This design comes from an exercise in tuning for small area on the open sky130 flow, not from production work. At most, simulation tests tie the RTL to the original design; equivalence was not proved. Not every run is shown, and edits may drop behaviour that the tests do not exercise. Function not checked in run 4: the RTL went through the layout flow alone. The clock port is modelled as an ideal driver; clocking choices that lean on that would not hold on a real chip. No activity file was given, so power comes from the tool's default toggle rates.

<file path="flow/config.mk">
export PLATFORM = sky130hd
export DESIGN_NAME = BallCompetition
export DESIGN_NICKNAME = BallCompetition
export VERILOG_FILES = /design/flow/design.v
export SDC_FILE = /design/flow/constraint.sdc
export NUM_CORES = 4
export LEC_CHECK = 0
export CAP_MARGIN = 20
export CORE_MARGIN = 2
export CORE_UTILIZATION = 40
export SLEW_MARGIN = 20
</file>
<file path="flow/design.v">
`timescale 1ns / 1ps
module key_debounce #(  
   parameter	DELAY_TIME = 250_000  
)(
		input wire	clk,		
		input wire  rstn,
		input wire	key_in,		
		output reg 	press_on			
);
reg		key_in_r0;		
reg		key_in_r1;		
reg 		key_in_nedge;		
reg	[$clog2(DELAY_TIME)-1:0]delay_cnt;		
reg		delay_flag;		 
always @(posedge clk or negedge rstn)
begin
    if(rstn == 1'b0) begin
        key_in_r0 <= 1'b0	;	
        key_in_r1 <= 1'b0	;	
    end
    else begin
       key_in_r0 <= key_in;
	   key_in_r1 <= key_in_r0;
    end
end
always @(posedge clk or negedge rstn)
begin
    if(rstn == 1'b0) begin
        key_in_nedge <= 1'b0;               
    end
    else begin
        key_in_nedge <= ~key_in_r0 & key_in_r1;
    end 
end
always @(posedge clk or negedge rstn)
begin
    if(rstn == 1'b0) begin
        delay_cnt  <= 'd0;	
    end
    else begin
        if((delay_flag == 1) && (delay_cnt == DELAY_TIME - 1))
				delay_cnt <= 0;
        else if ((delay_flag == 1) && (delay_cnt < DELAY_TIME - 1))
            delay_cnt <= delay_cnt + 1;
        else  
				delay_cnt <= 0;
    end
end
always @(posedge clk or negedge rstn)
begin
    if(rstn == 1'b0) begin
	 delay_flag <= 1'b0;		 
    end
    else begin
        if(key_in_nedge) begin	 
				delay_flag <= 1'b1;	 
        end
        else if (delay_cnt == DELAY_TIME - 1) begin
            delay_flag <= 1'b0;
        end
        else
            delay_flag <= delay_flag;
    end
end
always @(posedge clk or negedge rstn)
begin
    if(rstn == 1'b0) begin
        press_on <= 1'b0;
    end
    else begin
        if((delay_cnt == DELAY_TIME - 1) && (delay_flag == 1'b1)) begin		 
		    press_on <= 1'b1;
        end
        else begin
            press_on <= 1'b0;
        end
    end
end
endmodule
`timescale 1ns / 1ps
module Display(
    input	wire	clk,   
    input   wire  rstn,
    input	wire	[3:0]  sw_in,  
    input   wire  [2:0]  press_on,
    output	wire	[1:0]  reg_ab, 
    output  wire  [7:0]  led_time,
    output	wire 	[3:0]  seg_data_1, 
	 output	wire 	[3:0]  seg_data_2 
    );
localparam COUNT_1S = 12048;  
localparam Quarter_Time = 60; 	 
localparam Quarter_Time_rest = 10;	 
wire clk1h;
reg [13:0] counter ; 
reg [13:0] Qcounter ;
reg [6:0] scorer_A ; 
reg [6:0] scorer_B ; 
reg [6:0] Quarter_Time_Down ;	 
reg [2:0] Quarter_Time_rest_Down ;  
reg [4:0] AttackT_A ; 
reg [4:0] AttackT_B; 
reg [1:0] reg_ab_reg;
reg [7:0] led_time_reg ;
reg [3:0] seg_data_1_reg;
reg [3:0] seg_data_2_reg;
reg [1:0] DownCNT;	 
reg [6:0] countA_1;	 
reg [6:0] countA_2;	 
reg [6:0] countA_3;	 
reg [6:0] countB_1;	 
reg [6:0] countB_2;	 
reg [6:0] countB_3;	 
always @(posedge clk or negedge rstn)
begin
    if(rstn == 1'b0) begin	 
       led_time_reg <= 8'b0000_0000; 
       Qcounter <= 'd0; 
	    Quarter_Time_Down <= Quarter_Time;	
		 Quarter_Time_rest_Down <= Quarter_Time_rest;
	    DownCNT <= 'd0;
    end
    else begin
        if(Qcounter == COUNT_1S - 1) begin  
            Qcounter <= 'd0;
				if(Quarter_Time_Down == 0) begin        
						if(DownCNT == 2'd3) begin
						   DownCNT <= 2'd3;
							Quarter_Time_Down <=  0;
							Quarter_Time_rest_Down <= 0;
							led_time_reg <= {led_time_reg[5:0],1'b1,1'b1}; 
						end
						else begin
							if(Quarter_Time_rest_Down == 0)begin
								DownCNT <= DownCNT + 1'b1;
								Quarter_Time_Down <=  Quarter_Time;
								Quarter_Time_rest_Down <= Quarter_Time_rest;
								led_time_reg <= {led_time_reg[5:0],1'b1,1'b1}; 
							end
							else begin
								Quarter_Time_rest_Down <= Quarter_Time_rest_Down -1'b1;
							end
						end
				 end
				 else begin
					 Quarter_Time_Down <= Quarter_Time_Down - 1'b1;
				 end
        end
        else begin
           Qcounter <= Qcounter + 1; 
        end 
    end
end 
always @(posedge clk or negedge rstn)
begin
    if(rstn == 1'b0) begin
        scorer_A <= 'd0; 
        scorer_B <= 'd0; 
		  countA_1 <= 'd0;countA_2 <= 'd0;countA_3 <= 'd0;
		  countB_1 <= 'd0;countB_2 <= 'd0;countB_3 <= 'd0;
	 end
    else begin
        case(sw_in[3:1])
            3'b011:begin  
              case(press_on)  
                3'b001: begin
                    scorer_A <= scorer_A + 1;
						  countA_1 <= countA_1 + 1;
                end 
                3'b010: begin
                    scorer_A <= scorer_A + 2;
						  countA_2 <= countA_2 + 1;
                end 
                3'b100: begin
                    scorer_A <= scorer_A + 3;
						  countA_3 <= countA_3 + 1;
					 end
                default:begin
                    scorer_A <= scorer_A; 
                end
              endcase  
            end
            3'b111:begin  
               case(press_on)
                3'b001: begin
                    scorer_B <= scorer_B + 1;
						  countB_1 <= countB_1 + 1;
                end 
                3'b010: begin
                    scorer_B <= scorer_B + 2;
						  countB_2 <= countB_2 + 1;
                end 
                3'b100: begin
                    scorer_B <= scorer_B + 3;
						  countB_3 <= countB_3 + 1;
                end
                default:begin
                    scorer_B <= scorer_B; 
                end
              endcase     
            end			 
            default:begin
                scorer_A <= scorer_A; 
                scorer_B <= scorer_B; 
            end
        endcase
    end
end
always @(posedge clk or negedge rstn)
begin
    if(rstn == 1'b0) begin
        AttackT_A <= 5'd24;
        AttackT_B <= 5'd24;
        counter <=  'd0;
    end
    else begin
        case(sw_in[3:1])
		3'b000:begin    
              if(sw_in[0] == 1'b1) begin 
                    if(counter == COUNT_1S - 1) begin  
                            counter <= 'd0;
									 if(AttackT_A == 0) begin  
                                AttackT_A <= 0 ;
                            end
                            else begin
                               AttackT_A <= AttackT_A - 1'b1;
                            end
                    end
                    else begin
                       counter <= counter + 1;
                    end
             end
             else begin   
                counter <= counter;
             end   
		end
		3'b001:begin  
              if(sw_in[0] == 1'b1) begin  
                    if(counter == COUNT_1S - 1) begin  
                            counter <= 'd0;
                            if(AttackT_B == 0) begin 
                                AttackT_B <= 0 ;
                            end
                            else begin
                               AttackT_B <= AttackT_B - 1'b1;
                            end
                    end
                    else begin
                       counter <= counter + 1;
                    end
             end
             else begin   
                counter <= counter;
             end
		end
		3'b011:begin  
           counter <=  counter;
           AttackT_A <= AttackT_A;
		     AttackT_B <= AttackT_B;
		end
		3'b111:begin  
		     counter <=  counter;
           AttackT_A <= AttackT_A;
		     AttackT_B <= AttackT_B;
		end	
		default:begin
            counter <=  'd0;
            AttackT_A <= 5'd24;
		      AttackT_B <= 5'd24;
	    end
	   endcase
    end
end
always @(posedge clk or negedge rstn)
begin
    if(rstn == 1'b0) begin
		  seg_data_1_reg <= 4'd16; 
        seg_data_2_reg <= 4'd16;
		  reg_ab_reg <= 2'b11;
    end
    else begin
        case(sw_in[3:1])
		3'b000:begin    
            seg_data_2_reg <= AttackT_A%10; 
            seg_data_1_reg <= AttackT_A/10; 
			reg_ab_reg <= 2'b10;
		end
		3'b001:begin  
            seg_data_2_reg <= AttackT_B%10;
            seg_data_1_reg <= AttackT_B/10;
			reg_ab_reg <= 2'b01;
		end
		3'b011:begin  
            seg_data_2_reg <= scorer_A%10;
            seg_data_1_reg <= scorer_A/10;
			reg_ab_reg <= 2'b10;
		end
		3'b111:begin  
				seg_data_2_reg <= scorer_B%10;
				seg_data_1_reg <= scorer_B/10;
		   reg_ab_reg <= 2'b01;
		end			 
		3'b110:begin   
				if(Quarter_Time_Down == 0)begin
					seg_data_2_reg <= Quarter_Time_rest_Down%10;
					seg_data_1_reg <= Quarter_Time_rest_Down/10;end
				else begin
					seg_data_2_reg <= Quarter_Time_Down%10;
					seg_data_1_reg <= Quarter_Time_Down/10;end
		    reg_ab_reg <= 2'b00;
		end
		3'b100:begin   
            if(scorer_A > scorer_B) begin
					seg_data_2_reg <= 4'd10;   
					seg_data_1_reg <= scorer_A-scorer_B;   
					reg_ab_reg <= 2'b10;
			   end
				else if(scorer_A < scorer_B) begin
					seg_data_2_reg <= 4'd11;   
					seg_data_1_reg <= scorer_B-scorer_A;   
					reg_ab_reg <= 2'b01;
			   end 
				else begin	 
					seg_data_2_reg <= 4'd00;  
					seg_data_1_reg <= 4'd00;   
					reg_ab_reg <= 2'b00;
				end
		end
	   3'b010:begin
		case(press_on)	 
				3'b001:begin
					seg_data_2_reg <= countA_1%10;
					seg_data_1_reg <= countA_1/10;end
				3'b010:begin
					seg_data_2_reg <= countA_2%10;
					seg_data_1_reg <= countA_2/10;end
				3'b100:begin
					seg_data_2_reg <= countA_3%10;
					seg_data_1_reg <= countA_3/10;end
				endcase
		end
		3'b101:begin
				case(press_on)
				3'b001:begin
					seg_data_2_reg <= countB_1%10;
					seg_data_1_reg <= countB_1/10;end
				3'b010:begin
					seg_data_2_reg <= countB_2%10;
					seg_data_1_reg <= countB_2/10;end
				3'b100:begin
					seg_data_2_reg <= countB_3%10;
					seg_data_1_reg <= countB_3/10;end
				endcase
		end
		default:begin  
			seg_data_2_reg <= 4'd16;
			seg_data_1_reg <= 4'd16;
			reg_ab_reg <= 2'b11;
	    end
	endcase
    end
end    
assign reg_ab = reg_ab_reg;  
assign led_time = led_time_reg;
assign seg_data_1 = seg_data_1_reg;
assign seg_data_2 = seg_data_2_reg;
endmodule
`timescale 1ns / 1ps
module segment(
    input  [3:0] seg_data_1,
    input  [3:0] seg_data_2,
    output [8:0] seg_led_1,
    output [8:0] seg_led_2
);
function [8:0] seg;
    input [3:0] d;
    begin
        case (d)
            4'd0:  seg = 9'h3f;
            4'd1:  seg = 9'h06;
            4'd2:  seg = 9'h5b;
            4'd3:  seg = 9'h4f;
            4'd4:  seg = 9'h66;
            4'd5:  seg = 9'h6d;
            4'd6:  seg = 9'h7d;
            4'd7:  seg = 9'h07;
            4'd8:  seg = 9'h7f;
            4'd9:  seg = 9'h6f;
            4'd10: seg = 9'h77;  
            4'd11: seg = 9'h7c;  
            4'd12: seg = 9'h39;
            4'd13: seg = 9'h5e;
            4'd14: seg = 9'h79;
            default: seg = 9'h71;
        endcase
    end
endfunction
assign seg_led_1 = seg(seg_data_1);
assign seg_led_2 = seg(seg_data_2);
endmodule
`timescale 1ns / 1ps
module BallCompetition(
    input	wire clk,					 
    input   wire rstn,					 
    input	wire	[3:0]  sw_in,  	 
    input   wire  [2:0]  key_in,		 
    output	wire	[1:0]  reg_ab,  	 
    output  wire  [7:0]  led_time,	 
    output  [8:0]  seg_led_1,			 
	 output  [8:0]  seg_led_2			 
);
	localparam DelayTime = 250;   
   wire [2:0]	press_on;				 
	wire [3:0] seg_data_1;				 
	wire [3:0] seg_data_2;				 
    key_debounce	 
    #(.DELAY_TIME  (DelayTime))  
    key0
    (
		.clk(clk),		            
      .rstn(rstn),
      .key_in(key_in[0]),		
      .press_on(press_on[0])	       
    );
    key_debounce
    #(.DELAY_TIME  (DelayTime))  
    key1
    (
      .clk(clk),		           
      .rstn(rstn),
      .key_in(key_in[1]),		
      .press_on(press_on[1])	       
    );
    key_debounce
    #(.DELAY_TIME  (DelayTime))  
    key2
    (
      .clk(clk),		            
      .rstn(rstn),
      .key_in(key_in[2]),		
      .press_on(press_on[2])	      
    ); 
    Display u_Display(
      .clk(clk),  
      .rstn(rstn),
      .sw_in(sw_in),  
      .press_on(press_on),
      .reg_ab(reg_ab), 
      .led_time(led_time),
      .seg_data_1(seg_data_1),  
      .seg_data_2(seg_data_2)      
    );
    segment u_segment(
   .seg_data_1  (seg_data_1),	
	.seg_data_2  (seg_data_2),		
	.seg_led_1   (seg_led_1),		
	.seg_led_2	 (seg_led_2)
    );
endmodule
</file>
<file path="flow/run.sh">
#!/bin/bash
# synth_recipe.tcl (not shown) runs the flow's synth.tcl, then flattens the netlist and writes it again
# the make line also repeats each setting of config.mk as NAME=value (left out here)
make -C /OpenROAD-flow-scripts/flow DESIGN_CONFIG=/design/flow/config.mk WORK_HOME=/design/flow/orfs CLKGATE_MAP_FILE= SYNTH_SCRIPT=/design/flow/synth_recipe.tcl finish
</file>
<file path="flow/constraint.sdc">
create_clock -name core_clock -period 10.0 [get_ports {clk}]
set_input_delay 2.0000 -clock core_clock [delete_from_list [all_inputs] [get_ports {clk}]]
set_output_delay 2.0000 -clock core_clock [all_outputs]
set_load 0.01 [all_outputs]
</file>
==> flow_summary_export.csv, run 1 <==
group,metric,value,unit
placement,worst_setup_timing_slack_at_the_placement_stage,2880,ps
final_layout,finalCoreUtilization,0.458,
clock_network,cts.htree.levels,4,
final_layout,largestRegisters,"u_Display.Qcounter (14), u_Display.counter (14)",
sta,slew_headroom,0.362,
clock_network,cts.path.max_buffers,2,
final_layout,multi_input_gate_area,5160,um2
critical_path,worstPathMaxFanout,29,
hold_path,holdCritStartpoint,"key2.key_in_r0$_DFF_PN0_",
routing,drtIter0Drc,514,
placement,globalplace.congestion,0.906,
sta,grt_setup_unrepaired,"false",
final_layout,area_delta_synth_final,12.3,%
routing,totalWireLength,20700,um
clock_network,cts_tree,"built",
clock_network,cts.reportedPaths.clkPinSlew,70,ps
power_and_ir_drop,power_per_cell_area,165,nW/um2
sta,achievable-frequency,147,MHz
critical_path,r2r_setup_slack,4760,ps
critical_path,worstReg2RegEnd,"u_Display.seg_data_2_reg[2]$_DFFE_PN0P_",
floorplan,floorplan.rows,56,
floorplan,die_area,25200,um2
placement,detailedPlacementHpwl,14900,um
run_status,outcome,"no timing/DRC/antenna violations",
critical_path,critPathLaunchType,"input pin",
clock_network,cts.sinks,159,
global_routing,grt_pass1_vias,6929,
final_layout,layout-drive-gt1-share,0.0922,
synth,synthDominantAreaCellType,"dfrtp_1",
floorplan,io_pins,37,
synth,cell_area_after_synthesis,9580,um2
routing,avgViaCountPerCell,5.28,
power_and_ir_drop,static-leakage-power,4.77,nW
critical_path,worst_ep_arrival_time,7150,ps
synth,postSynthRegisterBits,159,
final_layout,nFillCells,2245,
synth,synthFlopType,"dfrtp_1",
clock_network,tritoncts.num_buffers,17,
critical_path,critPathCaptureType,"flop",
sta,final_hold_fails,0,
critical_path,reg2regPathDepth,20,
routing,detail_route.first_pass.iterations,7,
hold_path,holdCritPathClass,"flop to flop",
critical_path,critPathRequiredTime,10350,ps
clock_network,ctsRootBufferMaster,"clkbuf_16",
clock_network,clock_latency,440,ps
sta,min_period_over_period,0.680,
sta,final_period_minus_worst_setup_slack,6800,ps
sta,finalSetupViolCount,0,
synth,synthArstFlopShare,1.00,
synth,synthCells,1008,
routing,route.antenna.remaining_nets,0,
synth,post-synth-top-area-fraction,0.387,
critical_path,timing.rr.start,"key2.press_on$_DFF_PN0_",
critical_path,crit_path_start,"sw_in[1]",
synth,yosysWarnings,7,
flow_run,timing.max_cap.violations,0,
synth,seq_area_frac_synth,0.417,
clock_network,cts_resized,0,
sta,finalWorstSetupSlack,3200,ps
placement,port_buffers,32,
sta,worst_pin_slew,952,ps
global_routing,gr-usage-all-layers,0.171,
final_layout,antennaDiodeCount,0,
clock_network,cts_post_setup_buffers_inserted,0,
clock_network,hold_buffer_count_at_cts,0,
synth,synth-edff-count,0,
sta,timing.setup.tns,0,ps
critical_path,last_element_of_the_critical_path,"u_Display.seg_data_2_reg[2]$_DFFE_PN0P_",
synth,synth_cell_types,87,
final_layout,area.sequential,3990,um2
global_routing,grt_first_pass_wirelength,35200,um
sta,fin_skew,7.03,ps
global_routing,grt-ovfl-total,0,
sta,final_max_slew_viol_count,0,
global_routing,grt_antenna_before_repair,0,
synth,ys_top_cells_by_area,"dfrtp_1 (39%), ha_1 (6.9%), nor2_1 (4.3%), xnor2_1 (4.3%), xor2_1 (3.6%)",
## run 1: where the power goes
group          internal (mW)  switching [mW]
clock network          0.361           0.306
logic                  0.164           0.173
registers              0.703          0.0620
total                   1.23           0.541
## run 1: placed cells by master (no fill, tap or decap), types with 20 or more instances in the layout
cell / n
o21ai_0: 51
nand2_1: 74
a21oi_1: 47
nor2_1: 110
dfrtp_1: 148
xnor2_1: 47
nor2b_1: 20
xor2_1: 39
inv_1: 59
ha_1: 53
nor3_1: 30
clkdlybuf4s50_1: 31
nand3_1: 35
## run 1: synth_stat cells, types with 18 or more instances
| cell type | number |
|---|---|
| nand2_1 | 74 |
| nor2_1 | 110 |
| xnor2_1 | 47 |
| dfrtp_1 | 148 |
| nor2b_1 | 20 |
| clkbuf_1 | 18 |
| o21ai_0 | 51 |
| nand3_1 | 35 |
| xor2_1 | 39 |
| a21oi_1 | 47 |
| nor3_1 | 30 |
| inv_1 | 59 |
| ha_1 | 53 |
## run 1: worst max-delay path, cell delays in order
cell and delay (ps):
clkdlybuf4s50_1 1070, nand3b_2 360, a221oi_1 440, a211o_1 310
nor2_1 80, o21ai_1 340, and2_1 210, ha_1 170
inv_1 50, o31a_1 310, o21bai_1 190, nand2b_2 110
xnor2_1 140, ha_1 240, o21ai_0 110, a211oi_1 310
o2bb2ai_1 180, or4_1 420, o211ai_1 90
## run 1: layer usage
metal  global-route usage  wire, um  up-vias
met2                0.268      9320      144
met5                    0         0        -
li1                     -         -     3582
met3               0.0308       842       29
met4               0.0584       402        0
met1                0.238     10100     3422
## run 1: cell type report
class	count	share of cell area
Clock buffer	17	0.0396
Clock inverter	15	0.0173
Tap cell	319	0.0371
Timing Repair Buffer	38	0.0341
Inverter	59	0.0206
Sequential cell	159	0.371
Multi-Input combinational cell	753	0.480
## run 1: per-stage QoR
stage	total power [mW]	cells	instance area (um2)	hold slack [ps]
after global routing	1.87	1360	10800	395
after CTS	1.79	1360	10800	379
after floorplan	1.00	1011	9590	354
final	1.77	1360	10800	379
after detailed placement	1.12	1328	10100	369
after global placement	1.11	1328	10100	359
## run 1: logic make-up after synthesis
family | count (synthesis) | share of synthesized area
fa+ha+maj | 58 | 0.0786
flops | 159 | 0.417
compound gates | 214 | 0.156
xor+xnor | 86 | 0.0786
buf+inv | 99 | 0.0456
other cells | 1 | 0.000392
simple gates | 369 | 0.197
mux | 22 | 0.0272
## run 1: how the worst min path moves through the flow
stage	end	cells past startpoint	slack, ps
detailed placement	key2.key_in_r1$_DFF_PN0_	0	370
global placement	key2.key_in_r1$_DFF_PN0_	0	360
global route	key2.key_in_r1$_DFF_PN0_	0	390
CTS	key2.key_in_r1$_DFF_PN0_	0	380
finish	key2.key_in_r1$_DFF_PN0_	0	380
floorplan	key0.key_in_r1$_DFF_PN0_	0	350
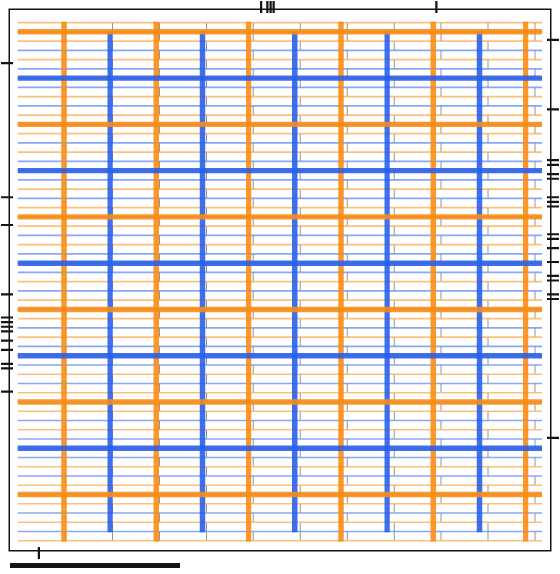
**Above:** run 1 (power grid).
The bar under the picture is 50 um long. Pins as bars on the die edge. Tap cells in gray.
Orange shows VSS. Blue shows VDD.
37 signal pins sit on the boundary. 11 straps on met4. 319 tap cells. 11 straps on met5.
Max IR drop VDD: 119 uV
Die W: 159 um
area of the core region: 23500 um2
height of the die: 159 um

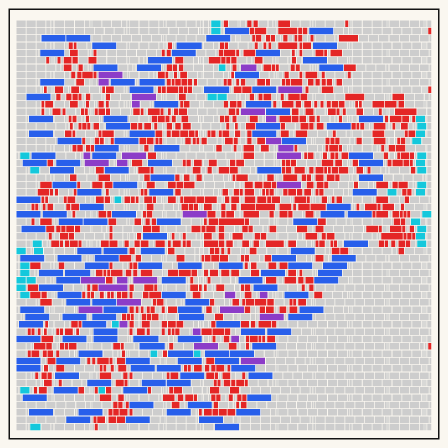
**Above:** run 1 (placed cells, one color a class).
Fill, decap, tap and diode cells in gray.
Blue shows flops, cells 159. Purple shows clock drivers and dummy loads, cells 32. Cyan shows other buffers and delay cells, cells 38. Red shows all other logic, cells 812.

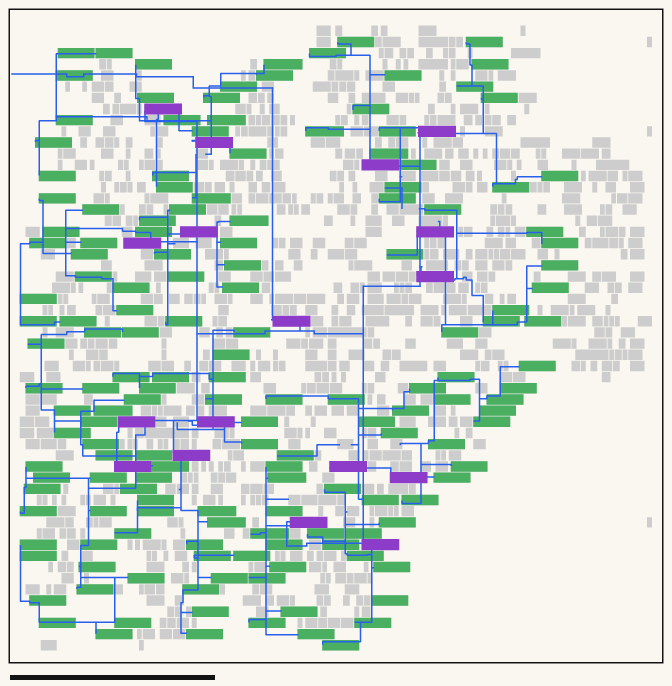
**Above:** run 1 (clock distribution).
The bar under the picture is 50 um long.
Purple shows cells driving clock nets, count 17. Green shows flip-flops, count 159. Blue shows clock wires, length 2070 um.
There are 18 routed clock nets. Position of the flops: spread over the die.

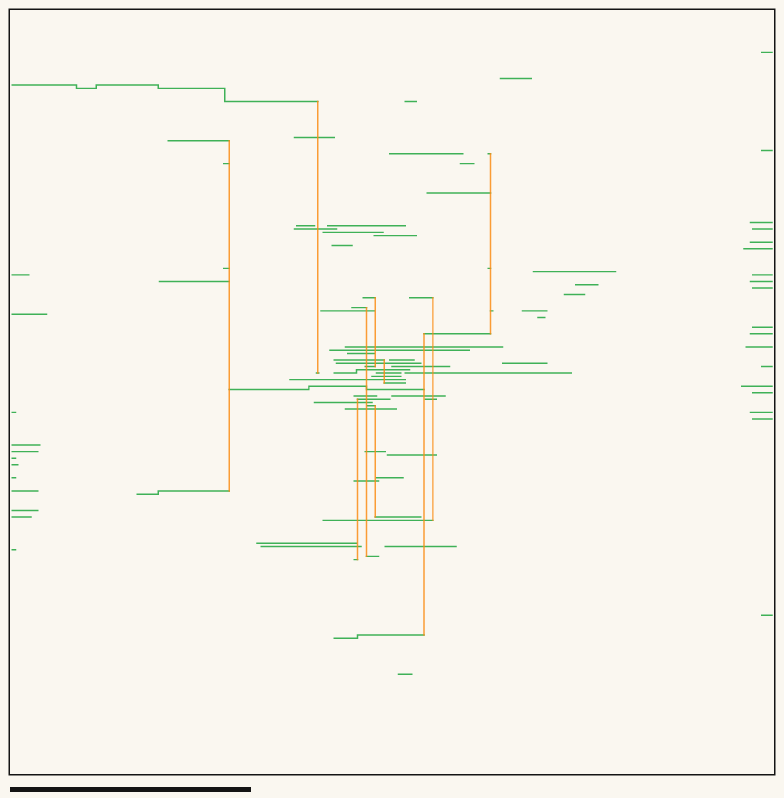
**Above:** run 1 (metal layers overlaid).
The bar under the picture is 50 um long. Only two layers are drawn.
Green shows met3, wire length 843 um. Orange shows met4, wire length 403 um.
routed length per instance: 15.2 um
vias after detailed routing: 7177

--- run 2 (changed files replaced; the others as in run 1) ---
==> flow/design.v <==
`timescale 1ns / 1ps
module key_debounce #(
    parameter DELAY_TIME = 250
)(
    input  wire clk,
    input  wire rstn,
    input  wire key_in,
    output reg  press_on
);
reg       key_in_r0;
reg       key_in_r1;
reg       key_in_nedge;
reg [7:0] delay_cnt;
wire last = (delay_cnt == DELAY_TIME);
always @(posedge clk or negedge rstn)
begin
    if (rstn == 1'b0) begin
        key_in_r0    <= 1'b0;
        key_in_r1    <= 1'b0;
        key_in_nedge <= 1'b0;
        delay_cnt    <= 8'd0;
        press_on     <= 1'b0;
    end
    else begin
        key_in_r0    <= key_in;
        key_in_r1    <= key_in_r0;
        key_in_nedge <= ~key_in_r0 & key_in_r1;
        if (last || delay_cnt == 8'd0)
            delay_cnt <= {7'd0, key_in_nedge};
        else
            delay_cnt <= delay_cnt + 8'd1;
        press_on     <= last;
    end
end
endmodule
`timescale 1ns / 1ps
module Display(
    input  wire       clk,
    input  wire       rstn,
    input  wire [3:0] sw_in,
    input  wire [2:0] press_on,
    output wire [1:0] reg_ab,
    output wire [7:0] led_time,
    output wire [3:0] seg_data_1,
    output wire [3:0] seg_data_2
);
localparam [13:0] Q_SEED = 14'b10110000001000;
localparam [13:0] Q_LAST = 14'b11011000000100;
localparam [13:0] A_LAST = 14'd12047;
reg [13:0] Qcounter;
reg [13:0] counter;
reg [6:0]  scorer_A, scorer_B;
reg [6:0]  countA_1, countA_2, countA_3;
reg [6:0]  countB_1, countB_2, countB_3;
reg [5:0]  q_val;         
reg        q_rest;        
reg [3:0]  q_led;         
reg [4:0]  AttackT_A, AttackT_B;
reg [1:0]  reg_ab_reg;
reg [3:0]  seg_data_1_reg, seg_data_2_reg;
wire [2:0] mode = sw_in[3:1];
wire q_tick = (Qcounter[11:0] == Q_LAST[11:0]);
always @(posedge clk or negedge rstn)
begin
    if (rstn == 1'b0) begin
        Qcounter <= Q_SEED;
        q_val    <= 6'd60;
        q_rest   <= 1'b0;
        q_led    <= 4'b0000;
    end
    else begin
        Qcounter <= {Qcounter[12:0],
                     Qcounter[13] ^ Qcounter[11] ^ Qcounter[1] ^ Qcounter[0] ^ q_tick};
        if (q_tick) begin
            if (q_rest) begin
                if (q_led[2]) begin           
                    q_val <= 6'd0;
                    q_led <= {q_led[2:0], 1'b1};
                end
                else if (q_val == 6'd0) begin
                    q_val  <= 6'd60;
                    q_rest <= 1'b0;
                    q_led  <= {q_led[2:0], 1'b1};
                end
                else
                    q_val <= q_val - 6'd1;
            end
            else if (q_val == 6'd1) begin     
                q_val  <= 6'd2;
                q_rest <= 1'b1;
            end
            else
                q_val <= q_val - 6'd1;
        end
    end
end
wire one_key = (press_on == 3'b001) | (press_on == 3'b010) | (press_on == 3'b100);
wire team    = sw_in[3];               
wire [6:0] score_sel = team ? scorer_B : scorer_A;
wire [1:0] points    = {press_on[2] | press_on[1], press_on[2] | press_on[0]};
wire [6:0] score_nxt = score_sel + {5'd0, points};
reg  [6:0] count_sel;
always @(*) begin
    case ({team, press_on[2], press_on[1]})
        3'b000:  count_sel = countA_1;
        3'b001:  count_sel = countA_2;
        3'b010:  count_sel = countA_3;
        3'b100:  count_sel = countB_1;
        3'b101:  count_sel = countB_2;
        3'b110:  count_sel = countB_3;
        default: count_sel = 7'd0;
    endcase
end
wire [6:0] count_nxt = count_sel + 7'd1;
wire add_on = (mode[1:0] == 2'b11) & one_key;    
wire add_A  = add_on & ~team;
wire add_B  = add_on &  team;
always @(posedge clk or negedge rstn)
begin
    if (rstn == 1'b0) begin
        scorer_A <= 7'd0; scorer_B <= 7'd0;
        countA_1 <= 7'd0; countA_2 <= 7'd0; countA_3 <= 7'd0;
        countB_1 <= 7'd0; countB_2 <= 7'd0; countB_3 <= 7'd0;
    end
    else begin
        if (add_A) scorer_A <= score_nxt;
        if (add_B) scorer_B <= score_nxt;
        if (add_A & press_on[0]) countA_1 <= count_nxt;
        if (add_A & press_on[1]) countA_2 <= count_nxt;
        if (add_A & press_on[2]) countA_3 <= count_nxt;
        if (add_B & press_on[0]) countB_1 <= count_nxt;
        if (add_B & press_on[1]) countB_2 <= count_nxt;
        if (add_B & press_on[2]) countB_3 <= count_nxt;
    end
end
wire       att_team = sw_in[1];
wire [4:0] att_sel  = att_team ? AttackT_B : AttackT_A;
wire       att_run  = (mode[2:1] == 2'b00) & sw_in[0];           
wire       att_clr  = (mode == 3'b010) | (mode == 3'b100) |
                      (mode == 3'b101) | (mode == 3'b110);
wire       a_last   = ((counter & A_LAST) == A_LAST);
wire       att_dec  = att_run & a_last & (att_sel != 5'd0);
wire [4:0] att_nxt  = att_sel - 5'd1;
always @(posedge clk or negedge rstn)
begin
    if (rstn == 1'b0) begin
        counter   <= 14'd0;
        AttackT_A <= 5'd24;
        AttackT_B <= 5'd24;
    end
    else begin
        if (att_clr) begin
            counter   <= 14'd0;
            AttackT_A <= 5'd24;
            AttackT_B <= 5'd24;
        end
        else if (att_run) begin
            counter <= a_last ? 14'd0 : counter + 14'd1;
            if (att_dec & ~att_team) AttackT_A <= att_nxt;
            if (att_dec &  att_team) AttackT_B <= att_nxt;
        end
    end
end
reg [6:0] disp_val;
always @(*) begin
    casez (mode)
        3'b00?:  disp_val = {2'b00, att_sel};
        3'b?11:  disp_val = score_sel;
        3'b110:  disp_val = {1'b0, q_val};
        default: disp_val = count_sel;
    endcase
end
wire [3:0] disp_tens  = disp_val / 7'd10;
wire [3:0] disp_units = disp_val % 7'd10;
wire [7:0] diff   = {1'b0, scorer_A} - {1'b0, scorer_B};
wire       a_less = diff[7];
wire       a_more = ~diff[7] & (diff[6:0] != 7'd0);
wire [3:0] diff_abs = a_less ? (4'd0 - diff[3:0]) : diff[3:0];
always @(posedge clk or negedge rstn)
begin
    if (rstn == 1'b0) begin
        seg_data_1_reg <= 4'd0;
        seg_data_2_reg <= 4'd0;
        reg_ab_reg     <= 2'b11;
    end
    else begin
        case (mode)
            3'b100: begin
                seg_data_1_reg <= diff_abs;
                seg_data_2_reg <= a_more ? 4'd10 : a_less ? 4'd11 : 4'd0;
                reg_ab_reg     <= {a_more, a_less};
            end
            3'b010, 3'b101: begin
                if (one_key) begin
                    seg_data_1_reg <= disp_tens;
                    seg_data_2_reg <= disp_units;
                end
            end
            default: begin
                seg_data_1_reg <= disp_tens;
                seg_data_2_reg <= disp_units;
                reg_ab_reg <= (mode == 3'b110) ? 2'b00 :
                              (mode[1] ? {~team, team} : {~att_team, att_team});
            end
        endcase
    end
end
assign reg_ab     = reg_ab_reg;
assign led_time   = {q_led[3], q_led[3], q_led[2], q_led[2],
                     q_led[1], q_led[1], q_led[0], q_led[0]};
assign seg_data_1 = seg_data_1_reg;
assign seg_data_2 = seg_data_2_reg;
endmodule
`timescale 1ns / 1ps
module segment(
    input  [3:0] seg_data_1,
    input  [3:0] seg_data_2,
    output [8:0] seg_led_1,
    output [8:0] seg_led_2
);
function [8:0] seg;
    input [3:0] d;
    begin
        case (d)
            4'd0:  seg = 9'h3f;
            4'd1:  seg = 9'h06;
            4'd2:  seg = 9'h5b;
            4'd3:  seg = 9'h4f;
            4'd4:  seg = 9'h66;
            4'd5:  seg = 9'h6d;
            4'd6:  seg = 9'h7d;
            4'd7:  seg = 9'h07;
            4'd8:  seg = 9'h7f;
            4'd9:  seg = 9'h6f;
            4'd10: seg = 9'h77;
            4'd11: seg = 9'h7c;
            4'd12: seg = 9'h39;
            4'd13: seg = 9'h5e;
            4'd14: seg = 9'h79;
            default: seg = 9'h71;
        endcase
    end
endfunction
assign seg_led_1 = seg(seg_data_1);
assign seg_led_2 = seg(seg_data_2);
endmodule
`timescale 1ns / 1ps
module BallCompetition(
    input	wire clk,					 
    input   wire rstn,					 
    input	wire	[3:0]  sw_in,  	 
    input   wire  [2:0]  key_in,		 
    output	wire	[1:0]  reg_ab,  	 
    output  wire  [7:0]  led_time,	 
    output  [8:0]  seg_led_1,			 
	 output  [8:0]  seg_led_2			 
);
	localparam DelayTime = 250;   
   wire [2:0]	press_on;				 
	wire [3:0] seg_data_1;				 
	wire [3:0] seg_data_2;				 
    key_debounce	 
    #(.DELAY_TIME  (DelayTime))  
    key0
    (
		.clk(clk),		            
      .rstn(rstn),
      .key_in(key_in[0]),		
      .press_on(press_on[0])	       
    );
    key_debounce
    #(.DELAY_TIME  (DelayTime))  
    key1
    (
      .clk(clk),		           
      .rstn(rstn),
      .key_in(key_in[1]),		
      .press_on(press_on[1])	       
    );
    key_debounce
    #(.DELAY_TIME  (DelayTime))  
    key2
    (
      .clk(clk),		            
      .rstn(rstn),
      .key_in(key_in[2]),		
      .press_on(press_on[2])	      
    ); 
    Display u_Display(
      .clk(clk),  
      .rstn(rstn),
      .sw_in(sw_in),  
      .press_on(press_on),
      .reg_ab(reg_ab), 
      .led_time(led_time),
      .seg_data_1(seg_data_1),  
      .seg_data_2(seg_data_2)      
    );
    segment u_segment(
   .seg_data_1  (seg_data_1),	
	.seg_data_2  (seg_data_2),		
	.seg_led_1   (seg_led_1),		
	.seg_led_2	 (seg_led_2)
    );
endmodule
==> flow/config.mk <==
export PLATFORM = sky130hd
export DESIGN_NAME = BallCompetition
export DESIGN_NICKNAME = BallCompetition
export VERILOG_FILES = /design/flow/design.v
export SDC_FILE = /design/flow/constraint.sdc
export NUM_CORES = 4
export LEC_CHECK = 0
export ABC_AREA = 1
export CAP_MARGIN = 20
export CORE_MARGIN = 2
export CORE_UTILIZATION = 40
export SLEW_MARGIN = 20
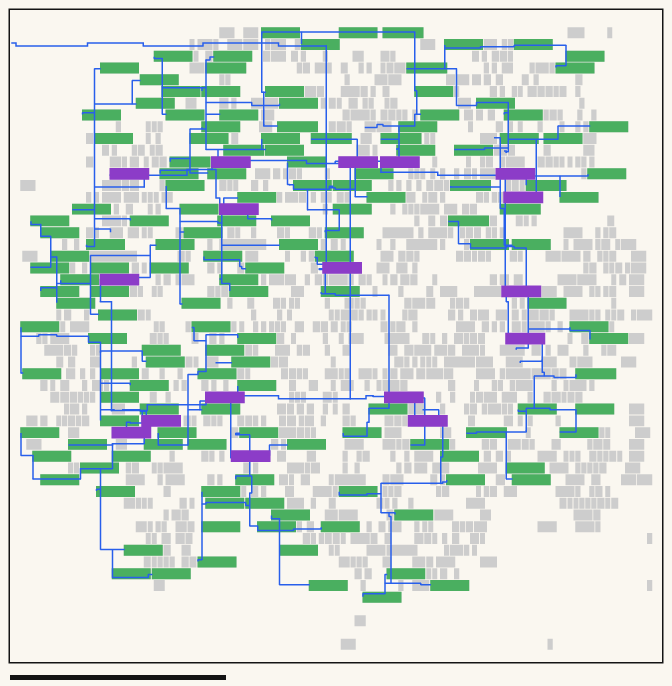
**Above:** run 2 (clock distribution).
The bar under the picture is 50 um long.
Blue shows clock wires, length 2010 um. Green shows flip-flops, count 151. Purple shows cells driving clock nets, count 17.
There are 18 routed clock nets.

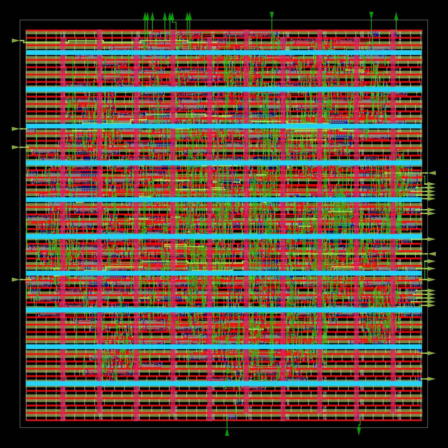
**Above:** run 2 (full-chip view from the flow's report step).
Post-Route Utilization: 0.463
final standard cell area without fillers: 9750 um2
number of core rows: 53
Die W: 151 um
total die area: 22700 um2

==> run 2 against run 1 <==
  * Highest routed layer unchanged
  * Synthesized cell count up 4.0%
  * Wire length down 12%
  * Count of clock-buffer cells in the layout unchanged
  * Non-clock buffer count down 2
  * Area after synthesis down 10%
  * Sequential power down 8.6%
  * Flip-flop and latch count down 8
==> flow_summary_export.csv, run 2 <==
group,metric,value,unit
clock_network,cts.htree.levels,4,
final_layout,antennaDiodeCount,0,
floorplan,io_pins,37,
final_layout,mostFrequentLayoutCells,"nand2_1 (244), dfrtp_1 (137), inv_1 (123), o21ai_0 (106), nor2_1 (69)",
global_routing,grt-ovfl-total,0,
routing,avgViaCountPerCell,4.93,
sta,final_period_minus_worst_setup_slack,5530,ps
clock_network,cts.sinks,151,
final_layout,layout_commonest_cell,"nand2_1",
critical_path,worst_ep_arrival_time,5830,ps
clock_network,cts_post_setup_buffers_inserted,0,
clock_network,ctsRootBufferMaster,"clkbuf_16",
hold_path,holdCritPathClass,"flop to flop",
synth,postSynthAreaPerCell,8.22,um2
synth,post-synth-top-count-cell,"nand2_1",
power_and_ir_drop,post-layout-total-power,1.73,mW
clock_network,cts_resized,0,
critical_path,worst_path_max_delay_cell,"clkdlybuf4s50_1",
synth,cell_area_after_synthesis,8620,um2
sta,fin_skew,10.8,ps
synth,synth_cell_types,62,
synth,netlist_top_cells_count,"nand2_1 (244), dfrtp_1 (137), inv_1 (123), o21ai_0 (106), nor2_1 (69)",
synth,postSynthRegisterBits,151,
clock_network,cts.path.max_buffers,2,
flow_run,timing.max_cap.violations,0,
final_layout,largestRegisters,"u_Display.Qcounter (14), u_Display.counter (14)",
critical_path,critPathLaunchType,"input pin",
global_routing,grt_pass1_vias,6406,
critical_path,crit_path_frequent_cell,"nand2_1",
placement,port_buffers,32,
synth,seq_area_frac_synth,0.441,
routing,route.antenna.remaining_nets,0,
routing,detail_route.first_pass.iterations,5,
sta,timing.setup.tns,0,ps
sta,worst_pin_slew,1000,ps
synth,synthCells,1048,
routing,drc_errors,0,
clock_network,cts.reportedPaths.clkPinSlew,70,ps
critical_path,critPathRequiredTime,10310,ps
placement,post_dp_cell_area,9140,um2
clock_network,hold_buffer_count_at_cts,0,
synth,synthDominantAreaCellType,"dfrtp_1",
final_layout,layout-drive-gt1-share,0.107,
clock_network,tritoncts.num_buffers,17,
sta,min_period_over_period,0.553,
floorplan,coreArea,21100,um2
critical_path,critPathCaptureType,"flop",
placement,globalplace.congestion,0.835,
routing,drtIter0Drc,359,
sta,finalSetupViolCount,0,
synth,post-synth-top-area-fraction,0.398,
synth,synthArstFlopShare,1.00,
sta,grt_setup_unrepaired,"false",
synth,yosysWarnings,3,
sta,slew_headroom,0.328,
synth,synth-edff-count,0,
run_status,outcome,"no timing/DRC/antenna violations",
placement,detailedPlacementHpwl,13000,um
synth,ys_top_cells_by_area,"dfrtp_1 (40%), nand2_1 (11%), o21ai_0 (6.2%), ha_1 (6.1%), inv_1 (5.4%)",
power_and_ir_drop,power_per_cell_area,177,nW/um2
final_layout,area_delta_synth_final,13.2,%
clock_network,cts_tree,"built",
power_and_ir_drop,static-leakage-power,4.69,nW
sta,final_hold_fails,0,
final_layout,nFillCells,2075,
critical_path,worstPathMaxFanout,34,
power_and_ir_drop,vdd_ir_drop_max,114,uV
sta,final_max_slew_viol_count,0,
sta,achievable-frequency,181,MHz
clock_network,clock_latency,430,ps
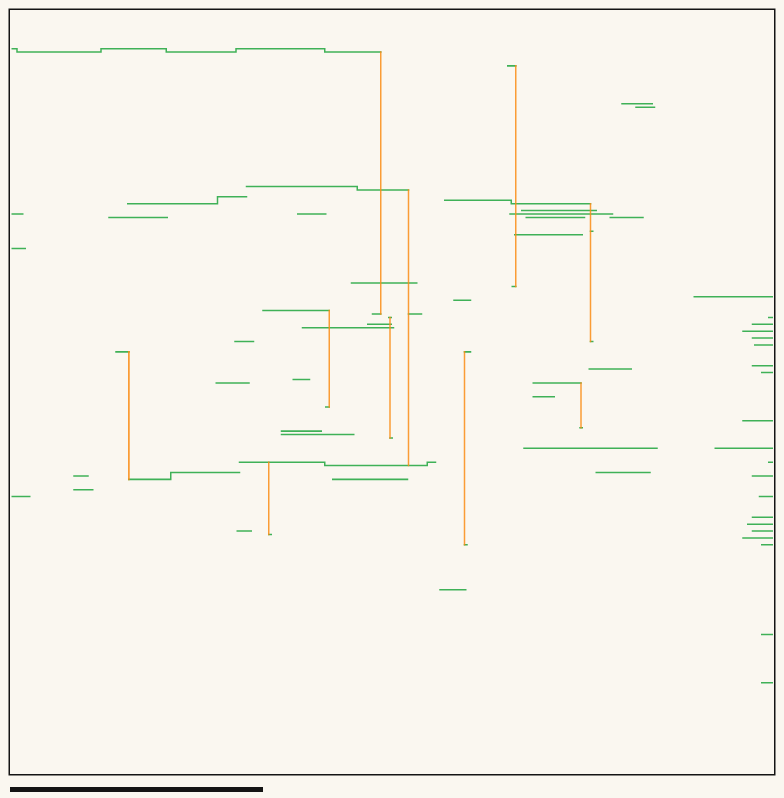
**Above:** run 2 (metal layers overlaid).
The bar under the picture is 50 um long. Only two layers are drawn.
Green shows met3, wire length 602 um. Orange shows met4, wire length 306 um.
vias after detailed routing: 6738
routed length per instance: 13.2 um
routed wire length: 18100 um
global router's overall resource usage: 0.170

run 2: cell count changes in the layout (fill, tap and decap cells not counted), moves of 16 or more:
cell and delta:
and3_1 -16, inv_1 +64, nand2_1 +170, nor2_1 -41, nor2b_1 -20, o21ai_0 +55
xnor2_1 -41, xor2_1 -22
run 2: cells by family (layout without fill, tap and decap cells):
logic type,after synthesis,count (layout),share of synthesized area
compound gates,198,198,0.129
xor+xnor,24,24,0.0253
fa+ha+maj,44,44,0.0656
buf+inv,164,205,0.0822
flops,151,151,0.441
mux,5,5,0.00653
other cells,1,4,0.000435
simple gates,461,461,0.251
run 2: layout make-up:
| type | count | area (um2) | share of cell area |
|---|---|---|---|
| Timing Repair Buffer | 36 | 352 | 0.0360 |
| Clock buffer | 17 | 425 | 0.0436 |
| Clock inverter | 15 | 190 | 0.0195 |
| Multi-Input combinational cell | 736 | 4120 | 0.423 |
| Inverter | 137 | 524 | 0.0537 |
| Sequential cell | 151 | 3800 | 0.389 |
| Tap cell | 275 | 344 | 0.0353 |
run 2: worst paths after layout:
kind                       depth (start not counted)  slack (ps)                                      end                             start
setup / recovery                                  30        4470  u_Display.seg_data_1_reg[0]$_DFFE_PN0P_                          sw_in[3]
hold / removal                                     0         360         u_Display.Qcounter[13]$_DFF_PN1_  u_Display.Qcounter[12]$_DFF_PN0_
setup reg to reg                                  29        6160  u_Display.seg_data_1_reg[0]$_DFFE_PN0P_           key1.press_on$_DFF_PN0_
hold reg to reg                                    0         360         u_Display.Qcounter[13]$_DFF_PN1_  u_Display.Qcounter[12]$_DFF_PN0_
max in group asynchronous                          2        7040        u_Display.countB_2[4]$_DFFE_PN0P_                              rstn
min in group asynchronous                          1        1650         u_Display.counter[9]$_DFFE_PN0P_                              rstn
run 2: routing by layer:
layer	share of wire	track usage	routed length, um
met5	0	0	0
met4	0.017	0.0523	306
met3	0.033	0.0318	602
met2	0.47	0.275	8430
met1	0.48	0.232	8770
run 2: metrics by stage:
step	std cells	setup slack, ps	hold slack (ps)
floorplan	1051	5170	333
global route	1367	4060	361
global placement	1335	4190	335
detailed placement	1335	4090	341
CTS	1367	4490	357
finish	1367	4470	356
run 2: where the power goes:
| group | leakage (nW) | switching, mW | internal (mW) |
|---|---|---|---|
| Combinational | 2.44 | 0.220 | 0.148 |
| Clock | 0.296 | 0.284 | 0.379 |
| Sequential | 1.96 | 0.0376 | 0.661 |
| Total | 4.69 | 0.542 | 1.19 |
run 2: worst max-delay path: cells and delay by family:
family / cells / cell delay [ps]
AO/OA/AOI/OAI: 1 / 70
XOR/XNOR: 1 / 190
adder cells (fa/ha/maj): 2 / 380
buffers and inverters: 5 / 1110
AND/OR/NAND/NOR: 21 / 2040
## Run 3: what changed since run 2
==> flow/flow/run.sh (new file) <==
#!/bin/bash
# Layout flow: the standard ORFS flow, with
#  - synthesis: ORFS's synth.tcl (synth -nofsm -noshare, flatten, rename as the
#    standard synthesis does), but without the full/half-adder extraction and
#    with an area-oriented ABC script (flow/area.abc);
#  - port buffers of the smallest buffer cell;
#  - CTS with small clock buffers and no dummy loads.
set -euo pipefail
HERE=$(pwd)
FLOWDIR=$HERE/flow

# synthesis script: same as synth_recipe.tcl, with abc given our script
sed "s#@ABC_SCRIPT@#$FLOWDIR/area.abc#" $FLOWDIR/synth.tcl > $HERE/my_synth.tcl

# the make command of standard.sh, with our synthesis script
sed "s#SYNTH_SCRIPT=[^ ]*#SYNTH_SCRIPT=$HERE/my_synth.tcl#" standard.sh > $HERE/my_standard.sh

export ADDER_MAP_FILE=
export BUFFER_PORTS_ARGS="-buffer_cell sky130_fd_sc_hd__buf_1"
export CTS_ARGS="$(cat $FLOWDIR/cts_args.txt)"

bash $HERE/my_standard.sh synth > $HERE/synth.log 2>&1
bash standard.sh finish > $HERE/layout.log 2>&1
==> flow/flow/area.abc (new file) <==
strash
&get -n
&st
&dch -f
&nf -a
&put
==> flow/flow/cts_args.txt (new file) <==
-sink_clustering_enable -repair_clock_nets -dont_use_dummy_load -buf_list sky130_fd_sc_hd__clkbuf_8
==> flow/flow/synth.tcl (new file) <==
proc synth {args} { yosys synth -nofsm -noshare {*}$args }
proc abc {args} {
  set i [lsearch -exact $args -script]
  if { $i >= 0 } { lset args [expr {$i + 1}] @ABC_SCRIPT@ }
  yosys abc {*}$args
}
source $::env(SCRIPTS_DIR)/synth.tcl
# left out here: clear keep_hierarchy, flatten, clean up, hide names made inside functions, write 1_2_yosys.v
==> flow/standard.sh (new file) <==
#!/bin/bash
# synth_recipe.tcl (not shown) runs the flow's synth.tcl, then flattens the netlist and writes it again
# the make line also repeats each setting of config.mk as NAME=value (left out here)
make -C /OpenROAD-flow-scripts/flow DESIGN_CONFIG=/design/flow/config.mk WORK_HOME=/design/flow/orfs CLKGATE_MAP_FILE= SYNTH_SCRIPT=/design/flow/synth_recipe.tcl "${@:-finish}"
removed: flow/run.sh
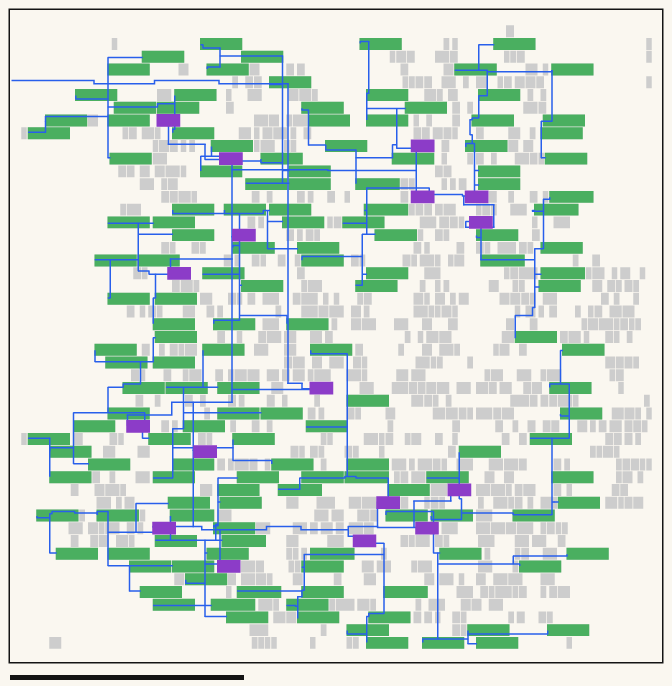
**Above:** run 3 (clock distribution).
The bar under the picture is 50 um long.
Green shows flip-flops, count 151. Blue shows clock wires, length 1820 um. Purple shows cells driving clock nets, count 17.
Position of the flops: spread over the die.

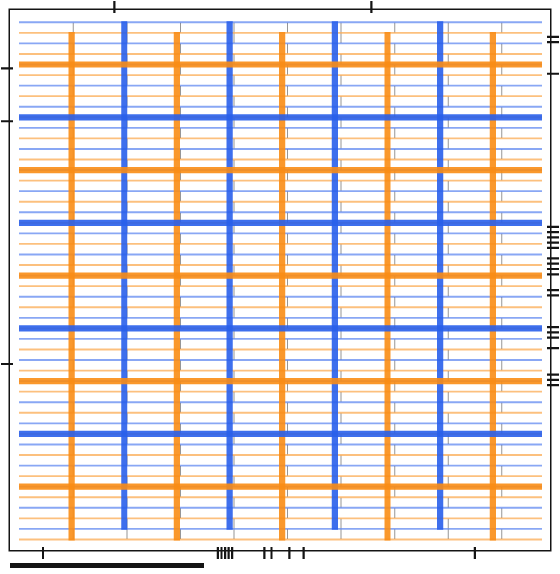
**Above:** run 3 (power grid).
The bar under the picture is 50 um long. Pins as bars on the die edge. Tap cells in gray.
Orange shows VSS. Blue shows VDD.
9 straps on met4. 50 met1 rails follow the rows.

==> run 3 against run 2 <==
  * First-iteration DRC count decreased by 7.8%
  * Sequential share of layout area increased by 9.0 points
  * Setup slack got worse by 160 ps
  * Synthesized cell count decreased by 26%
  * Non-clock buffer count decreased by 1
==> flow_summary_export.csv, run 3 <==
group,metric,value,unit
floorplan,start_util,0.407,
clock_network,cts_resized,0,
floorplan,coreArea,18000,um2
placement,detailedPlacementHpwl,10900,um
hold_path,holdCritPathClass,"flop to flop",
synth,ys_top_cells_by_area,"dfrtp_1 (47%), o21ai_0 (6.7%), nand2_1 (6.5%), dfstp_2 (5.0%), xnor2_1 (3.8%)",
sta,finalSetupViolCount,0,
final_layout,antennaDiodeCount,0,
power_and_ir_drop,p_comb_frac,0.167,
synth,synthArstFlopShare,1.00,
clock_network,hold_buffer_count_at_cts,0,
sta,final_hold_fails,0,
synth,netlist_top_cells_count,"dfrtp_1 (137), nand2_1 (126), o21ai_0 (98), nor2_1 (72), a21oi_1 (52)",
power_and_ir_drop,power.net_switching,386,uW
final_layout,layout-drive-gt1-share,0.0438,
sta,timing.setup.tns,0,ps
final_layout,mostFrequentLayoutCells,"dfrtp_1 (137), nand2_1 (126), o21ai_0 (98), nor2_1 (71), a21oi_1 (52)",
final_layout,post_layout_nonfiller_instances,1051,
power_and_ir_drop,p_seq_frac,0.573,
sta,final_period_minus_worst_setup_slack,5690,ps
synth,cell_area_after_synthesis,7310,um2
final_layout,largestRegisters,"u_Display.Qcounter (14), u_Display.counter (14)",
floorplan,chipWidth,139,um
clock_network,cts.sinks,151,
synth,seq_area_frac_synth,0.519,
synth,post-synth-top-count-cell,"dfrtp_1",
clock_network,cts_post_setup_buffers_inserted,0,
sta,achievable-frequency,176,MHz
synth,synthCells,775,
critical_path,critPathLaunchType,"input pin",
routing,drtIter0Drc,331,
clock_network,cts.path.max_buffers,2,
critical_path,criticalPathCategory,"input pin to flop",
critical_path,cp_cell_sequence,"buf_1 > nand2_1 > nand2_1 > nor2_1 > a222oi_1 > nor3b_1 > or4_1 > o21ai_0 > o21ba_1 > o21a_1 > xnor2_1 > o21ai_0 > a21oi_1 > o32ai_1",
clock_network,tritoncts.num_buffers,17,
floorplan,die_y,139,um
global_routing,grt_first_pass_wirelength,26200,um
routing,detail_route.first_pass.iterations,5,
synth,postSynthAreaPerCell,9.43,um2
sta,min_period_over_period,0.569,
final_layout,area.sequential,3800,um2
run_status,outcome,"no timing/DRC/antenna violations",
synth,synth_cell_types,53,
routing,totalWireLength,15200,um
synth,post-synth-top-area-fraction,0.469,
routing,routed_length_per_instance,14.5,um
global_routing,grt_pass1_vias,5323,
placement,dp.cells,1034,
critical_path,worst_path_max_delay_cell,"a222oi_1",
global_routing,grt_antenna_before_repair,0,
floorplan,io_pins,37,
sta,fin_skew,15.0,ps
placement,globalplace.congestion,0.827,
final_layout,area_delta_synth_final,8.49,%
final_layout,layout.nets,833,
power_and_ir_drop,p_clk_frac,0.260,
sta,slew_headroom,0.388,
global_routing,grt_start_max_net_pins,59,
clock_network,cts_tree,"built",
synth,yosysWarnings,3,
routing,avgViaCountPerCell,5.31,
routing,num_vias,5584,
synth,synth-edff-count,0,
clock_network,cts.htree.levels,4,
final_layout,multi_input_gate_area,3410,um2
power_and_ir_drop,switching_share,0.296,
synth,postSynthRegisterBits,151,
placement,port_buffers,32,
global_routing,grt-ovfl-total,0,
critical_path,critical-path-max-stage-delay,550,ps
routing,route.antenna.remaining_nets,0,
critical_path,critPathRequiredTime,10350,ps
power_and_ir_drop,power_per_cell_area,165,nW/um2
floorplan,die_area,19400,um2
critical_path,worst_ep_arrival_time,6040,ps
routing,drc_errors,0,
synth,synthFlopType,"dfrtp_1",
critical_path,critPathCaptureType,"flop",
critical_path,worstPathMaxFanout,15,
power_and_ir_drop,static-leakage-power,3.29,nW
clock_network,cts.reportedPaths.clkPinSlew,70,ps
power_and_ir_drop,power.internal,919,uW
clock_network,ctsRootBufferMaster,"clkbuf_8",
flow_run,timing.max_cap.violations,0,
power_and_ir_drop,vdd_ir_drop_max,79.8,uV
sta,final_max_slew_viol_count,0,
final_layout,layout_commonest_cell,"dfrtp_1",
final_layout,nFillCells,1800,
clock_network,clock_latency,440,ps
synth,synthDominantAreaCellType,"dfrtp_1",
sta,grt_setup_unrepaired,"false",
global_routing,gr-usage-all-layers,0.166,
sta,worst_pin_slew,918,ps
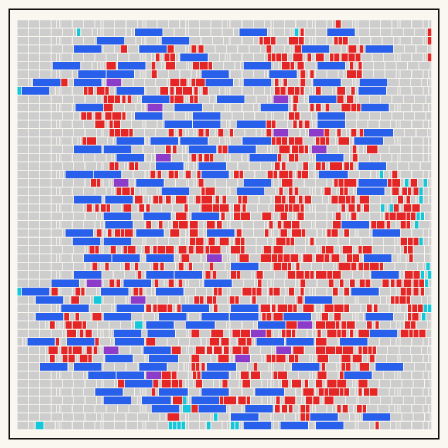
**Above:** run 3 (placed cells, one color a class).
Fill, decap, tap and diode cells in gray.
Blue shows flops, cells 151. Red shows all other logic, cells 619. Cyan shows other buffers and delay cells, cells 35. Purple shows cells driving clock nets, cells 17.
fraction of standard cell area that is sequential: 0.479
Post-Route Utilization: 0.441
number of core rows: 49

[run 3: stage by stage]
step / utilization / hold slack, ps / power [mW] / setup WS, ps / cell area (um2)
finish: 0.441 / 358 / 1.31 / 4310 / 7930
global route: 0.441 / 372 / 1.39 / 3850 / 7930
CTS: 0.441 / 362 / 1.33 / 4370 / 7930
detailed placement: 0.428 / 345 / 0.979 / 3880 / 7690
global placement: 0.428 / 336 / 0.974 / 3910 / 7690
floorplan: - / 333 / 0.908 / 4830 / 7320
[run 3: path summary, 6_finish.rpt]
check                                                 start                                      end  slack [ps]  depth (start not counted)
max in group asynchronous                              rstn        u_Display.scorer_A[1]$_DFFE_PN0P_        6620                          3
min in group asynchronous                              rstn              key2.delay_cnt[7]$_DFF_PN0_        1560                          1
hold / removal             u_Display.Qcounter[12]$_DFF_PN0_         u_Display.Qcounter[13]$_DFF_PN1_         360                          0
setup reg to reg                    key2.press_on$_DFF_PN0_  u_Display.seg_data_2_reg[2]$_DFFE_PN0P_        5710                         13
setup / recovery                                   sw_in[1]  u_Display.seg_data_2_reg[2]$_DFFE_PN0P_        4310                         14
hold reg to reg            u_Display.Qcounter[12]$_DFF_PN0_         u_Display.Qcounter[13]$_DFF_PN1_         360                          0
[run 3: power by group through the flow]
stage	registers (mW)	clock network, mW	logic [mW]
6_report	0.748	0.340	0.218
5_1_grt	0.760	0.380	0.251
4_1_cts	0.747	0.357	0.221
3_5_place_dp	0.757	0	0.221
3_3_place_gp	0.758	0	0.216
2_1_floorplan	0.742	0	0.166
[run 3: area by class of cell]
class,instances,share of cell area
flip-flops and latches,151,0.479
multi-input cells,604,0.430
repair buffers,35,0.0185
clock buffers,17,0.0295
inverters,15,0.00710
well taps,229,0.0361
[run 3: metal layers]
layer	wire length, um	GRT usage	part of all wire	vias to the layer above
met4	250	0.0526	0.016	0
met1	7460	0.224	0.49	2619
met2	7050	0.264	0.46	75
met5	0	0	0	-
met3	456	0.0414	0.030	19
li1	-	-	-	2871
[run 3: worst max-delay path: cells and delay by family]
family                    cells  cell delay, ps
buffers and inverters         1             530
and+or+nand+nor               5            1450
AOI/OAI and AO/OA             7            1910
xor gates and xnor gates      1             140
[run 3: logic make-up (layout without fill, tap and decap cells)]
kind of cell / count (synthesis) / count (layout) / synth area share
AOI/OAI and AO/OA: 235 / 235 / 0.193
buffers and inverters: 23 / 67 / 0.0159
muxes: 16 / 16 / 0.0229
other: 1 / 4 / 0.000513
and+or+nand+nor: 299 / 299 / 0.188
xor gates and xnor gates: 46 / 46 / 0.0551
adders and majority gates: 4 / 4 / 0.00548
DFF: 151 / 151 / 0.519
## Run 4: what changed since run 3
--- a/flow/design.v
+++ b/flow/design.v
@@ -9,2 +9,3 @@
 );
+localparam [7:0] D_SEED = 8'b01011000;
 reg       key_in_r0;
@@ -13,3 +14,4 @@
 reg [7:0] delay_cnt;
-wire last = (delay_cnt == DELAY_TIME);
+wire free = (delay_cnt[7:1] == 7'd0);
+wire fb   = delay_cnt[7] ^ delay_cnt[3] ^ delay_cnt[2] ^ delay_cnt[1];
 always @(posedge clk or negedge rstn)
@@ -27,7 +29,7 @@
         key_in_nedge <= ~key_in_r0 & key_in_r1;
-        if (last || delay_cnt == 8'd0)
-            delay_cnt <= {7'd0, key_in_nedge};
+        if (free)
+            delay_cnt <= key_in_nedge ? D_SEED : 8'd0;
         else
-            delay_cnt <= delay_cnt + 8'd1;
-        press_on     <= last;
+            delay_cnt <= {delay_cnt[6:0], fb};
+        press_on     <= free & delay_cnt[0];
     end
@@ -48,3 +50,2 @@
 localparam [13:0] Q_LAST = 14'b11011000000100;
-localparam [13:0] A_LAST = 14'd12047;
 reg [13:0] Qcounter;
@@ -98,5 +99,8 @@
 wire team    = sw_in[3];               
+wire       win       = (mode == 3'b100);
 wire [6:0] score_sel = team ? scorer_B : scorer_A;
 wire [1:0] points    = {press_on[2] | press_on[1], press_on[2] | press_on[0]};
-wire [6:0] score_nxt = score_sel + {5'd0, points};
+wire [6:0] add_y     = win ? ~scorer_A : {5'd0, points};
+wire [7:0] add_sum   = {1'b0, score_sel} + {1'b0, add_y} + {7'd0, win};
+wire [6:0] score_nxt = add_sum[6:0];
 reg  [6:0] count_sel;
@@ -140,3 +144,3 @@
                       (mode == 3'b101) | (mode == 3'b110);
-wire       a_last   = ((counter & A_LAST) == A_LAST);
+wire       a_last   = (counter[11:0] == Q_LAST[11:0]);
 wire       att_dec  = att_run & a_last & (att_sel != 5'd0);
@@ -146,3 +150,3 @@
     if (rstn == 1'b0) begin
-        counter   <= 14'd0;
+        counter   <= Q_SEED;
         AttackT_A <= 5'd24;
@@ -152,3 +156,3 @@
         if (att_clr) begin
-            counter   <= 14'd0;
+            counter   <= Q_SEED;
             AttackT_A <= 5'd24;
@@ -157,3 +161,4 @@
         else if (att_run) begin
-            counter <= a_last ? 14'd0 : counter + 14'd1;
+            counter <= {counter[12:0],
+                        counter[13] ^ counter[11] ^ counter[1] ^ counter[0] ^ a_last};
             if (att_dec & ~att_team) AttackT_A <= att_nxt;
@@ -172,8 +177,9 @@
 end
-wire [3:0] disp_tens  = disp_val / 7'd10;
-wire [3:0] disp_units = disp_val % 7'd10;
-wire [7:0] diff   = {1'b0, scorer_A} - {1'b0, scorer_B};
-wire       a_less = diff[7];
-wire       a_more = ~diff[7] & (diff[6:0] != 7'd0);
-wire [3:0] diff_abs = a_less ? (4'd0 - diff[3:0]) : diff[3:0];
+wire [5:0] disp_half  = disp_val[6:1];
+wire [3:0] disp_tens  = disp_half / 6'd5;
+wire [2:0] disp_rem   = disp_half % 6'd5;
+wire [3:0] disp_units = {disp_rem, disp_val[0]};
+wire       a_more   = ~add_sum[7];
+wire       a_less   = add_sum[7] & (add_sum[6:0] != 7'd0);
+wire [3:0] diff_abs = a_more ? (4'd0 - add_sum[3:0]) : add_sum[3:0];
 always @(posedge clk or negedge rstn)
==> flow/flow/cts_args.txt (replaced) <==
-sink_clustering_enable -repair_clock_nets -dont_use_dummy_load -buf_list sky130_fd_sc_hd__clkbuf_8 -sink_clustering_size 30 -sink_clustering_max_diameter 150
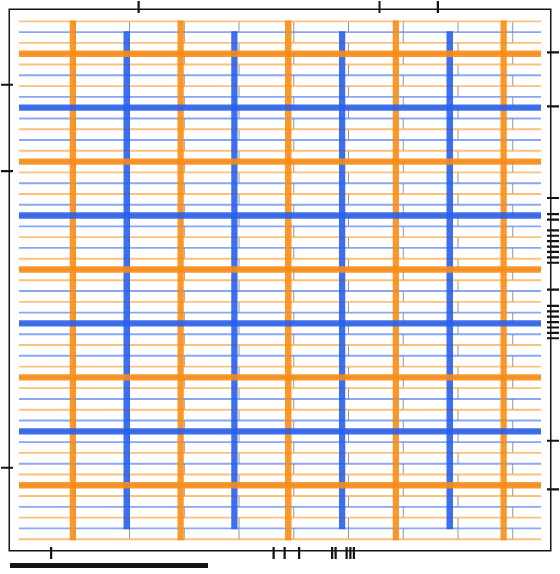
**Above:** run 4 (power grid).
The bar under the picture is 50 um long. Pins as bars on the die edge. Tap cells in gray.
Orange shows VSS. Blue shows VDD.
49 met1 rails follow the rows. 9 straps on met4. The core has 48 rows.
height of the die: 136 um
area of the core region: 17200 um2
Die W: 136 um

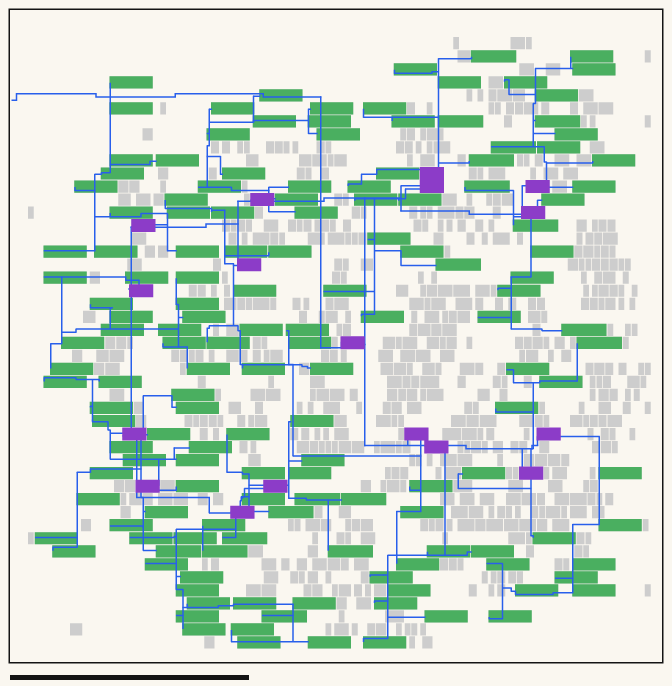
**Above:** run 4 (clock distribution).
The bar under the picture is 50 um long.
Green shows flip-flops, count 151. Purple shows cells driving clock nets, count 17. Blue shows clock wires, length 1850 um.
Position of the flops: spread over the die.
clock power share: 0.229
worst clock skew on the final layout: 30.8 ps
Clock group: 343 uW
source-to-sink clock delay at the later pin of the worst-skew pair: 450 ps

==> run 4 against run 3 <==
  * Still clean
  * Clock skew is 16 ps higher
  * Final cell count is 7.6% lower
  * Maximum frequency is 1.2% lower
  * Critical path depth rose by 1
  * Clock power hardly changed
  * Synthesized cell count shrank 8.9%
  * Worst hold slack lost 26 ps
  * Critical endpoint is now u_Display.seg_data_1_reg[2]$_DFFE_PN0P_
  * Largest power group unchanged
==> flow_summary_export.csv, run 4 <==
group,metric,value,unit
run_status,outcome,"no timing/DRC/antenna violations",
final_layout,layout-drive-gt1-share,0.0550,
synth,yosysWarnings,3,
sta,finalSetupViolCount,0,
synth,postSynthAreaPerCell,9.89,um2
clock_network,cts.reportedPaths.clkPinSlew,100,ps
synth,synthArstFlopShare,1.00,
sta,grt_setup_unrepaired,"false",
synth,post-synth-top-count-cell,"dfrtp_1",
power_and_ir_drop,power_per_cell_area,197,nW/um2
synth,synth-edff-count,0,
sta,min_period_over_period,0.576,
routing,drc_errors,0,
final_layout,multi_input_gate_area,3060,um2
final_layout,antennaDiodeCount,0,
floorplan,floorplan.rows,48,
power_and_ir_drop,power.internal,1.01,mW
critical_path,crit_path_start,"sw_in[3]",
flow_run,timing.max_cap.violations,0,
clock_network,hold_buffer_count_at_cts,0,
sta,worst_pin_slew,1090,ps
synth,synthCells,706,
synth,cell_area_after_synthesis,6980,um2
placement,port_buffers,32,
clock_network,cts_tree,"built",
routing,detail_route.first_pass.iterations,9,
power_and_ir_drop,switching_share,0.324,
routing,drtIter0Drc,283,
final_layout,nFillCells,1656,
clock_network,cts.sinks,151,
power_and_ir_drop,static-leakage-power,3.17,nW
critical_path,timing.rr.start,"key2.press_on$_DFF_PN0_",
clock_network,cts.htree.levels,4,
sta,final_period_minus_worst_setup_slack,5760,ps
global_routing,grt-ovfl-total,0,
floorplan,io_pins,37,
synth,synth_cell_types,53,
critical_path,critical-path-max-stage-delay,650,ps
synth,ys_top_cells_by_area,"dfrtp_1 (48%), dfstp_2 (6.8%), o21ai_0 (6.7%), nand2_1 (6.6%), xnor2_1 (3.5%)",
sta,slew_headroom,0.265,
critical_path,critPathRequiredTime,10280,ps
final_layout,largestRegisters,"u_Display.Qcounter (14), u_Display.counter (14)",
power_and_ir_drop,p_seq_frac,0.527,
critical_path,worst_path_max_delay_cell,"or3b_1",
global_routing,grt_antenna_before_repair,0,
floorplan,start_util,0.407,
global_routing,grt_pass1_vias,5019,
final_layout,fin_area,7580,um2
power_and_ir_drop,p_comb_frac,0.243,
placement,detailedPlacementHpwl,10600,um
clock_network,ctsRootBufferMaster,"clkbuf_8",
routing,routed_length_per_instance,15.6,um
clock_network,cts_post_setup_buffers_inserted,0,
critical_path,criticalPathCategory,"input pin to flop",
sta,final_max_slew_viol_count,0,
sta,final_hold_fails,0,
final_layout,area_delta_synth_final,8.51,%
final_layout,mostFrequentLayoutCells,"dfrtp_1 (133), nand2_1 (123), o21ai_0 (94), nor2_1 (44), a21oi_1 (34)",
synth,synthDominantAreaCellType,"dfrtp_1",
placement,post_dp_cell_area,7340,um2
sta,finalWorstSetupSlack,4240,ps
critical_path,cp_cell_sequence,"buf_1 > buf_4 > or3b_1 > mux2_1 > maj3_1 > maj3_1 > nand2b_1 > o21ba_1 > o21ai_0 > a32oi_1 > o21bai_1 > o21ai_0 > o311a_1 > a211oi_1 > a21oi_1",
clock_network,tritoncts.num_buffers,17,
placement,worst_setup_timing_slack_at_the_placement_stage,3870,ps
sta,achievable-frequency,174,MHz
synth,netlist_top_cells_count,"dfrtp_1 (133), nand2_1 (123), o21ai_0 (94), nor2_1 (44), a21oi_1 (34)",
critical_path,worst_ep_arrival_time,6040,ps
routing,num_vias,5281,
power_and_ir_drop,vdd_ir_drop_max,88.2,uV
routing,avgViaCountPerCell,5.44,
synth,seq_area_frac_synth,0.544,
placement,globalplace.congestion,0.894,
routing,route.antenna.remaining_nets,0,
hold_path,holdCritStartpoint,"u_Display.Qcounter[10]$_DFF_PN1_",
sta,timing.setup.tns,0,ps
power_and_ir_drop,power.net_switching,484,uW
hold_path,holdCritPathClass,"flop to flop",
global_routing,gr-usage-all-layers,0.172,
final_layout,area.sequential,3800,um2
synth,postSynthRegisterBits,151,
global_routing,grt_start_max_net_pins,61,
critical_path,critPathLaunchType,"input pin",
clock_network,cts.path.max_buffers,2,
synth,post-synth-top-area-fraction,0.477,
synth,synthFlopType,"dfrtp_1",
final_layout,layout.nets,757,
critical_path,critPathCaptureType,"flop",
clock_network,cts_resized,0,
critical_path,worstPathMaxFanout,26,
final_layout,layout_commonest_cell,"dfrtp_1",
global_routing,grt_first_pass_wirelength,25000,um
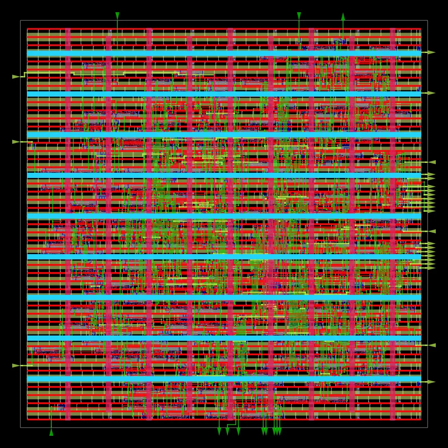
**Above:** run 4 (full-chip view from the flow's report step).
routed wire length: 15100 um
total die area: 18500 um2
Post-Route Utilization: 0.441

==> run 4: cell types whose count changed after synthesis, sizes merged, moves of 5 or more <==
cell,delta
a21oi,-18
clkinv,-5
nor3,-8
buf,+9
and3,-9
a211oi,-5
a22o,+8
nand4b,-6
mux2i,+5
nor2,-28
nand2b,+8
==> run 4: worst paths after layout <==
path / to / slack [ps] / cells after the start
max: u_Display.seg_data_1_reg[2]$_DFFE_PN0P_ / 4240 / 15
min: u_Display.Qcounter[11]$_DFF_PN1_ / 330 / 0
max reg2reg: u_Display.seg_data_2_reg[1]$_DFFE_PN0P_ / 5860 / 13
min reg2reg: u_Display.Qcounter[11]$_DFF_PN1_ / 330 / 0
max in group asynchronous: u_Display.counter[8]$_DFFE_PN0P_ / 6560 / 3
min in group asynchronous: u_Display.Qcounter[6]$_DFF_PN0_ / 1580 / 1
==> run 4: power by group through the flow <==
stage / Combinational, mW / Sequential [mW] / Clock (mW)
after floorplan: 0.282 / 0.776 / 0
after global placement: 0.350 / 0.793 / 0
after detailed placement: 0.363 / 0.797 / 0
after CTS: 0.366 / 0.787 / 0.357
after global routing: 0.412 / 0.804 / 0.384
final: 0.363 / 0.788 / 0.343
==> run 4: area by class of cell <==
| cell class | count | share of cell area |
|---|---|---|
| well taps | 225 | 0.0371 |
| flip-flops and latches | 151 | 0.502 |
| multi-input cells | 531 | 0.404 |
| inverters | 10 | 0.00495 |
| clock buffers | 17 | 0.0309 |
| repair buffers | 37 | 0.0213 |
==> run 4: worst max-delay path, delay by kind of cell <==
family          cells  cell delay (ps)
fa+ha+maj           2              780
buf+inv             2              370
mux                 1              450
simple gates        2              840
compound gates      8             1590
==> run 4: per-stage QoR <==
step                      hold slack [ps]  std cells  power, mW  utilization
after detailed placement              343        954       1.16        0.428
after global placement                339        954       1.14        0.428
final                                 332        971       1.49        0.441
after global routing                  332        971       1.60        0.441
after CTS                             331        971       1.51        0.441
after floorplan                       333        709       1.06            -
==> run 4: per-layer routing <==
layer / track usage / vias to the layer above / part of all wire
met2: 0.279 / 115 / 0.47
met1: 0.224 / 2570 / 0.47
met4: 0.0712 / 0 / 0.024
met5: 0 / - / 0
li1: - / 2574 / -
met3: 0.0365 / 22 / 0.039
==> run 4: logic make-up (layout without fill, tap and decap cells) <==
kind of cell,count (synthesis),after routing,synth area share
AO/OA/AOI/OAI,203,203,0.178
XOR/XNOR,44,44,0.0552
adder cells (fa/ha/maj),2,2,0.00287
buffers and inverters,27,64,0.0188
flip-flops,151,151,0.544
multiplexers,19,19,0.0279
other,1,4,0.000537
AND/OR/NAND/NOR,259,259,0.173
## Run 5: what changed since run 4
--- a/flow/design.v
+++ b/flow/design.v
@@ -56,3 +56,2 @@
 reg [5:0]  q_val;         
-reg        q_rest;        
 reg [3:0]  q_led;         
@@ -63,2 +62,4 @@
 wire q_tick = (Qcounter[11:0] == Q_LAST[11:0]);
+wire q_rest = (q_val == 6'd0) | (q_val[5:1] == 5'b11111);
+wire [5:0] q_disp = q_rest ? {4'd0, ~q_val[1], q_val[0]} : q_val;
 always @(posedge clk or negedge rstn)
@@ -68,3 +69,2 @@
         q_val    <= 6'd60;
-        q_rest   <= 1'b0;
         q_led    <= 4'b0000;
@@ -75,18 +75,9 @@
         if (q_tick) begin
-            if (q_rest) begin
-                if (q_led[2]) begin           
-                    q_val <= 6'd0;
-                    q_led <= {q_led[2:0], 1'b1};
-                end
-                else if (q_val == 6'd0) begin
-                    q_val  <= 6'd60;
-                    q_rest <= 1'b0;
-                    q_led  <= {q_led[2:0], 1'b1};
-                end
-                else
-                    q_val <= q_val - 6'd1;
+            if (q_rest & q_led[2]) begin           
+                q_val <= 6'd62;
+                q_led <= {q_led[2:0], 1'b1};
             end
-            else if (q_val == 6'd1) begin     
-                q_val  <= 6'd2;
-                q_rest <= 1'b1;
+            else if (q_val == 6'd62) begin         
+                q_val <= 6'd60;
+                q_led <= {q_led[2:0], 1'b1};
             end
@@ -173,3 +164,3 @@
         3'b?11:  disp_val = score_sel;
-        3'b110:  disp_val = {1'b0, q_val};
+        3'b110:  disp_val = {1'b0, q_disp};
         default: disp_val = count_sel;
@@ -249,4 +240,16 @@
 endfunction
+function [8:0] seg_units;
+    input [3:0] d;
+    begin
+        case (d)
+            4'd12:   seg_units = 9'h7c;
+            4'd13:   seg_units = 9'h77;
+            4'd14:   seg_units = 9'h74;
+            4'd15:   seg_units = 9'h7c;
+            default: seg_units = seg(d);
+        endcase
+    end
+endfunction
 assign seg_led_1 = seg(seg_data_1);
-assign seg_led_2 = seg(seg_data_2);
+assign seg_led_2 = seg_units(seg_data_2);
 endmodule
--- a/flow/flow/run.sh
+++ b/flow/flow/run.sh
@@ -6,3 +6,4 @@
 #  - port buffers of the smallest buffer cell;
-#  - CTS with small clock buffers and no dummy loads.
+#  - a hand-built two-level clock tree (flow/pre_cts.tcl) in place of
+#    ORFS's CTS, which uses fewer and smaller clock buffers.
 set -euo pipefail
@@ -19,3 +20,6 @@
 export BUFFER_PORTS_ARGS="-buffer_cell sky130_fd_sc_hd__buf_1"
-export CTS_ARGS="$(cat $FLOWDIR/cts_args.txt)"
+export FLOW_DIR_OWN=$FLOWDIR
+export PRE_CTS_TCL=$FLOWDIR/pre_cts.tcl
+read MCTS_K MCTS_LEAF MCTS_ROOT < $FLOWDIR/mcts.txt
+export MCTS_K MCTS_LEAF MCTS_ROOT
 
==> flow/flow/area.abc (replaced) <==
strash
dch -f
amap
==> flow/flow/manual_cts.tcl (new file) <==
# split the points idx into k groups of near-equal size, cutting the longer side
proc bisect { pts idx k } {
  if {$k <= 1} { return [list $idx] }
  set xs {}; set ys {}
  foreach i $idx { lappend xs [lindex $pts $i 0]; lappend ys [lindex $pts $i 1] }
  set xs [lsort -real $xs]; set ys [lsort -real $ys]
  set dim [expr {([lindex $xs end]-[lindex $xs 0]) >= ([lindex $ys end]-[lindex $ys 0]) ? 0 : 1}]
  set srt {}
  foreach i $idx { lappend srt [list $i [lindex $pts $i $dim]] }
  set srt [lsort -real -index 1 $srt]
  set k1 [expr {$k / 2}]
  set n1 [expr {int(round([llength $idx] * double($k1) / $k))}]
  set a {}; set b {}
  set j 0
  foreach e $srt { if {$j < $n1} { lappend a [lindex $e 0] } else { lappend b [lindex $e 0] }; incr j }
  return [concat [bisect $pts $a $k1] [bisect $pts $b [expr {$k - $k1}]]]
}
# manual clock tree: clk -> one root buffer -> K leaf buffers, flops clustered by location
proc manual_cts { K leafcell rootcell } {
  set block [ord::get_db_block]
  set db [ord::get_db]
  set clknet [$block findNet clk]
  # sinks: all iterms on clk net except the port
  set sinks {}
  foreach it [$clknet getITerms] { lappend sinks $it }
  set pts {}
  foreach it $sinks {
    set inst [$it getInst]
    set bb [$inst getBBox]
    lappend pts [list [expr {([$bb xMin]+[$bb xMax])/2.0}] [expr {([$bb yMin]+[$bb yMax])/2.0}]]
  }
  set n [llength $pts]
  # balanced recursive bisection of the sinks into K groups
  set idx {}
  for {set i 0} {$i < $n} {incr i} { lappend idx $i }
  set groups [bisect $pts $idx $K]
  set asg [lrepeat $n 0]
  set cents {}
  set k 0
  foreach g $groups {
    set sx 0; set sy 0
    foreach i $g { lset asg $i $k; set sx [expr {$sx+[lindex $pts $i 0]}]; set sy [expr {$sy+[lindex $pts $i 1]}] }
    lappend cents [list [expr {$sx/[llength $g]}] [expr {$sy/[llength $g]}]]
    incr k
  }
  set leafm [$db findMaster $leafcell]
  if {$rootcell == ""} {
    set rootnet $clknet
  } else {
    set rootm [$db findMaster $rootcell]
    set rootnet [odb::dbNet_create $block clknet_root]
    $rootnet setSigType CLOCK
    # root buffer at the mean of the centroids
    set rx 0; set ry 0
    foreach c $cents { set rx [expr {$rx+[lindex $c 0]}]; set ry [expr {$ry+[lindex $c 1]}] }
    set rx [expr {int($rx/$K)}]; set ry [expr {int($ry/$K)}]
    set rinst [odb::dbInst_create $block $rootm clkbuf_root]
    $rinst setLocation $rx $ry
    $rinst setPlacementStatus PLACED
    [$rinst findITerm A] connect $clknet
    [$rinst findITerm X] connect $rootnet
  }
  for {set k 0} {$k < $K} {incr k} {
    set c [lindex $cents $k]
    set linst [odb::dbInst_create $block $leafm clkbuf_leaf_$k]
    $linst setLocation [expr {int([lindex $c 0])}] [expr {int([lindex $c 1])}]
    $linst setPlacementStatus PLACED
    set lnet [odb::dbNet_create $block clknet_leaf_$k]
    $lnet setSigType CLOCK
    [$linst findITerm A] connect $rootnet
    [$linst findITerm X] connect $lnet
    foreach it $sinks a $asg {
      if {$a == $k} { $it disconnect; $it connect $lnet }
    }
  }
  puts "manual_cts: $n sinks, $K leaves"
}
==> flow/flow/mcts.txt (new file) <==
6 sky130_fd_sc_hd__clkbuf_16 sky130_fd_sc_hd__clkbuf_8
==> flow/flow/pre_cts.tcl (new file) <==
# Clock tree built by hand before ORFS's CTS step: the clock port drives one
# small root buffer, which drives a few large leaf buffers, each driving the
# flip-flops of one placement cluster. ORFS's clock_tree_synthesis is then
# told to skip these nets, so it adds nothing.
source $::env(FLOW_DIR_OWN)/manual_cts.tcl
manual_cts $::env(MCTS_K) $::env(MCTS_LEAF) $::env(MCTS_ROOT)
set skip {}
foreach n [[ord::get_db_block] getNets] {
  if {[string match clknet_* [$n getName]]} { lappend skip [$n getName] }
}
set_cts_config -skip_nets $skip
removed: flow/flow/cts_args.txt
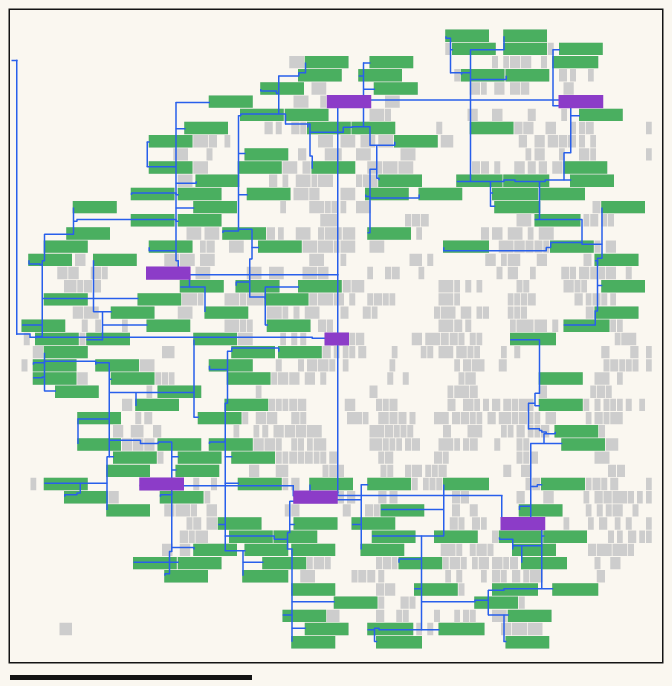
**Above:** run 5 (clock distribution).
The bar under the picture is 50 um long.
Blue shows clock wires, length 1580 um. Purple shows cells driving clock nets, count 7. Green shows flip-flops, count 150.
Position of the flops: spread over the die.
clock power share: 0.192
Clock group: 289 uW
source-to-sink clock delay at the later pin of the worst-skew pair: 410 ps
worst clock skew on the final layout: 11.3 ps

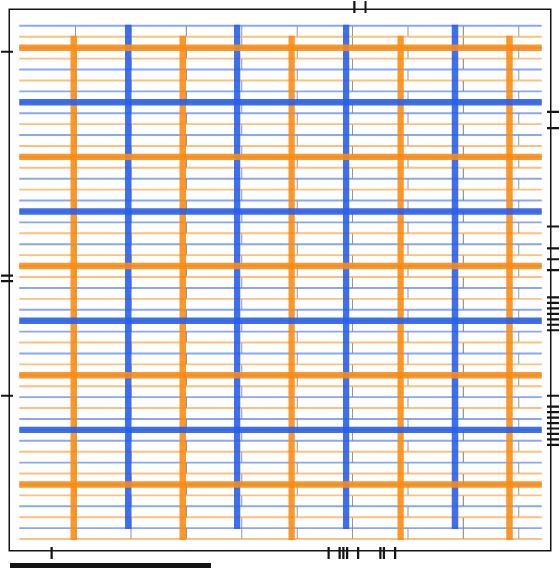
**Above:** run 5 (power grid).
The bar under the picture is 50 um long. Pins as bars on the die edge. Tap cells in gray.
Orange shows VSS. Blue shows VDD.
37 signal pins sit on the boundary. 9 straps on met5. 9 straps on met4.
Die W: 135 um
Max IR drop VDD: 107 uV

==> run 5 against run 4 <==
  * Still clean on timing, DRC and antenna
  * Setup slack got worse by 1400 ps
  * Maximum frequency fell by 19%
  * Total power rose by 0.87%
  * Combinational power rose by 15%
  * Flip-flop and latch count fell by 1
  * Synthesized cell count rose by 2.5%
  * Final cell count rose by 0.21%
  * Largest power group unchanged
==> flow_summary_export.csv, run 5 <==
group,metric,value,unit
run_status,outcome,"no timing/DRC/antenna violations",
power_and_ir_drop,switching_share,0.344,
synth,synth_cell_types,37,
global_routing,grt-ovfl-total,0,
final_layout,finalCoreUtilization,0.440,
synth,yosysWarnings,3,
global_routing,gr-usage-all-layers,0.169,
power_and_ir_drop,power.internal,989,uW
critical_path,criticalPathCategory,"input pin to flop",
critical_path,critPathRequiredTime,10280,ps
sta,achievable-frequency,140,MHz
power_and_ir_drop,static-leakage-power,2.98,nW
sta,worst_pin_slew,982,ps
final_layout,mostFrequentLayoutCells,"dfrtp_1 (132), nor2_1 (113), clkinv_1 (83), nand2_1 (54), a21oi_1 (53)",
critical_path,crit_path_frequent_cell,"nor2_1",
placement,post_dp_cell_area,7160,um2
critical_path,worst_ep_arrival_time,7410,ps
sta,slew_headroom,0.346,
floorplan,coreArea,16600,um2
synth,synthDominantAreaCellType,"dfrtp_1",
hold_path,holdCritPathClass,"flop to flop",
synth,netlist_top_cells_count,"dfrtp_1 (132), nor2_1 (113), clkinv_1 (83), nand2_1 (54), a21oi_1 (53)",
final_layout,antennaDiodeCount,0,
final_layout,multi_input_gate_area,2640,um2
sta,timing.setup.tns,0,ps
critical_path,critPathCaptureType,"flop",
global_routing,grt_pass1_vias,5105,
placement,port_buffers,32,
critical_path,critPathLaunchType,"input pin",
global_routing,grt_antenna_before_repair,0,
global_routing,grt_first_pass_wirelength,25700,um
critical_path,worst_path_max_delay_cell,"nor3_1",
final_layout,layout_commonest_cell,"dfrtp_1",
final_layout,layout.nets,764,
synth,ys_top_cells_by_area,"dfrtp_1 (48%), dfstp_2 (6.9%), nor2_1 (6.2%), o22a_1 (6.0%), clkinv_1 (4.6%)",
routing,route.antenna.remaining_nets,0,
synth,postSynthRegisterBits,150,
routing,avgViaCountPerCell,5.48,
sta,final_period_minus_worst_setup_slack,7130,ps
critical_path,critical-path-max-stage-delay,580,ps
synth,cell_area_after_synthesis,6810,um2
sta,grt_setup_unrepaired,"false",
sta,final_hold_fails,0,
flow_run,timing.max_cap.violations,0,
placement,globalplace.congestion,0.960,
clock_network,cts.reportedPaths.clkPinSlew,90,ps
synth,synthFlopType,"dfrtp_1",
sta,final_max_slew_viol_count,0,
synth,postSynthAreaPerCell,9.41,um2
final_layout,post_layout_nonfiller_instances,973,
sta,min_period_over_period,0.713,
synth,post-synth-top-count-cell,"dfrtp_1",
power_and_ir_drop,p_seq_frac,0.530,
final_layout,area.sequential,3780,um2
global_routing,grt_start_max_net_pins,80,
final_layout,fin_area,7320,um2
final_layout,nFillCells,1591,
routing,detail_route.first_pass.iterations,6,
floorplan,io_pins,37,
critical_path,reg2regPathDepth,29,
floorplan,start_util,0.409,
synth,synthCells,724,
routing,drc_errors,0,
floorplan,floorplan.rows,47,
synth,post-synth-top-area-fraction,0.485,
sta,finalSetupViolCount,0,
synth,synth-edff-count,0,
placement,dp.cells,966,
final_layout,layout-drive-gt1-share,0.0398,
synth,synthArstFlopShare,1.00,
final_layout,largestRegisters,"u_Display.Qcounter (14), u_Display.counter (14)",
clock_network,cts_post_setup_buffers_inserted,0,
clock_network,cts_resized,0,
placement,detailedPlacementHpwl,11300,um
power_and_ir_drop,power_per_cell_area,206,nW/um2
hold_path,worst_hold_path_stage_count,0,
routing,drtIter0Drc,409,
clock_network,hold_buffer_count_at_cts,0,
final_layout,area_delta_synth_final,7.49,%
critical_path,worstPathMaxFanout,22,
power_and_ir_drop,p_comb_frac,0.278,
floorplan,die_area,18100,um2
power_and_ir_drop,power.net_switching,518,uW
synth,seq_area_frac_synth,0.554,
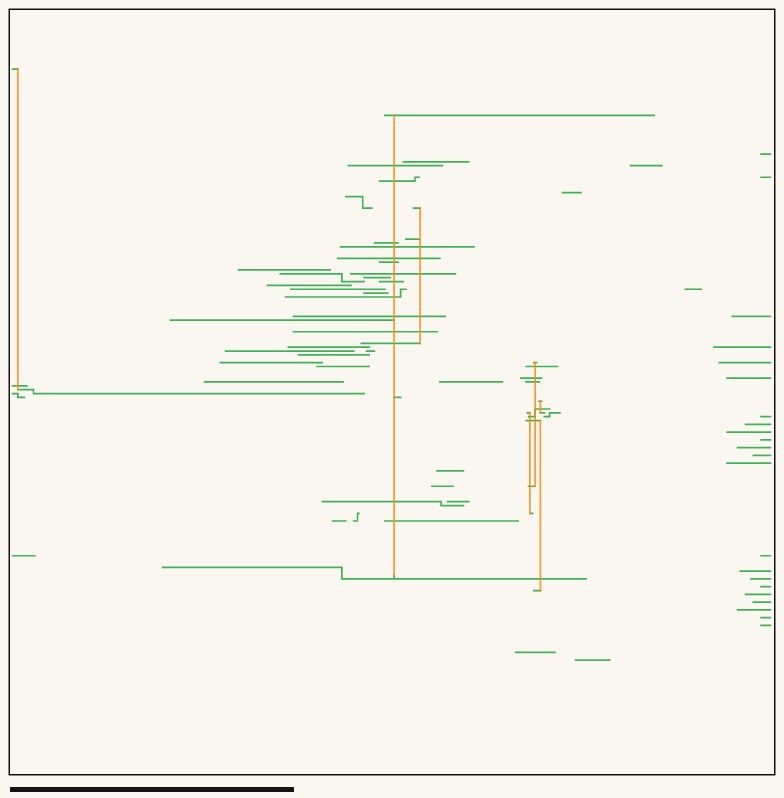
**Above:** run 5 (metal layers overlaid).
The bar under the picture is 50 um long. Only two layers are drawn.
Orange shows met4, wire length 233 um. Green shows met3, wire length 837 um.
routed wire length: 15500 um
vias after detailed routing: 5335
routed length per instance: 15.9 um

-- run 5: cell families after synthesis --
kind of cell | count (synthesis) | share of synthesized area
and+or+nand+nor | 230 | 0.147
AOI/OAI and AO/OA | 240 | 0.235
other | 1 | 0.000550
DFF | 150 | 0.554
buffers and inverters | 100 | 0.0595
xor gates and xnor gates | 3 | 0.00386
-- run 5: routing by layer --
metal / vias to the layer above / part of all wire / global-route usage
met5: - / 0 / 0
met2: 142 / 0.46 / 0.284
met1: 2537 / 0.47 / 0.243
li1: 2640 / - / -
met3: 16 / 0.054 / 0.0214
met4: 0 / 0.015 / 0.0193
-- run 5: cell type report --
type	count	share of cell area
Inverter	83	0.0425
Tap cell	220	0.0376
Multi-Input combinational cell	477	0.361
Timing Repair Buffer	36	0.0210
Sequential cell	150	0.516
Buffer	7	0.0224
-- run 5: power by group through the flow --
stage	logic (mW)	clock network [mW]	registers, mW
final	0.419	0.289	0.800
after global routing	0.475	0.326	0.813
after CTS	0.419	0.223	0.812
after detailed placement	0.416	0	0.811
after global placement	0.402	0	0.808
after floorplan	0.323	0	0.788
-- run 5: through the flow --
step           setup slack [ps]  hold WS, ps  power (mW)
5_1_grt                    2220          380        1.61
6_report                   2870          369        1.51
2_1_floorplan              3500          333        1.11
3_5_place_dp               2610          351        1.23
3_3_place_gp               2880          337        1.21
4_1_cts                    2580          348        1.45
-- run 5: worst paths after layout --
| check | from | end | slack, ps |
|---|---|---|---|
| setup / recovery | sw_in[3] | u_Display.seg_data_2_reg[1]$_DFFE_PN0P_ | 2870 |
| hold reg to reg | u_Display.Qcounter[12]$_DFF_PN0_ | u_Display.Qcounter[13]$_DFF_PN1_ | 370 |
| setup reg to reg | key2.press_on$_DFF_PN0_ | u_Display.seg_data_2_reg[1]$_DFFE_PN0P_ | 4050 |
| hold / removal | u_Display.Qcounter[12]$_DFF_PN0_ | u_Display.Qcounter[13]$_DFF_PN1_ | 370 |
| min in group asynchronous | rstn | key0.key_in_nedge$_DFF_PN0_ | 1760 |
| max in group asynchronous | rstn | u_Display.countA_2[5]$_DFFE_PN0P_ | 6690 |
-- run 5: worst max-delay path, delay by kind of cell --
| family | cells | cell delay [ps] |
|---|---|---|
| AO/OA/AOI/OAI | 12 | 2440 |
| AND/OR/NAND/NOR | 12 | 2000 |
| buffers and inverters | 7 | 940 |
## Run 6: what changed since run 5
==> flow/flow/mcts.txt (replaced) <==
8 sky130_fd_sc_hd__clkbuf_8 sky130_fd_sc_hd__clkbuf_8
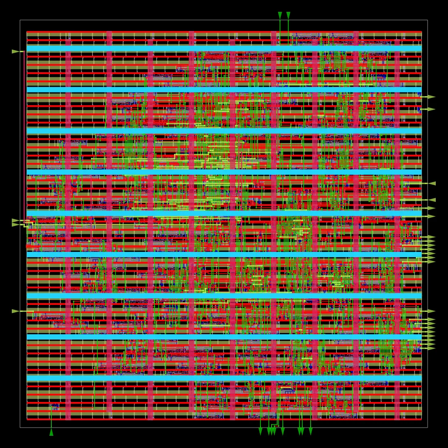
**Above:** run 6 (full-chip view from the flow's report step).
count of pins on the block boundary: 37
number of non-filler instances in the completed layout: 975
final standard cell area without fillers: 7280 um2

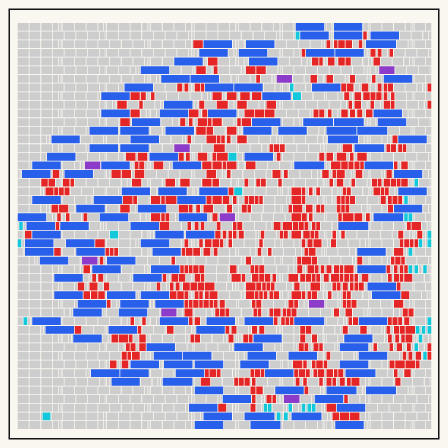
**Above:** run 6 (placed cells, one color a class).
Fill, decap, tap and diode cells in gray.
Blue shows flops, cells 150. Cyan shows other buffers and delay cells, cells 36. Purple shows cells driving clock nets, cells 9. Red shows all other logic, cells 560.
area of the core region: 16600 um2
number of core rows: 47
Post-Route Utilization: 0.438

==> run 6 against run 5 <==
  * Worst hold slack worse by 1.1 ps
  * Maximum frequency rose by 0.53%
  * Total power fell by 2.2%
  * Largest power group unchanged
  * Area after synthesis did not move
  * Register-to-register slack improved by 30 ps
  * Critical path depth did not move
  * Critical endpoint unchanged
  * Via count increased by 0.69%
  * Global-route usage is 0.11 points higher
  * Design area is 0.55% lower
==> flow_summary_export.csv, run 6 <==
group,metric,value,unit
final_layout,largestRegisters,"u_Display.Qcounter (14), u_Display.counter (14)",
synth,post-synth-top-count-cell,"dfrtp_1",
critical_path,r2r_setup_slack,4080,ps
global_routing,grt_start_max_net_pins,80,
synth,postSynthRegisterBits,150,
final_layout,layout-drive-gt1-share,0.0424,
floorplan,chipWidth,135,um
critical_path,worst_path_max_delay_cell,"nor3_1",
synth,synth_cell_types,37,
clock_network,cts.reportedPaths.clkPinSlew,110,ps
critical_path,critPathCaptureType,"flop",
critical_path,timing.rr.start,"key2.press_on$_DFF_PN0_",
floorplan,start_util,0.409,
final_layout,mostFrequentLayoutCells,"dfrtp_1 (132), nor2_1 (113), clkinv_1 (83), nand2_1 (54), a21oi_1 (53)",
critical_path,worstPathMaxFanout,22,
placement,dp.cells,966,
power_and_ir_drop,power.internal,954,uW
sta,final_hold_fails,0,
power_and_ir_drop,power_per_cell_area,202,nW/um2
global_routing,grt_antenna_before_repair,0,
clock_network,cts_resized,0,
power_and_ir_drop,vdd_ir_drop_max,90.2,uV
final_layout,layout_commonest_cell,"dfrtp_1",
synth,synthDominantAreaCellType,"dfrtp_1",
global_routing,grt_first_pass_wirelength,25800,um
synth,netlist_top_cells_count,"dfrtp_1 (132), nor2_1 (113), clkinv_1 (83), nand2_1 (54), a21oi_1 (53)",
routing,drtIter0Drc,426,
hold_path,holdCritStartpoint,"u_Display.Qcounter[12]$_DFF_PN0_",
sta,timing.setup.tns,0,ps
synth,synthFlopType,"dfrtp_1",
synth,synthCells,724,
power_and_ir_drop,power.net_switching,520,uW
clock_network,cts_post_setup_buffers_inserted,0,
routing,routed_length_per_instance,15.9,um
synth,ys_top_cells_by_area,"dfrtp_1 (48%), dfstp_2 (6.9%), nor2_1 (6.2%), o22a_1 (6.0%), clkinv_1 (4.6%)",
critical_path,critPathLaunchType,"input pin",
critical_path,critical-path-max-stage-delay,600,ps
critical_path,critical_path_buf_inv_count,7,
routing,route.met2.wl,7110,um
critical_path,crit_path_frequent_cell,"nor2_1",
critical_path,criticalPathCategory,"input pin to flop",
sta,grt_setup_unrepaired,"false",
hold_path,worst_hold_path_stage_count,0,
routing,drc_errors,0,
sta,min_period_over_period,0.709,
routing,routed.top_layer,"met4",
critical_path,critical_path.top_delay_family,"compound AO/OA/AOI/OAI gates",
critical_path,worstReg2RegEnd,"u_Display.seg_data_2_reg[1]$_DFFE_PN0P_",
hold_path,holdCritPathClass,"flop to flop",
synth,cell_area_after_synthesis,6810,um2
final_layout,antennaDiodeCount,0,
sta,final_max_slew_viol_count,0,
routing,num_vias,5372,
power_and_ir_drop,switching_share,0.353,
placement,globalplace.congestion,0.960,
sta,worst_pin_slew,994,ps
critical_path,worst_ep_arrival_time,7390,ps
power_and_ir_drop,p_comb_frac,0.284,
final_layout,layout.nets,766,
placement,port_buffers,32,
sta,slew_headroom,0.335,
synth,seq_area_frac_synth,0.554,
sta,finalSetupViolCount,0,
routing,route.antenna.remaining_nets,0,
synth,yosysWarnings,3,
global_routing,gr-usage-all-layers,0.170,
power_and_ir_drop,static-leakage-power,2.97,nW
sta,achievable-frequency,141,MHz
global_routing,grt_pass1_vias,5111,
clock_network,hold_buffer_count_at_cts,0,
routing,met1_length,7230,um
routing,avgViaCountPerCell,5.51,
placement,detailedPlacementHpwl,11300,um
hold_path,hold-path-endpoint,"u_Display.Qcounter[13]$_DFF_PN1_",
sta,final_period_minus_worst_setup_slack,7090,ps
critical_path,reg2regPathDepth,29,
run_status,outcome,"no timing/DRC/antenna violations",
synth,postSynthAreaPerCell,9.41,um2
final_layout,area_delta_synth_final,6.91,%
global_routing,grt-ovfl-total,0,
critical_path,critPathRequiredTime,10290,ps
synth,synth-edff-count,0,
power_and_ir_drop,p_seq_frac,0.542,
routing,routed-wl-met3,875,um
floorplan,die_area,18100,um2
synth,post-synth-top-area-fraction,0.485,
flow_run,timing.max_cap.violations,0,
routing,detail_route.first_pass.iterations,6,
synth,synthArstFlopShare,1.00,
floorplan,die_y,135,um
routing,totalWireLength,15500,um
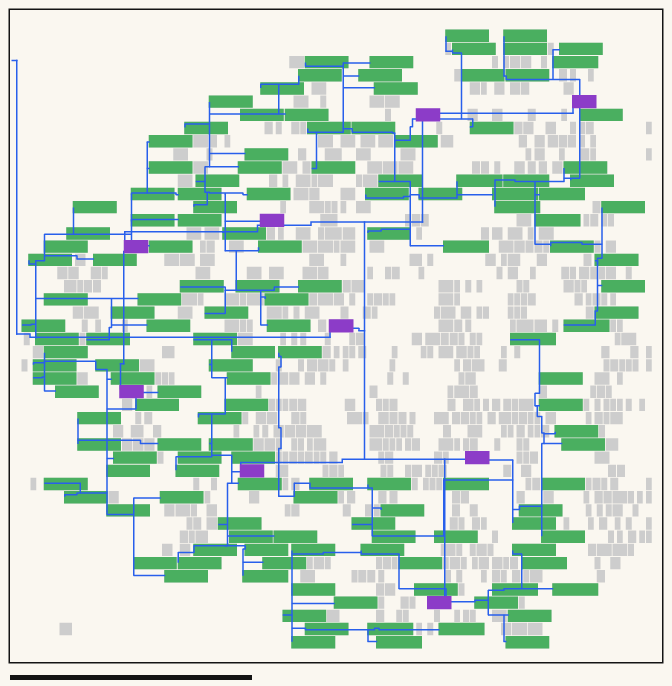
**Above:** run 6 (clock distribution).
The bar under the picture is 50 um long.
Blue shows clock wires, length 1690 um. Green shows flip-flops, count 150. Purple shows cells driving clock nets, count 9.
Position of the flops: spread over the die.
source-to-sink clock delay at the later pin of the worst-skew pair: 420 ps
clock power share: 0.174
Clock group: 256 uW
worst clock skew on the final layout: 16.2 ps

-- run 6: logic make-up after synthesis --
logic type / synth area share
buf+inv: 0.0595
other cells: 0.000550
flops: 0.554
xor+xnor: 0.00386
compound gates: 0.235
simple gates: 0.147
-- run 6: power groups by stage --
stage,Combinational (mW),Clock [mW],Sequential [mW]
finish,0.419,0.256,0.799
global route,0.475,0.293,0.813
CTS,0.419,0.184,0.812
detailed placement,0.416,0,0.811
global placement,0.402,0,0.808
floorplan,0.323,0,0.788
-- run 6: area by class of cell --
type | count | area [um2]
tap | 220 | 275
fill | 1599 | 9360
timing repair buffer | 36 | 154
inverter | 83 | 312
multi-input combinational | 477 | 2640
buffer | 9 | 124
sequential | 150 | 3780
-- run 6: worst register-to-register path, delay by kind of cell (launching register included) --
family	cells	cell delay (ps)
DFF	1	440
buffers and inverters	5	680
and+or+nand+nor	12	2200
AOI/OAI and AO/OA	12	2460
-- run 6: per-layer routing --
metal,vias up,track usage
met1,2543,0.246
li1,2637,-
met2,171,0.283
met4,0,0.0263
met3,21,0.0214
met5,-,0
-- run 6: worst max-delay path by stage --
stage	start	endpoint	slack, ps	depth (start not counted)
3_5_place_dp	sw_in[3]	u_Display.seg_data_2_reg[1]$_DFFE_PN0P_	2610	31
2_1_floorplan	sw_in[3]	u_Display.seg_data_2_reg[1]$_DFFE_PN0P_	3500	29
5_1_grt	sw_in[3]	u_Display.seg_data_2_reg[1]$_DFFE_PN0P_	2220	31
3_3_place_gp	sw_in[3]	u_Display.seg_data_2_reg[1]$_DFFE_PN0P_	2880	31
4_1_cts	sw_in[3]	u_Display.seg_data_2_reg[1]$_DFFE_PN0P_	2580	31
6_report	sw_in[3]	u_Display.seg_data_2_reg[1]$_DFFE_PN0P_	2910	31
-- run 6: through the flow --
step | setup WS (ps) | power [mW] | util | hold slack (ps) | area, um2
4_1_cts | 2580 | 1.41 | 0.438 | 348 | 7280
6_report | 2910 | 1.47 | 0.438 | 368 | 7280
3_3_place_gp | 2880 | 1.21 | 0.430 | 337 | 7160
3_5_place_dp | 2610 | 1.23 | 0.430 | 351 | 7160
2_1_floorplan | 3500 | 1.11 | - | 333 | 6820
5_1_grt | 2220 | 1.58 | 0.438 | 382 | 7280
## Run 7: what changed since run 6
==> flow/flow/mcts.txt (replaced) <==
5 sky130_fd_sc_hd__clkbuf_16 sky130_fd_sc_hd__clkbuf_8
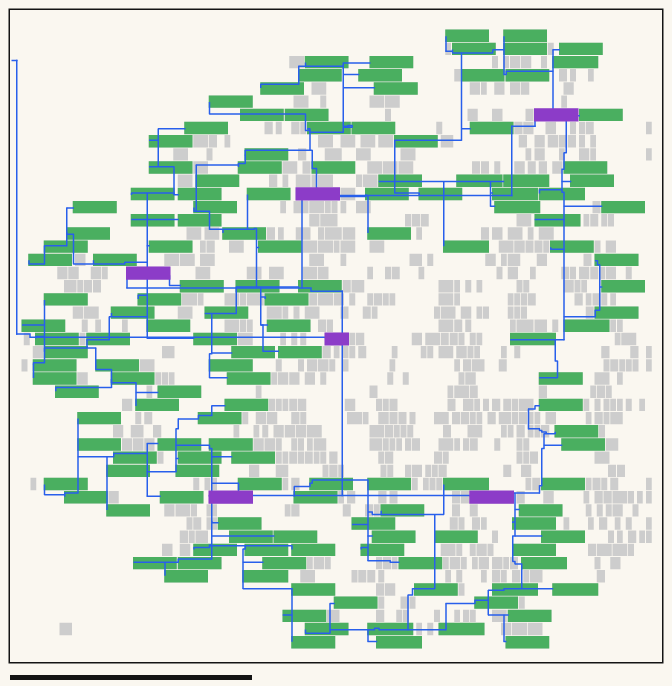
**Above:** run 7 (clock distribution).
The bar under the picture is 50 um long.
Blue shows clock wires, length 1590 um. Green shows flip-flops, count 150. Purple shows cells driving clock nets, count 6.
Position of the flops: spread over the die.

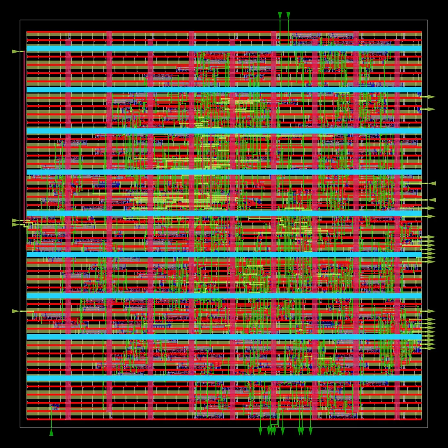
**Above:** run 7 (full-chip view from the flow's report step).
Post-Route Utilization: 0.439
number of non-filler instances in the completed layout: 972
routed wire length: 15500 um

==> run 7 against run 6 <==
  * Sequential power is essentially flat
  * Area after synthesis is the same
  * Still clean on timing, DRC and antenna
  * Total power grew 1.2%
  * Core utilization grew 0.090 points
  * Flip-flop and latch count is the same
  * Setup slack lost 21 ps
  * Largest cell class unchanged
==> flow_summary_export.csv, run 7 <==
group,metric,value,unit
run_status,outcome,"no timing/DRC/antenna violations",
synth,ys_top_cells_by_area,"dfrtp_1 (48%), dfstp_2 (6.9%), nor2_1 (6.2%), o22a_1 (6.0%), clkinv_1 (4.6%)",
power_and_ir_drop,power.net_switching,519,uW
sta,final_max_slew_viol_count,0,
hold_path,hold-path-endpoint,"u_Display.Qcounter[13]$_DFF_PN1_",
power_and_ir_drop,power_per_cell_area,204,nW/um2
synth,netlist_top_cells_count,"dfrtp_1 (132), nor2_1 (113), clkinv_1 (83), nand2_1 (54), a21oi_1 (53)",
floorplan,io_pins,37,
synth,postSynthRegisterBits,150,
critical_path,crit_path_frequent_cell,"nor2_1",
global_routing,gr-usage-all-layers,0.169,
critical_path,critPathRequiredTime,10280,ps
synth,synth-edff-count,0,
final_layout,nFillCells,1587,
routing,drtIter0Drc,425,
sta,min_period_over_period,0.711,
hold_path,worst_hold_path_stage_count,0,
routing,route.antenna.remaining_nets,0,
hold_path,holdCritPathClass,"flop to flop",
floorplan,coreArea,16600,um2
placement,dp.cells,966,
power_and_ir_drop,vdd_ir_drop_max,114,uV
global_routing,grt_start_max_net_pins,80,
clock_network,hold_buffer_count_at_cts,0,
synth,synthArstFlopShare,1.00,
synth,synthDominantAreaCellType,"dfrtp_1",
placement,globalplace.congestion,0.960,
placement,worst_setup_timing_slack_at_the_placement_stage,2610,ps
final_layout,layout-drive-gt1-share,0.0386,
global_routing,grt_pass1_vias,5092,
synth,post-synth-top-count-cell,"dfrtp_1",
sta,finalWorstSetupSlack,2890,ps
clock_network,cts_post_setup_buffers_inserted,0,
routing,drc_errors,0,
floorplan,start_util,0.409,
critical_path,reg2regPathDepth,29,
critical_path,timing.rr.start,"key2.press_on$_DFF_PN0_",
floorplan,die_area,18100,um2
critical_path,worst_ep_arrival_time,7390,ps
power_and_ir_drop,static-leakage-power,2.97,nW
placement,post_dp_cell_area,7160,um2
synth,synthFlopType,"dfrtp_1",
synth,synth_cell_types,37,
critical_path,criticalPathCategory,"input pin to flop",
floorplan,chipWidth,135,um
sta,finalSetupViolCount,0,
synth,synthCells,724,
critical_path,worstReg2RegEnd,"u_Display.seg_data_2_reg[1]$_DFFE_PN0P_",
routing,routed_length_per_instance,15.9,um
sta,whs,373,ps
final_layout,antennaDiodeCount,0,
routing,detail_route.first_pass.iterations,5,
sta,grt_setup_unrepaired,"false",
sta,final_hold_fails,0,
flow_run,timing.max_cap.violations,0,
sta,final_period_minus_worst_setup_slack,7110,ps
routing,num_vias,5404,
routing,avgViaCountPerCell,5.56,
critical_path,critical-path-max-stage-delay,580,ps
power_and_ir_drop,post-layout-total-power,1.49,mW
synth,yosysWarnings,3,
final_layout,area_delta_synth_final,7.13,%
sta,fin_skew,13.4,ps
synth,postSynthAreaPerCell,9.41,um2
synth,cell_area_after_synthesis,6810,um2
critical_path,critPathCaptureType,"flop",
global_routing,grt_antenna_before_repair,0,
sta,slew_headroom,0.347,
synth,seq_area_frac_synth,0.554,
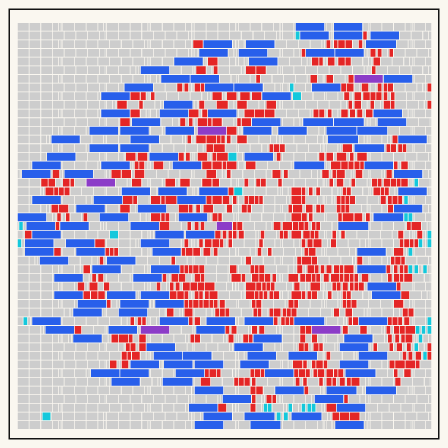
**Above:** run 7 (placed cells, one color a class).
Fill, decap, tap and diode cells in gray.
Blue shows flops, cells 150. Red shows all other logic, cells 560. Purple shows cells driving clock nets, cells 6. Cyan shows other buffers and delay cells, cells 36.
final standard cell area without fillers: 7300 um2
fraction of standard cell area that is sequential: 0.517

==> run 7: changes by cell type in the layout (fill, tap and decap cells not counted) <==
cell,delta
clkbuf_8,-8
clkbuf_16,+5
==> run 7: how the worst max path moves through the flow <==
stage,to,startpoint,slack [ps],cells after the start
after floorplan,u_Display.seg_data_2_reg[1]$_DFFE_PN0P_,sw_in[3],3500,29
after global placement,u_Display.seg_data_2_reg[1]$_DFFE_PN0P_,sw_in[3],2880,31
after detailed placement,u_Display.seg_data_2_reg[1]$_DFFE_PN0P_,sw_in[3],2610,31
after CTS,u_Display.seg_data_2_reg[1]$_DFFE_PN0P_,sw_in[3],2580,31
after global routing,u_Display.seg_data_2_reg[1]$_DFFE_PN0P_,sw_in[3],2210,31
final,u_Display.seg_data_2_reg[1]$_DFFE_PN0P_,sw_in[3],2890,31
==> run 7: critical path, delay by kind of cell <==
kind | cells | cell delay, ps
simple gates | 12 | 2020
compound gates | 12 | 2390
buf+inv | 7 | 940
==> run 7: logic make-up (layout without fill, tap and decap cells) <==
kind of cell,Yosys count,count (layout),share of synthesized area
AO/OA/AOI/OAI,240,240,0.235
AND/OR/NAND/NOR,230,230,0.147
flip-flops,150,150,0.554
buffers and inverters,100,125,0.0595
XOR/XNOR,3,3,0.00386
other,1,4,0.000550
==> run 7: layer usage <==
layer	GRT usage	wire length, um	up-vias	share of wire
met5	0	0	-	0
li1	-	-	2635	-
met1	0.244	7280	2585	0.47
met2	0.282	7110	163	0.46
met3	0.0203	806	21	0.052
met4	0.0211	267	0	0.017
==> run 7: cell type report <==
type | count | area [um2] | area share
Buffer | 6 | 139 | 0.0190
Sequential cell | 150 | 3780 | 0.517
Tap cell | 220 | 275 | 0.0377
Multi-Input combinational cell | 477 | 2640 | 0.362
Inverter | 83 | 312 | 0.0427
Timing Repair Buffer | 36 | 154 | 0.0211
==> run 7: power by group through the flow <==
stage | Combinational (mW) | Sequential [mW] | Clock, mW
3_3_place_gp | 0.402 | 0.808 | 0
5_1_grt | 0.475 | 0.813 | 0.306
3_5_place_dp | 0.416 | 0.811 | 0
4_1_cts | 0.419 | 0.812 | 0.203
2_1_floorplan | 0.323 | 0.788 | 0
6_report | 0.419 | 0.800 | 0.273
## Run 8: what changed since run 7
==> flow/flow/mcts.txt (replaced) <==
10 sky130_fd_sc_hd__clkbuf_8 sky130_fd_sc_hd__clkbuf_8
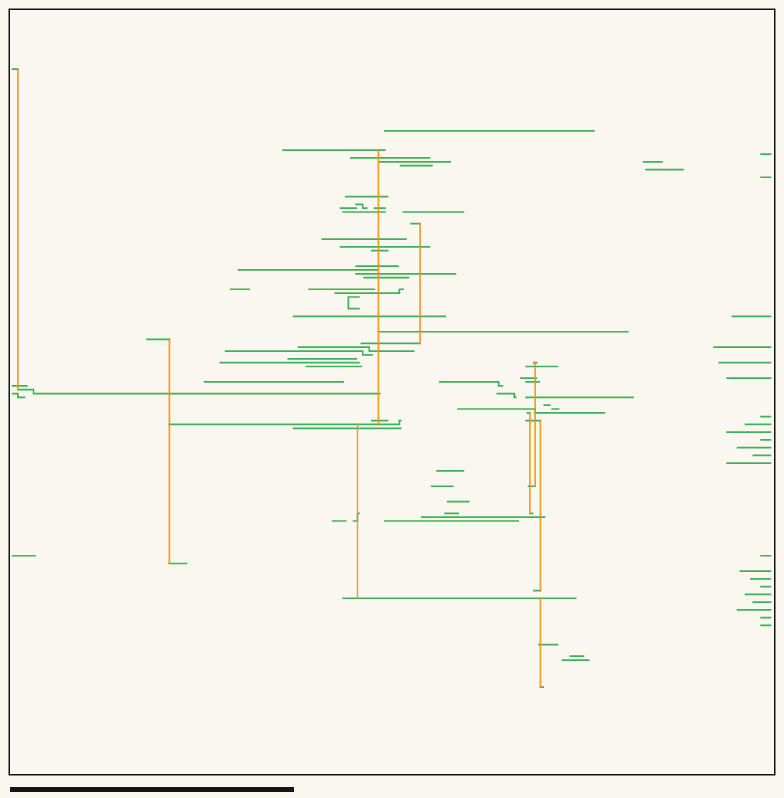
**Above:** run 8 (metal layers overlaid).
The bar under the picture is 50 um long. Only two layers are drawn.
Orange shows met4, wire length 281 um. Green shows met3, wire length 887 um.

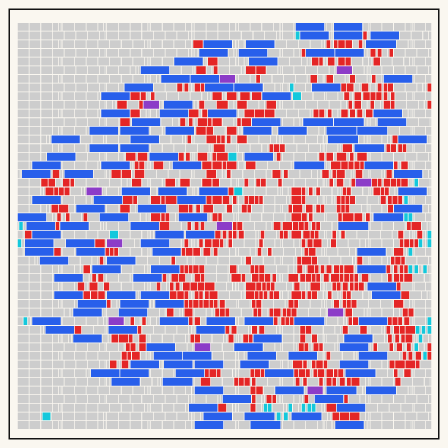
**Above:** run 8 (placed cells, one color a class).
Fill, decap, tap and diode cells in gray.
Purple shows cells driving clock nets, cells 11. Cyan shows other buffers and delay cells, cells 36. Red shows all other logic, cells 560. Blue shows flops, cells 150.
final standard cell area without fillers: 7310 um2
Post-Route Utilization: 0.439
fraction of standard cell area that is sequential: 0.517

==> run 8 against run 7 <==
  * Core utilization rose by 0.075 points
  * Clock power rose by 3%
  * Total power rose by 0.56%
  * Wire length rose by 0.80%
  * Final cell count rose by 0.51%
  * Combinational power barely moved
  * Area after synthesis did not move
  * Critical path type unchanged
==> flow_summary_export.csv, run 8 <==
group,metric,value,unit
critical_path,critical_path.top_delay_family,"compound AO/OA/AOI/OAI gates",
sta,achievable-frequency,141,MHz
placement,port_buffers,32,
routing,avgViaCountPerCell,5.51,
sta,slew_headroom,0.345,
final_layout,largestRegisters,"u_Display.Qcounter (14), u_Display.counter (14)",
synth,seq_area_frac_synth,0.554,
clock_network,cts.reportedPaths.clkPinSlew,100,ps
final_layout,multi_input_gate_area,2640,um2
synth,post-synth-top-area-fraction,0.485,
critical_path,r2r_setup_slack,4090,ps
critical_path,critPathCaptureType,"flop",
sta,grt_setup_unrepaired,"false",
routing,routed_length_per_instance,16.0,um
synth,postSynthAreaPerCell,9.41,um2
synth,synth_cell_types,37,
critical_path,timing.rr.start,"key2.press_on$_DFF_PN0_",
global_routing,grt_pass1_vias,5124,
sta,min_period_over_period,0.708,
floorplan,start_util,0.409,
global_routing,gr-usage-all-layers,0.170,
power_and_ir_drop,power.internal,971,uW
power_and_ir_drop,power_per_cell_area,205,nW/um2
critical_path,criticalPathCategory,"input pin to flop",
hold_path,holdCritStartpoint,"u_Display.Qcounter[12]$_DFF_PN0_",
clock_network,cts_resized,0,
final_layout,layout.nets,768,
sta,final_period_minus_worst_setup_slack,7080,ps
flow_run,timing.max_cap.violations,0,
clock_network,hold_buffer_count_at_cts,0,
final_layout,antennaDiodeCount,0,
sta,worst_pin_slew,982,ps
synth,netlist_top_cells_count,"dfrtp_1 (132), nor2_1 (113), clkinv_1 (83), nand2_1 (54), a21oi_1 (53)",
power_and_ir_drop,power.net_switching,529,uW
sta,finalSetupViolCount,0,
critical_path,worst_path_max_delay_cell,"nor3_1",
power_and_ir_drop,vdd_ir_drop_max,99.2,uV
power_and_ir_drop,p_clk_frac,0.188,
critical_path,crit_path_start,"sw_in[3]",
critical_path,worst_ep_arrival_time,7390,ps
global_routing,grt-ovfl-total,0,
synth,post-synth-top-count-cell,"dfrtp_1",
critical_path,crit_path_frequent_cell,"nor2_1",
sta,timing.setup.tns,0,ps
final_layout,area.sequential,3780,um2
critical_path,worstReg2RegEnd,"u_Display.seg_data_2_reg[1]$_DFFE_PN0P_",
global_routing,grt_antenna_before_repair,0,
final_layout,mostFrequentLayoutCells,"dfrtp_1 (132), nor2_1 (113), clkinv_1 (83), nand2_1 (54), a21oi_1 (53)",
synth,synthArstFlopShare,1.00,
critical_path,critical-path-max-stage-delay,600,ps
power_and_ir_drop,static-leakage-power,2.98,nW
routing,route.antenna.remaining_nets,0,
floorplan,coreArea,16600,um2
routing,drtIter0Drc,361,
synth,synthDominantAreaCellType,"dfrtp_1",
power_and_ir_drop,p_comb_frac,0.279,
hold_path,holdCritPathClass,"flop to flop",
floorplan,chipWidth,135,um
power_and_ir_drop,p_seq_frac,0.533,
final_layout,layout_commonest_cell,"dfrtp_1",
floorplan,die_y,135,um
synth,synth-edff-count,0,
clock_network,cts_post_setup_buffers_inserted,0,
final_layout,layout-drive-gt1-share,0.0449,
critical_path,critPathLaunchType,"input pin",
final_layout,nFillCells,1595,
final_layout,area_delta_synth_final,7.31,%
hold_path,worst_hold_path_stage_count,0,
routing,drc_errors,0,
power_and_ir_drop,switching_share,0.353,
global_routing,grt_start_max_net_pins,80,
routing,detail_route.first_pass.iterations,5,
synth,cell_area_after_synthesis,6810,um2
placement,globalplace.congestion,0.960,
synth,synthFlopType,"dfrtp_1",
critical_path,reg2regPathDepth,29,
routing,num_vias,5388,
synth,ys_top_cells_by_area,"dfrtp_1 (48%), dfstp_2 (6.9%), nor2_1 (6.2%), o22a_1 (6.0%), clkinv_1 (4.6%)",
run_status,outcome,"no timing/DRC/antenna violations",
sta,final_hold_fails,0,
critical_path,critical_path_buf_inv_count,7,
synth,yosysWarnings,3,
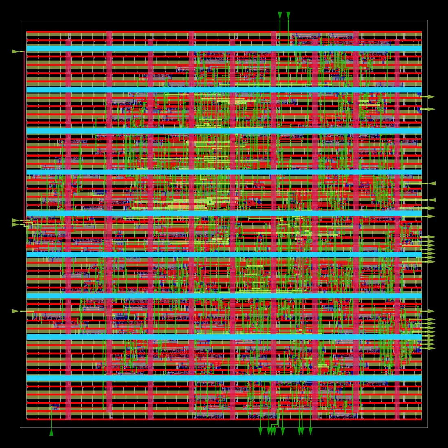
**Above:** run 8 (full-chip view from the flow's report step).
routed wire length: 15600 um
number of non-filler instances in the completed layout: 977

run 8: power groups by stage:
stage | logic, mW | registers, mW | clock network [mW]
3_3_place_gp | 0.402 | 0.808 | 0
3_5_place_dp | 0.416 | 0.811 | 0
5_1_grt | 0.475 | 0.813 | 0.314
6_report | 0.419 | 0.800 | 0.281
4_1_cts | 0.419 | 0.812 | 0.204
2_1_floorplan | 0.323 | 0.788 | 0
run 8: logic make-up (layout without fill, tap and decap cells):
| group | Yosys count | in the layout | share of synthesized area |
|---|---|---|---|
| buffers and inverters | 100 | 130 | 0.0595 |
| AND/OR/NAND/NOR | 230 | 230 | 0.147 |
| XOR/XNOR | 3 | 3 | 0.00386 |
| other | 1 | 4 | 0.000550 |
| AO/OA/AOI/OAI | 240 | 240 | 0.235 |
| flip-flops | 150 | 150 | 0.554 |
run 8: worst reg2reg max path, delay by kind of cell (launching register included):
kind	cells	cell delay, ps
simple gates	12	2210
buf+inv	5	680
flops	1	430
compound gates	12	2480
run 8: area by class of cell:
class                      count  area share
sequential                   150       0.517
multi-input combinational    477       0.361
inverter                      83      0.0426
buffer                        11      0.0207
timing repair buffer          36      0.0211
tap                          220      0.0377
run 8: how the worst max path moves through the flow:
stage	slack, ps	to
after floorplan	3500	u_Display.seg_data_2_reg[1]$_DFFE_PN0P_
after global placement	2880	u_Display.seg_data_2_reg[1]$_DFFE_PN0P_
after detailed placement	2610	u_Display.seg_data_2_reg[1]$_DFFE_PN0P_
after CTS	2580	u_Display.seg_data_2_reg[1]$_DFFE_PN0P_
after global routing	2220	u_Display.seg_data_2_reg[1]$_DFFE_PN0P_
final	2920	u_Display.seg_data_2_reg[1]$_DFFE_PN0P_
run 8: metal layers:
| metal | wire length (um) | track usage | vias up |
|---|---|---|---|
| li1 | - | - | 2644 |
| met1 | 7260 | 0.246 | 2566 |
| met2 | 7160 | 0.283 | 158 |
| met3 | 886 | 0.0214 | 20 |
| met4 | 280 | 0.0246 | 0 |
| met5 | 0 | 0 | - |
run 8: per-stage QoR:
stage / power, mW / area (um2) / instances / worst slack (ps)
finish: 1.50 / 7310 / 977 / 2920
detailed placement: 1.23 / 7160 / 966 / 2610
global placement: 1.21 / 7160 / 966 / 2880
global route: 1.60 / 7310 / 977 / 2220
CTS: 1.43 / 7310 / 977 / 2580
floorplan: 1.11 / 6820 / 727 / 3500

==> layout pictures side by side <==
Full-chip view from the flow's report step.
picture 1
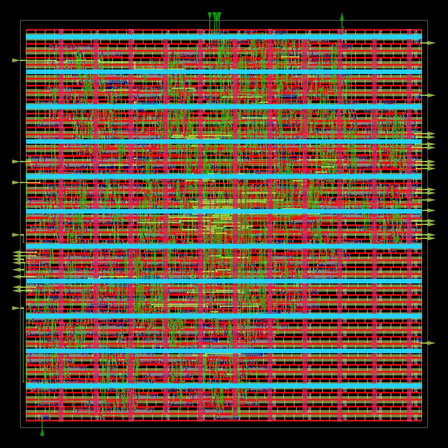
picture 2
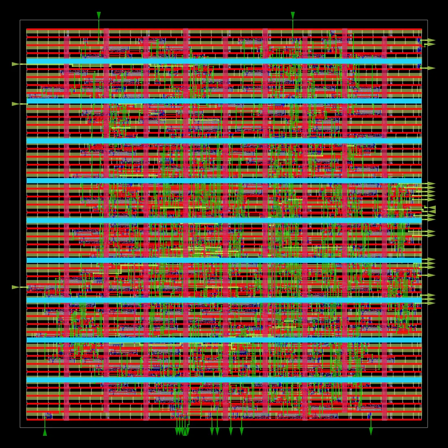
picture 3
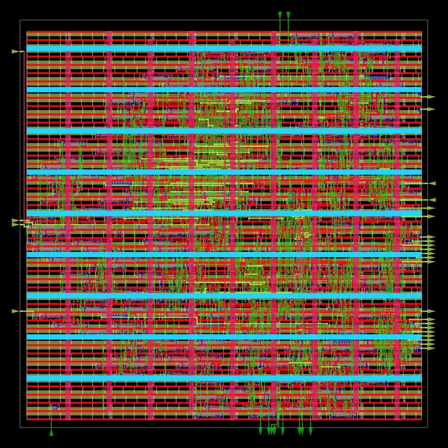
- most cells: picture 1
- picture 3 = run 5
- picture 2 = run 3
- picture 1 = run 1


==> layout pictures side by side <==
Placed cells, one color a class.
Fill, decap, tap and diode cells in gray.
shot_01.png
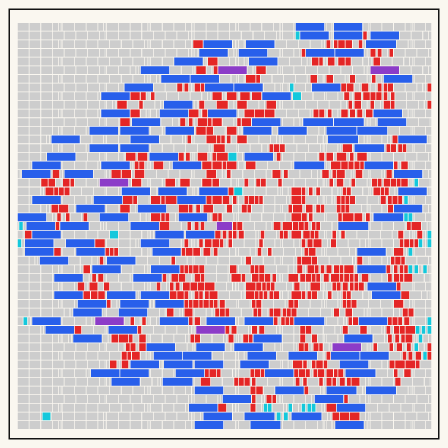
shot_02.png
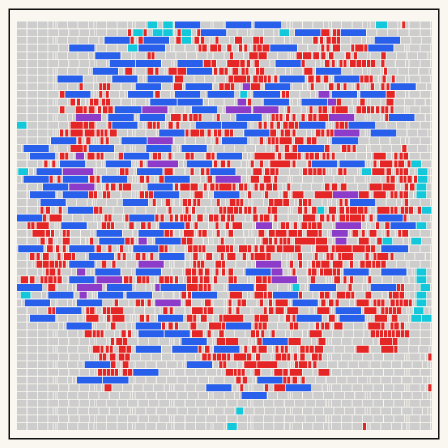
The one with the most cells is shot_02.png.
- shot_02.png = run 2
- shot_01.png = run 5

-- re-timing with driven ports --
No port has a modelled driver above. Below, the same layouts with a new extraction and two added sets of constraints. Step 1 (the two cells are an assumption about what drives the block):
set clk [get_ports {clk}]
set_driving_cell -lib_cell sky130_fd_sc_hd__clkbuf_16 $clk
set_driving_cell -lib_cell sky130_fd_sc_hd__buf_2 [delete_from_list [all_inputs] $clk]
Step 2 also shifts input and output timing later by t, the mid clock arrival at the registers, as if the neighbouring blocks saw the same clock. a / b / c = no drivers / after step 1 / after step 2; a / b = the first two.
run	t, ns	slack for setup (ns)	worst setup path after step 2	latest minus earliest clock arrival (ns)	worst slew at a driven data input, ns
run 1	0.477	3.200 / 3.205 / 2.728	input to register	0.009 / 0.008	0.05
run 2	0.466	4.473 / 4.495 / 4.029	input to register	0.010 / 0.011	0.04
run 3	0.473	4.310 / 4.308 / 3.836	input to register	0.015 / 0.015	0.04
run 4	0.471	4.240 / 4.255 / 3.784	input to register	0.036 / 0.036	0.04
run 5	0.440	2.870 / 2.871 / 2.432	input to register	0.012 / 0.011	0.03
run 6	0.444	2.907 / 2.909 / 2.465	input to register	0.016 / 0.017	0.03
run 7	0.437	2.887 / 2.888 / 2.451	input to register	0.013 / 0.014	0.03
run 8	0.468	2.924 / 2.925 / 2.458	input to register	0.013 / 0.013	0.04
After both steps setup and hold are still met in every run listed. The setup slack of run 3, which loses most, moves by -0.002 ns with the drivers and by -0.474 ns with both steps.
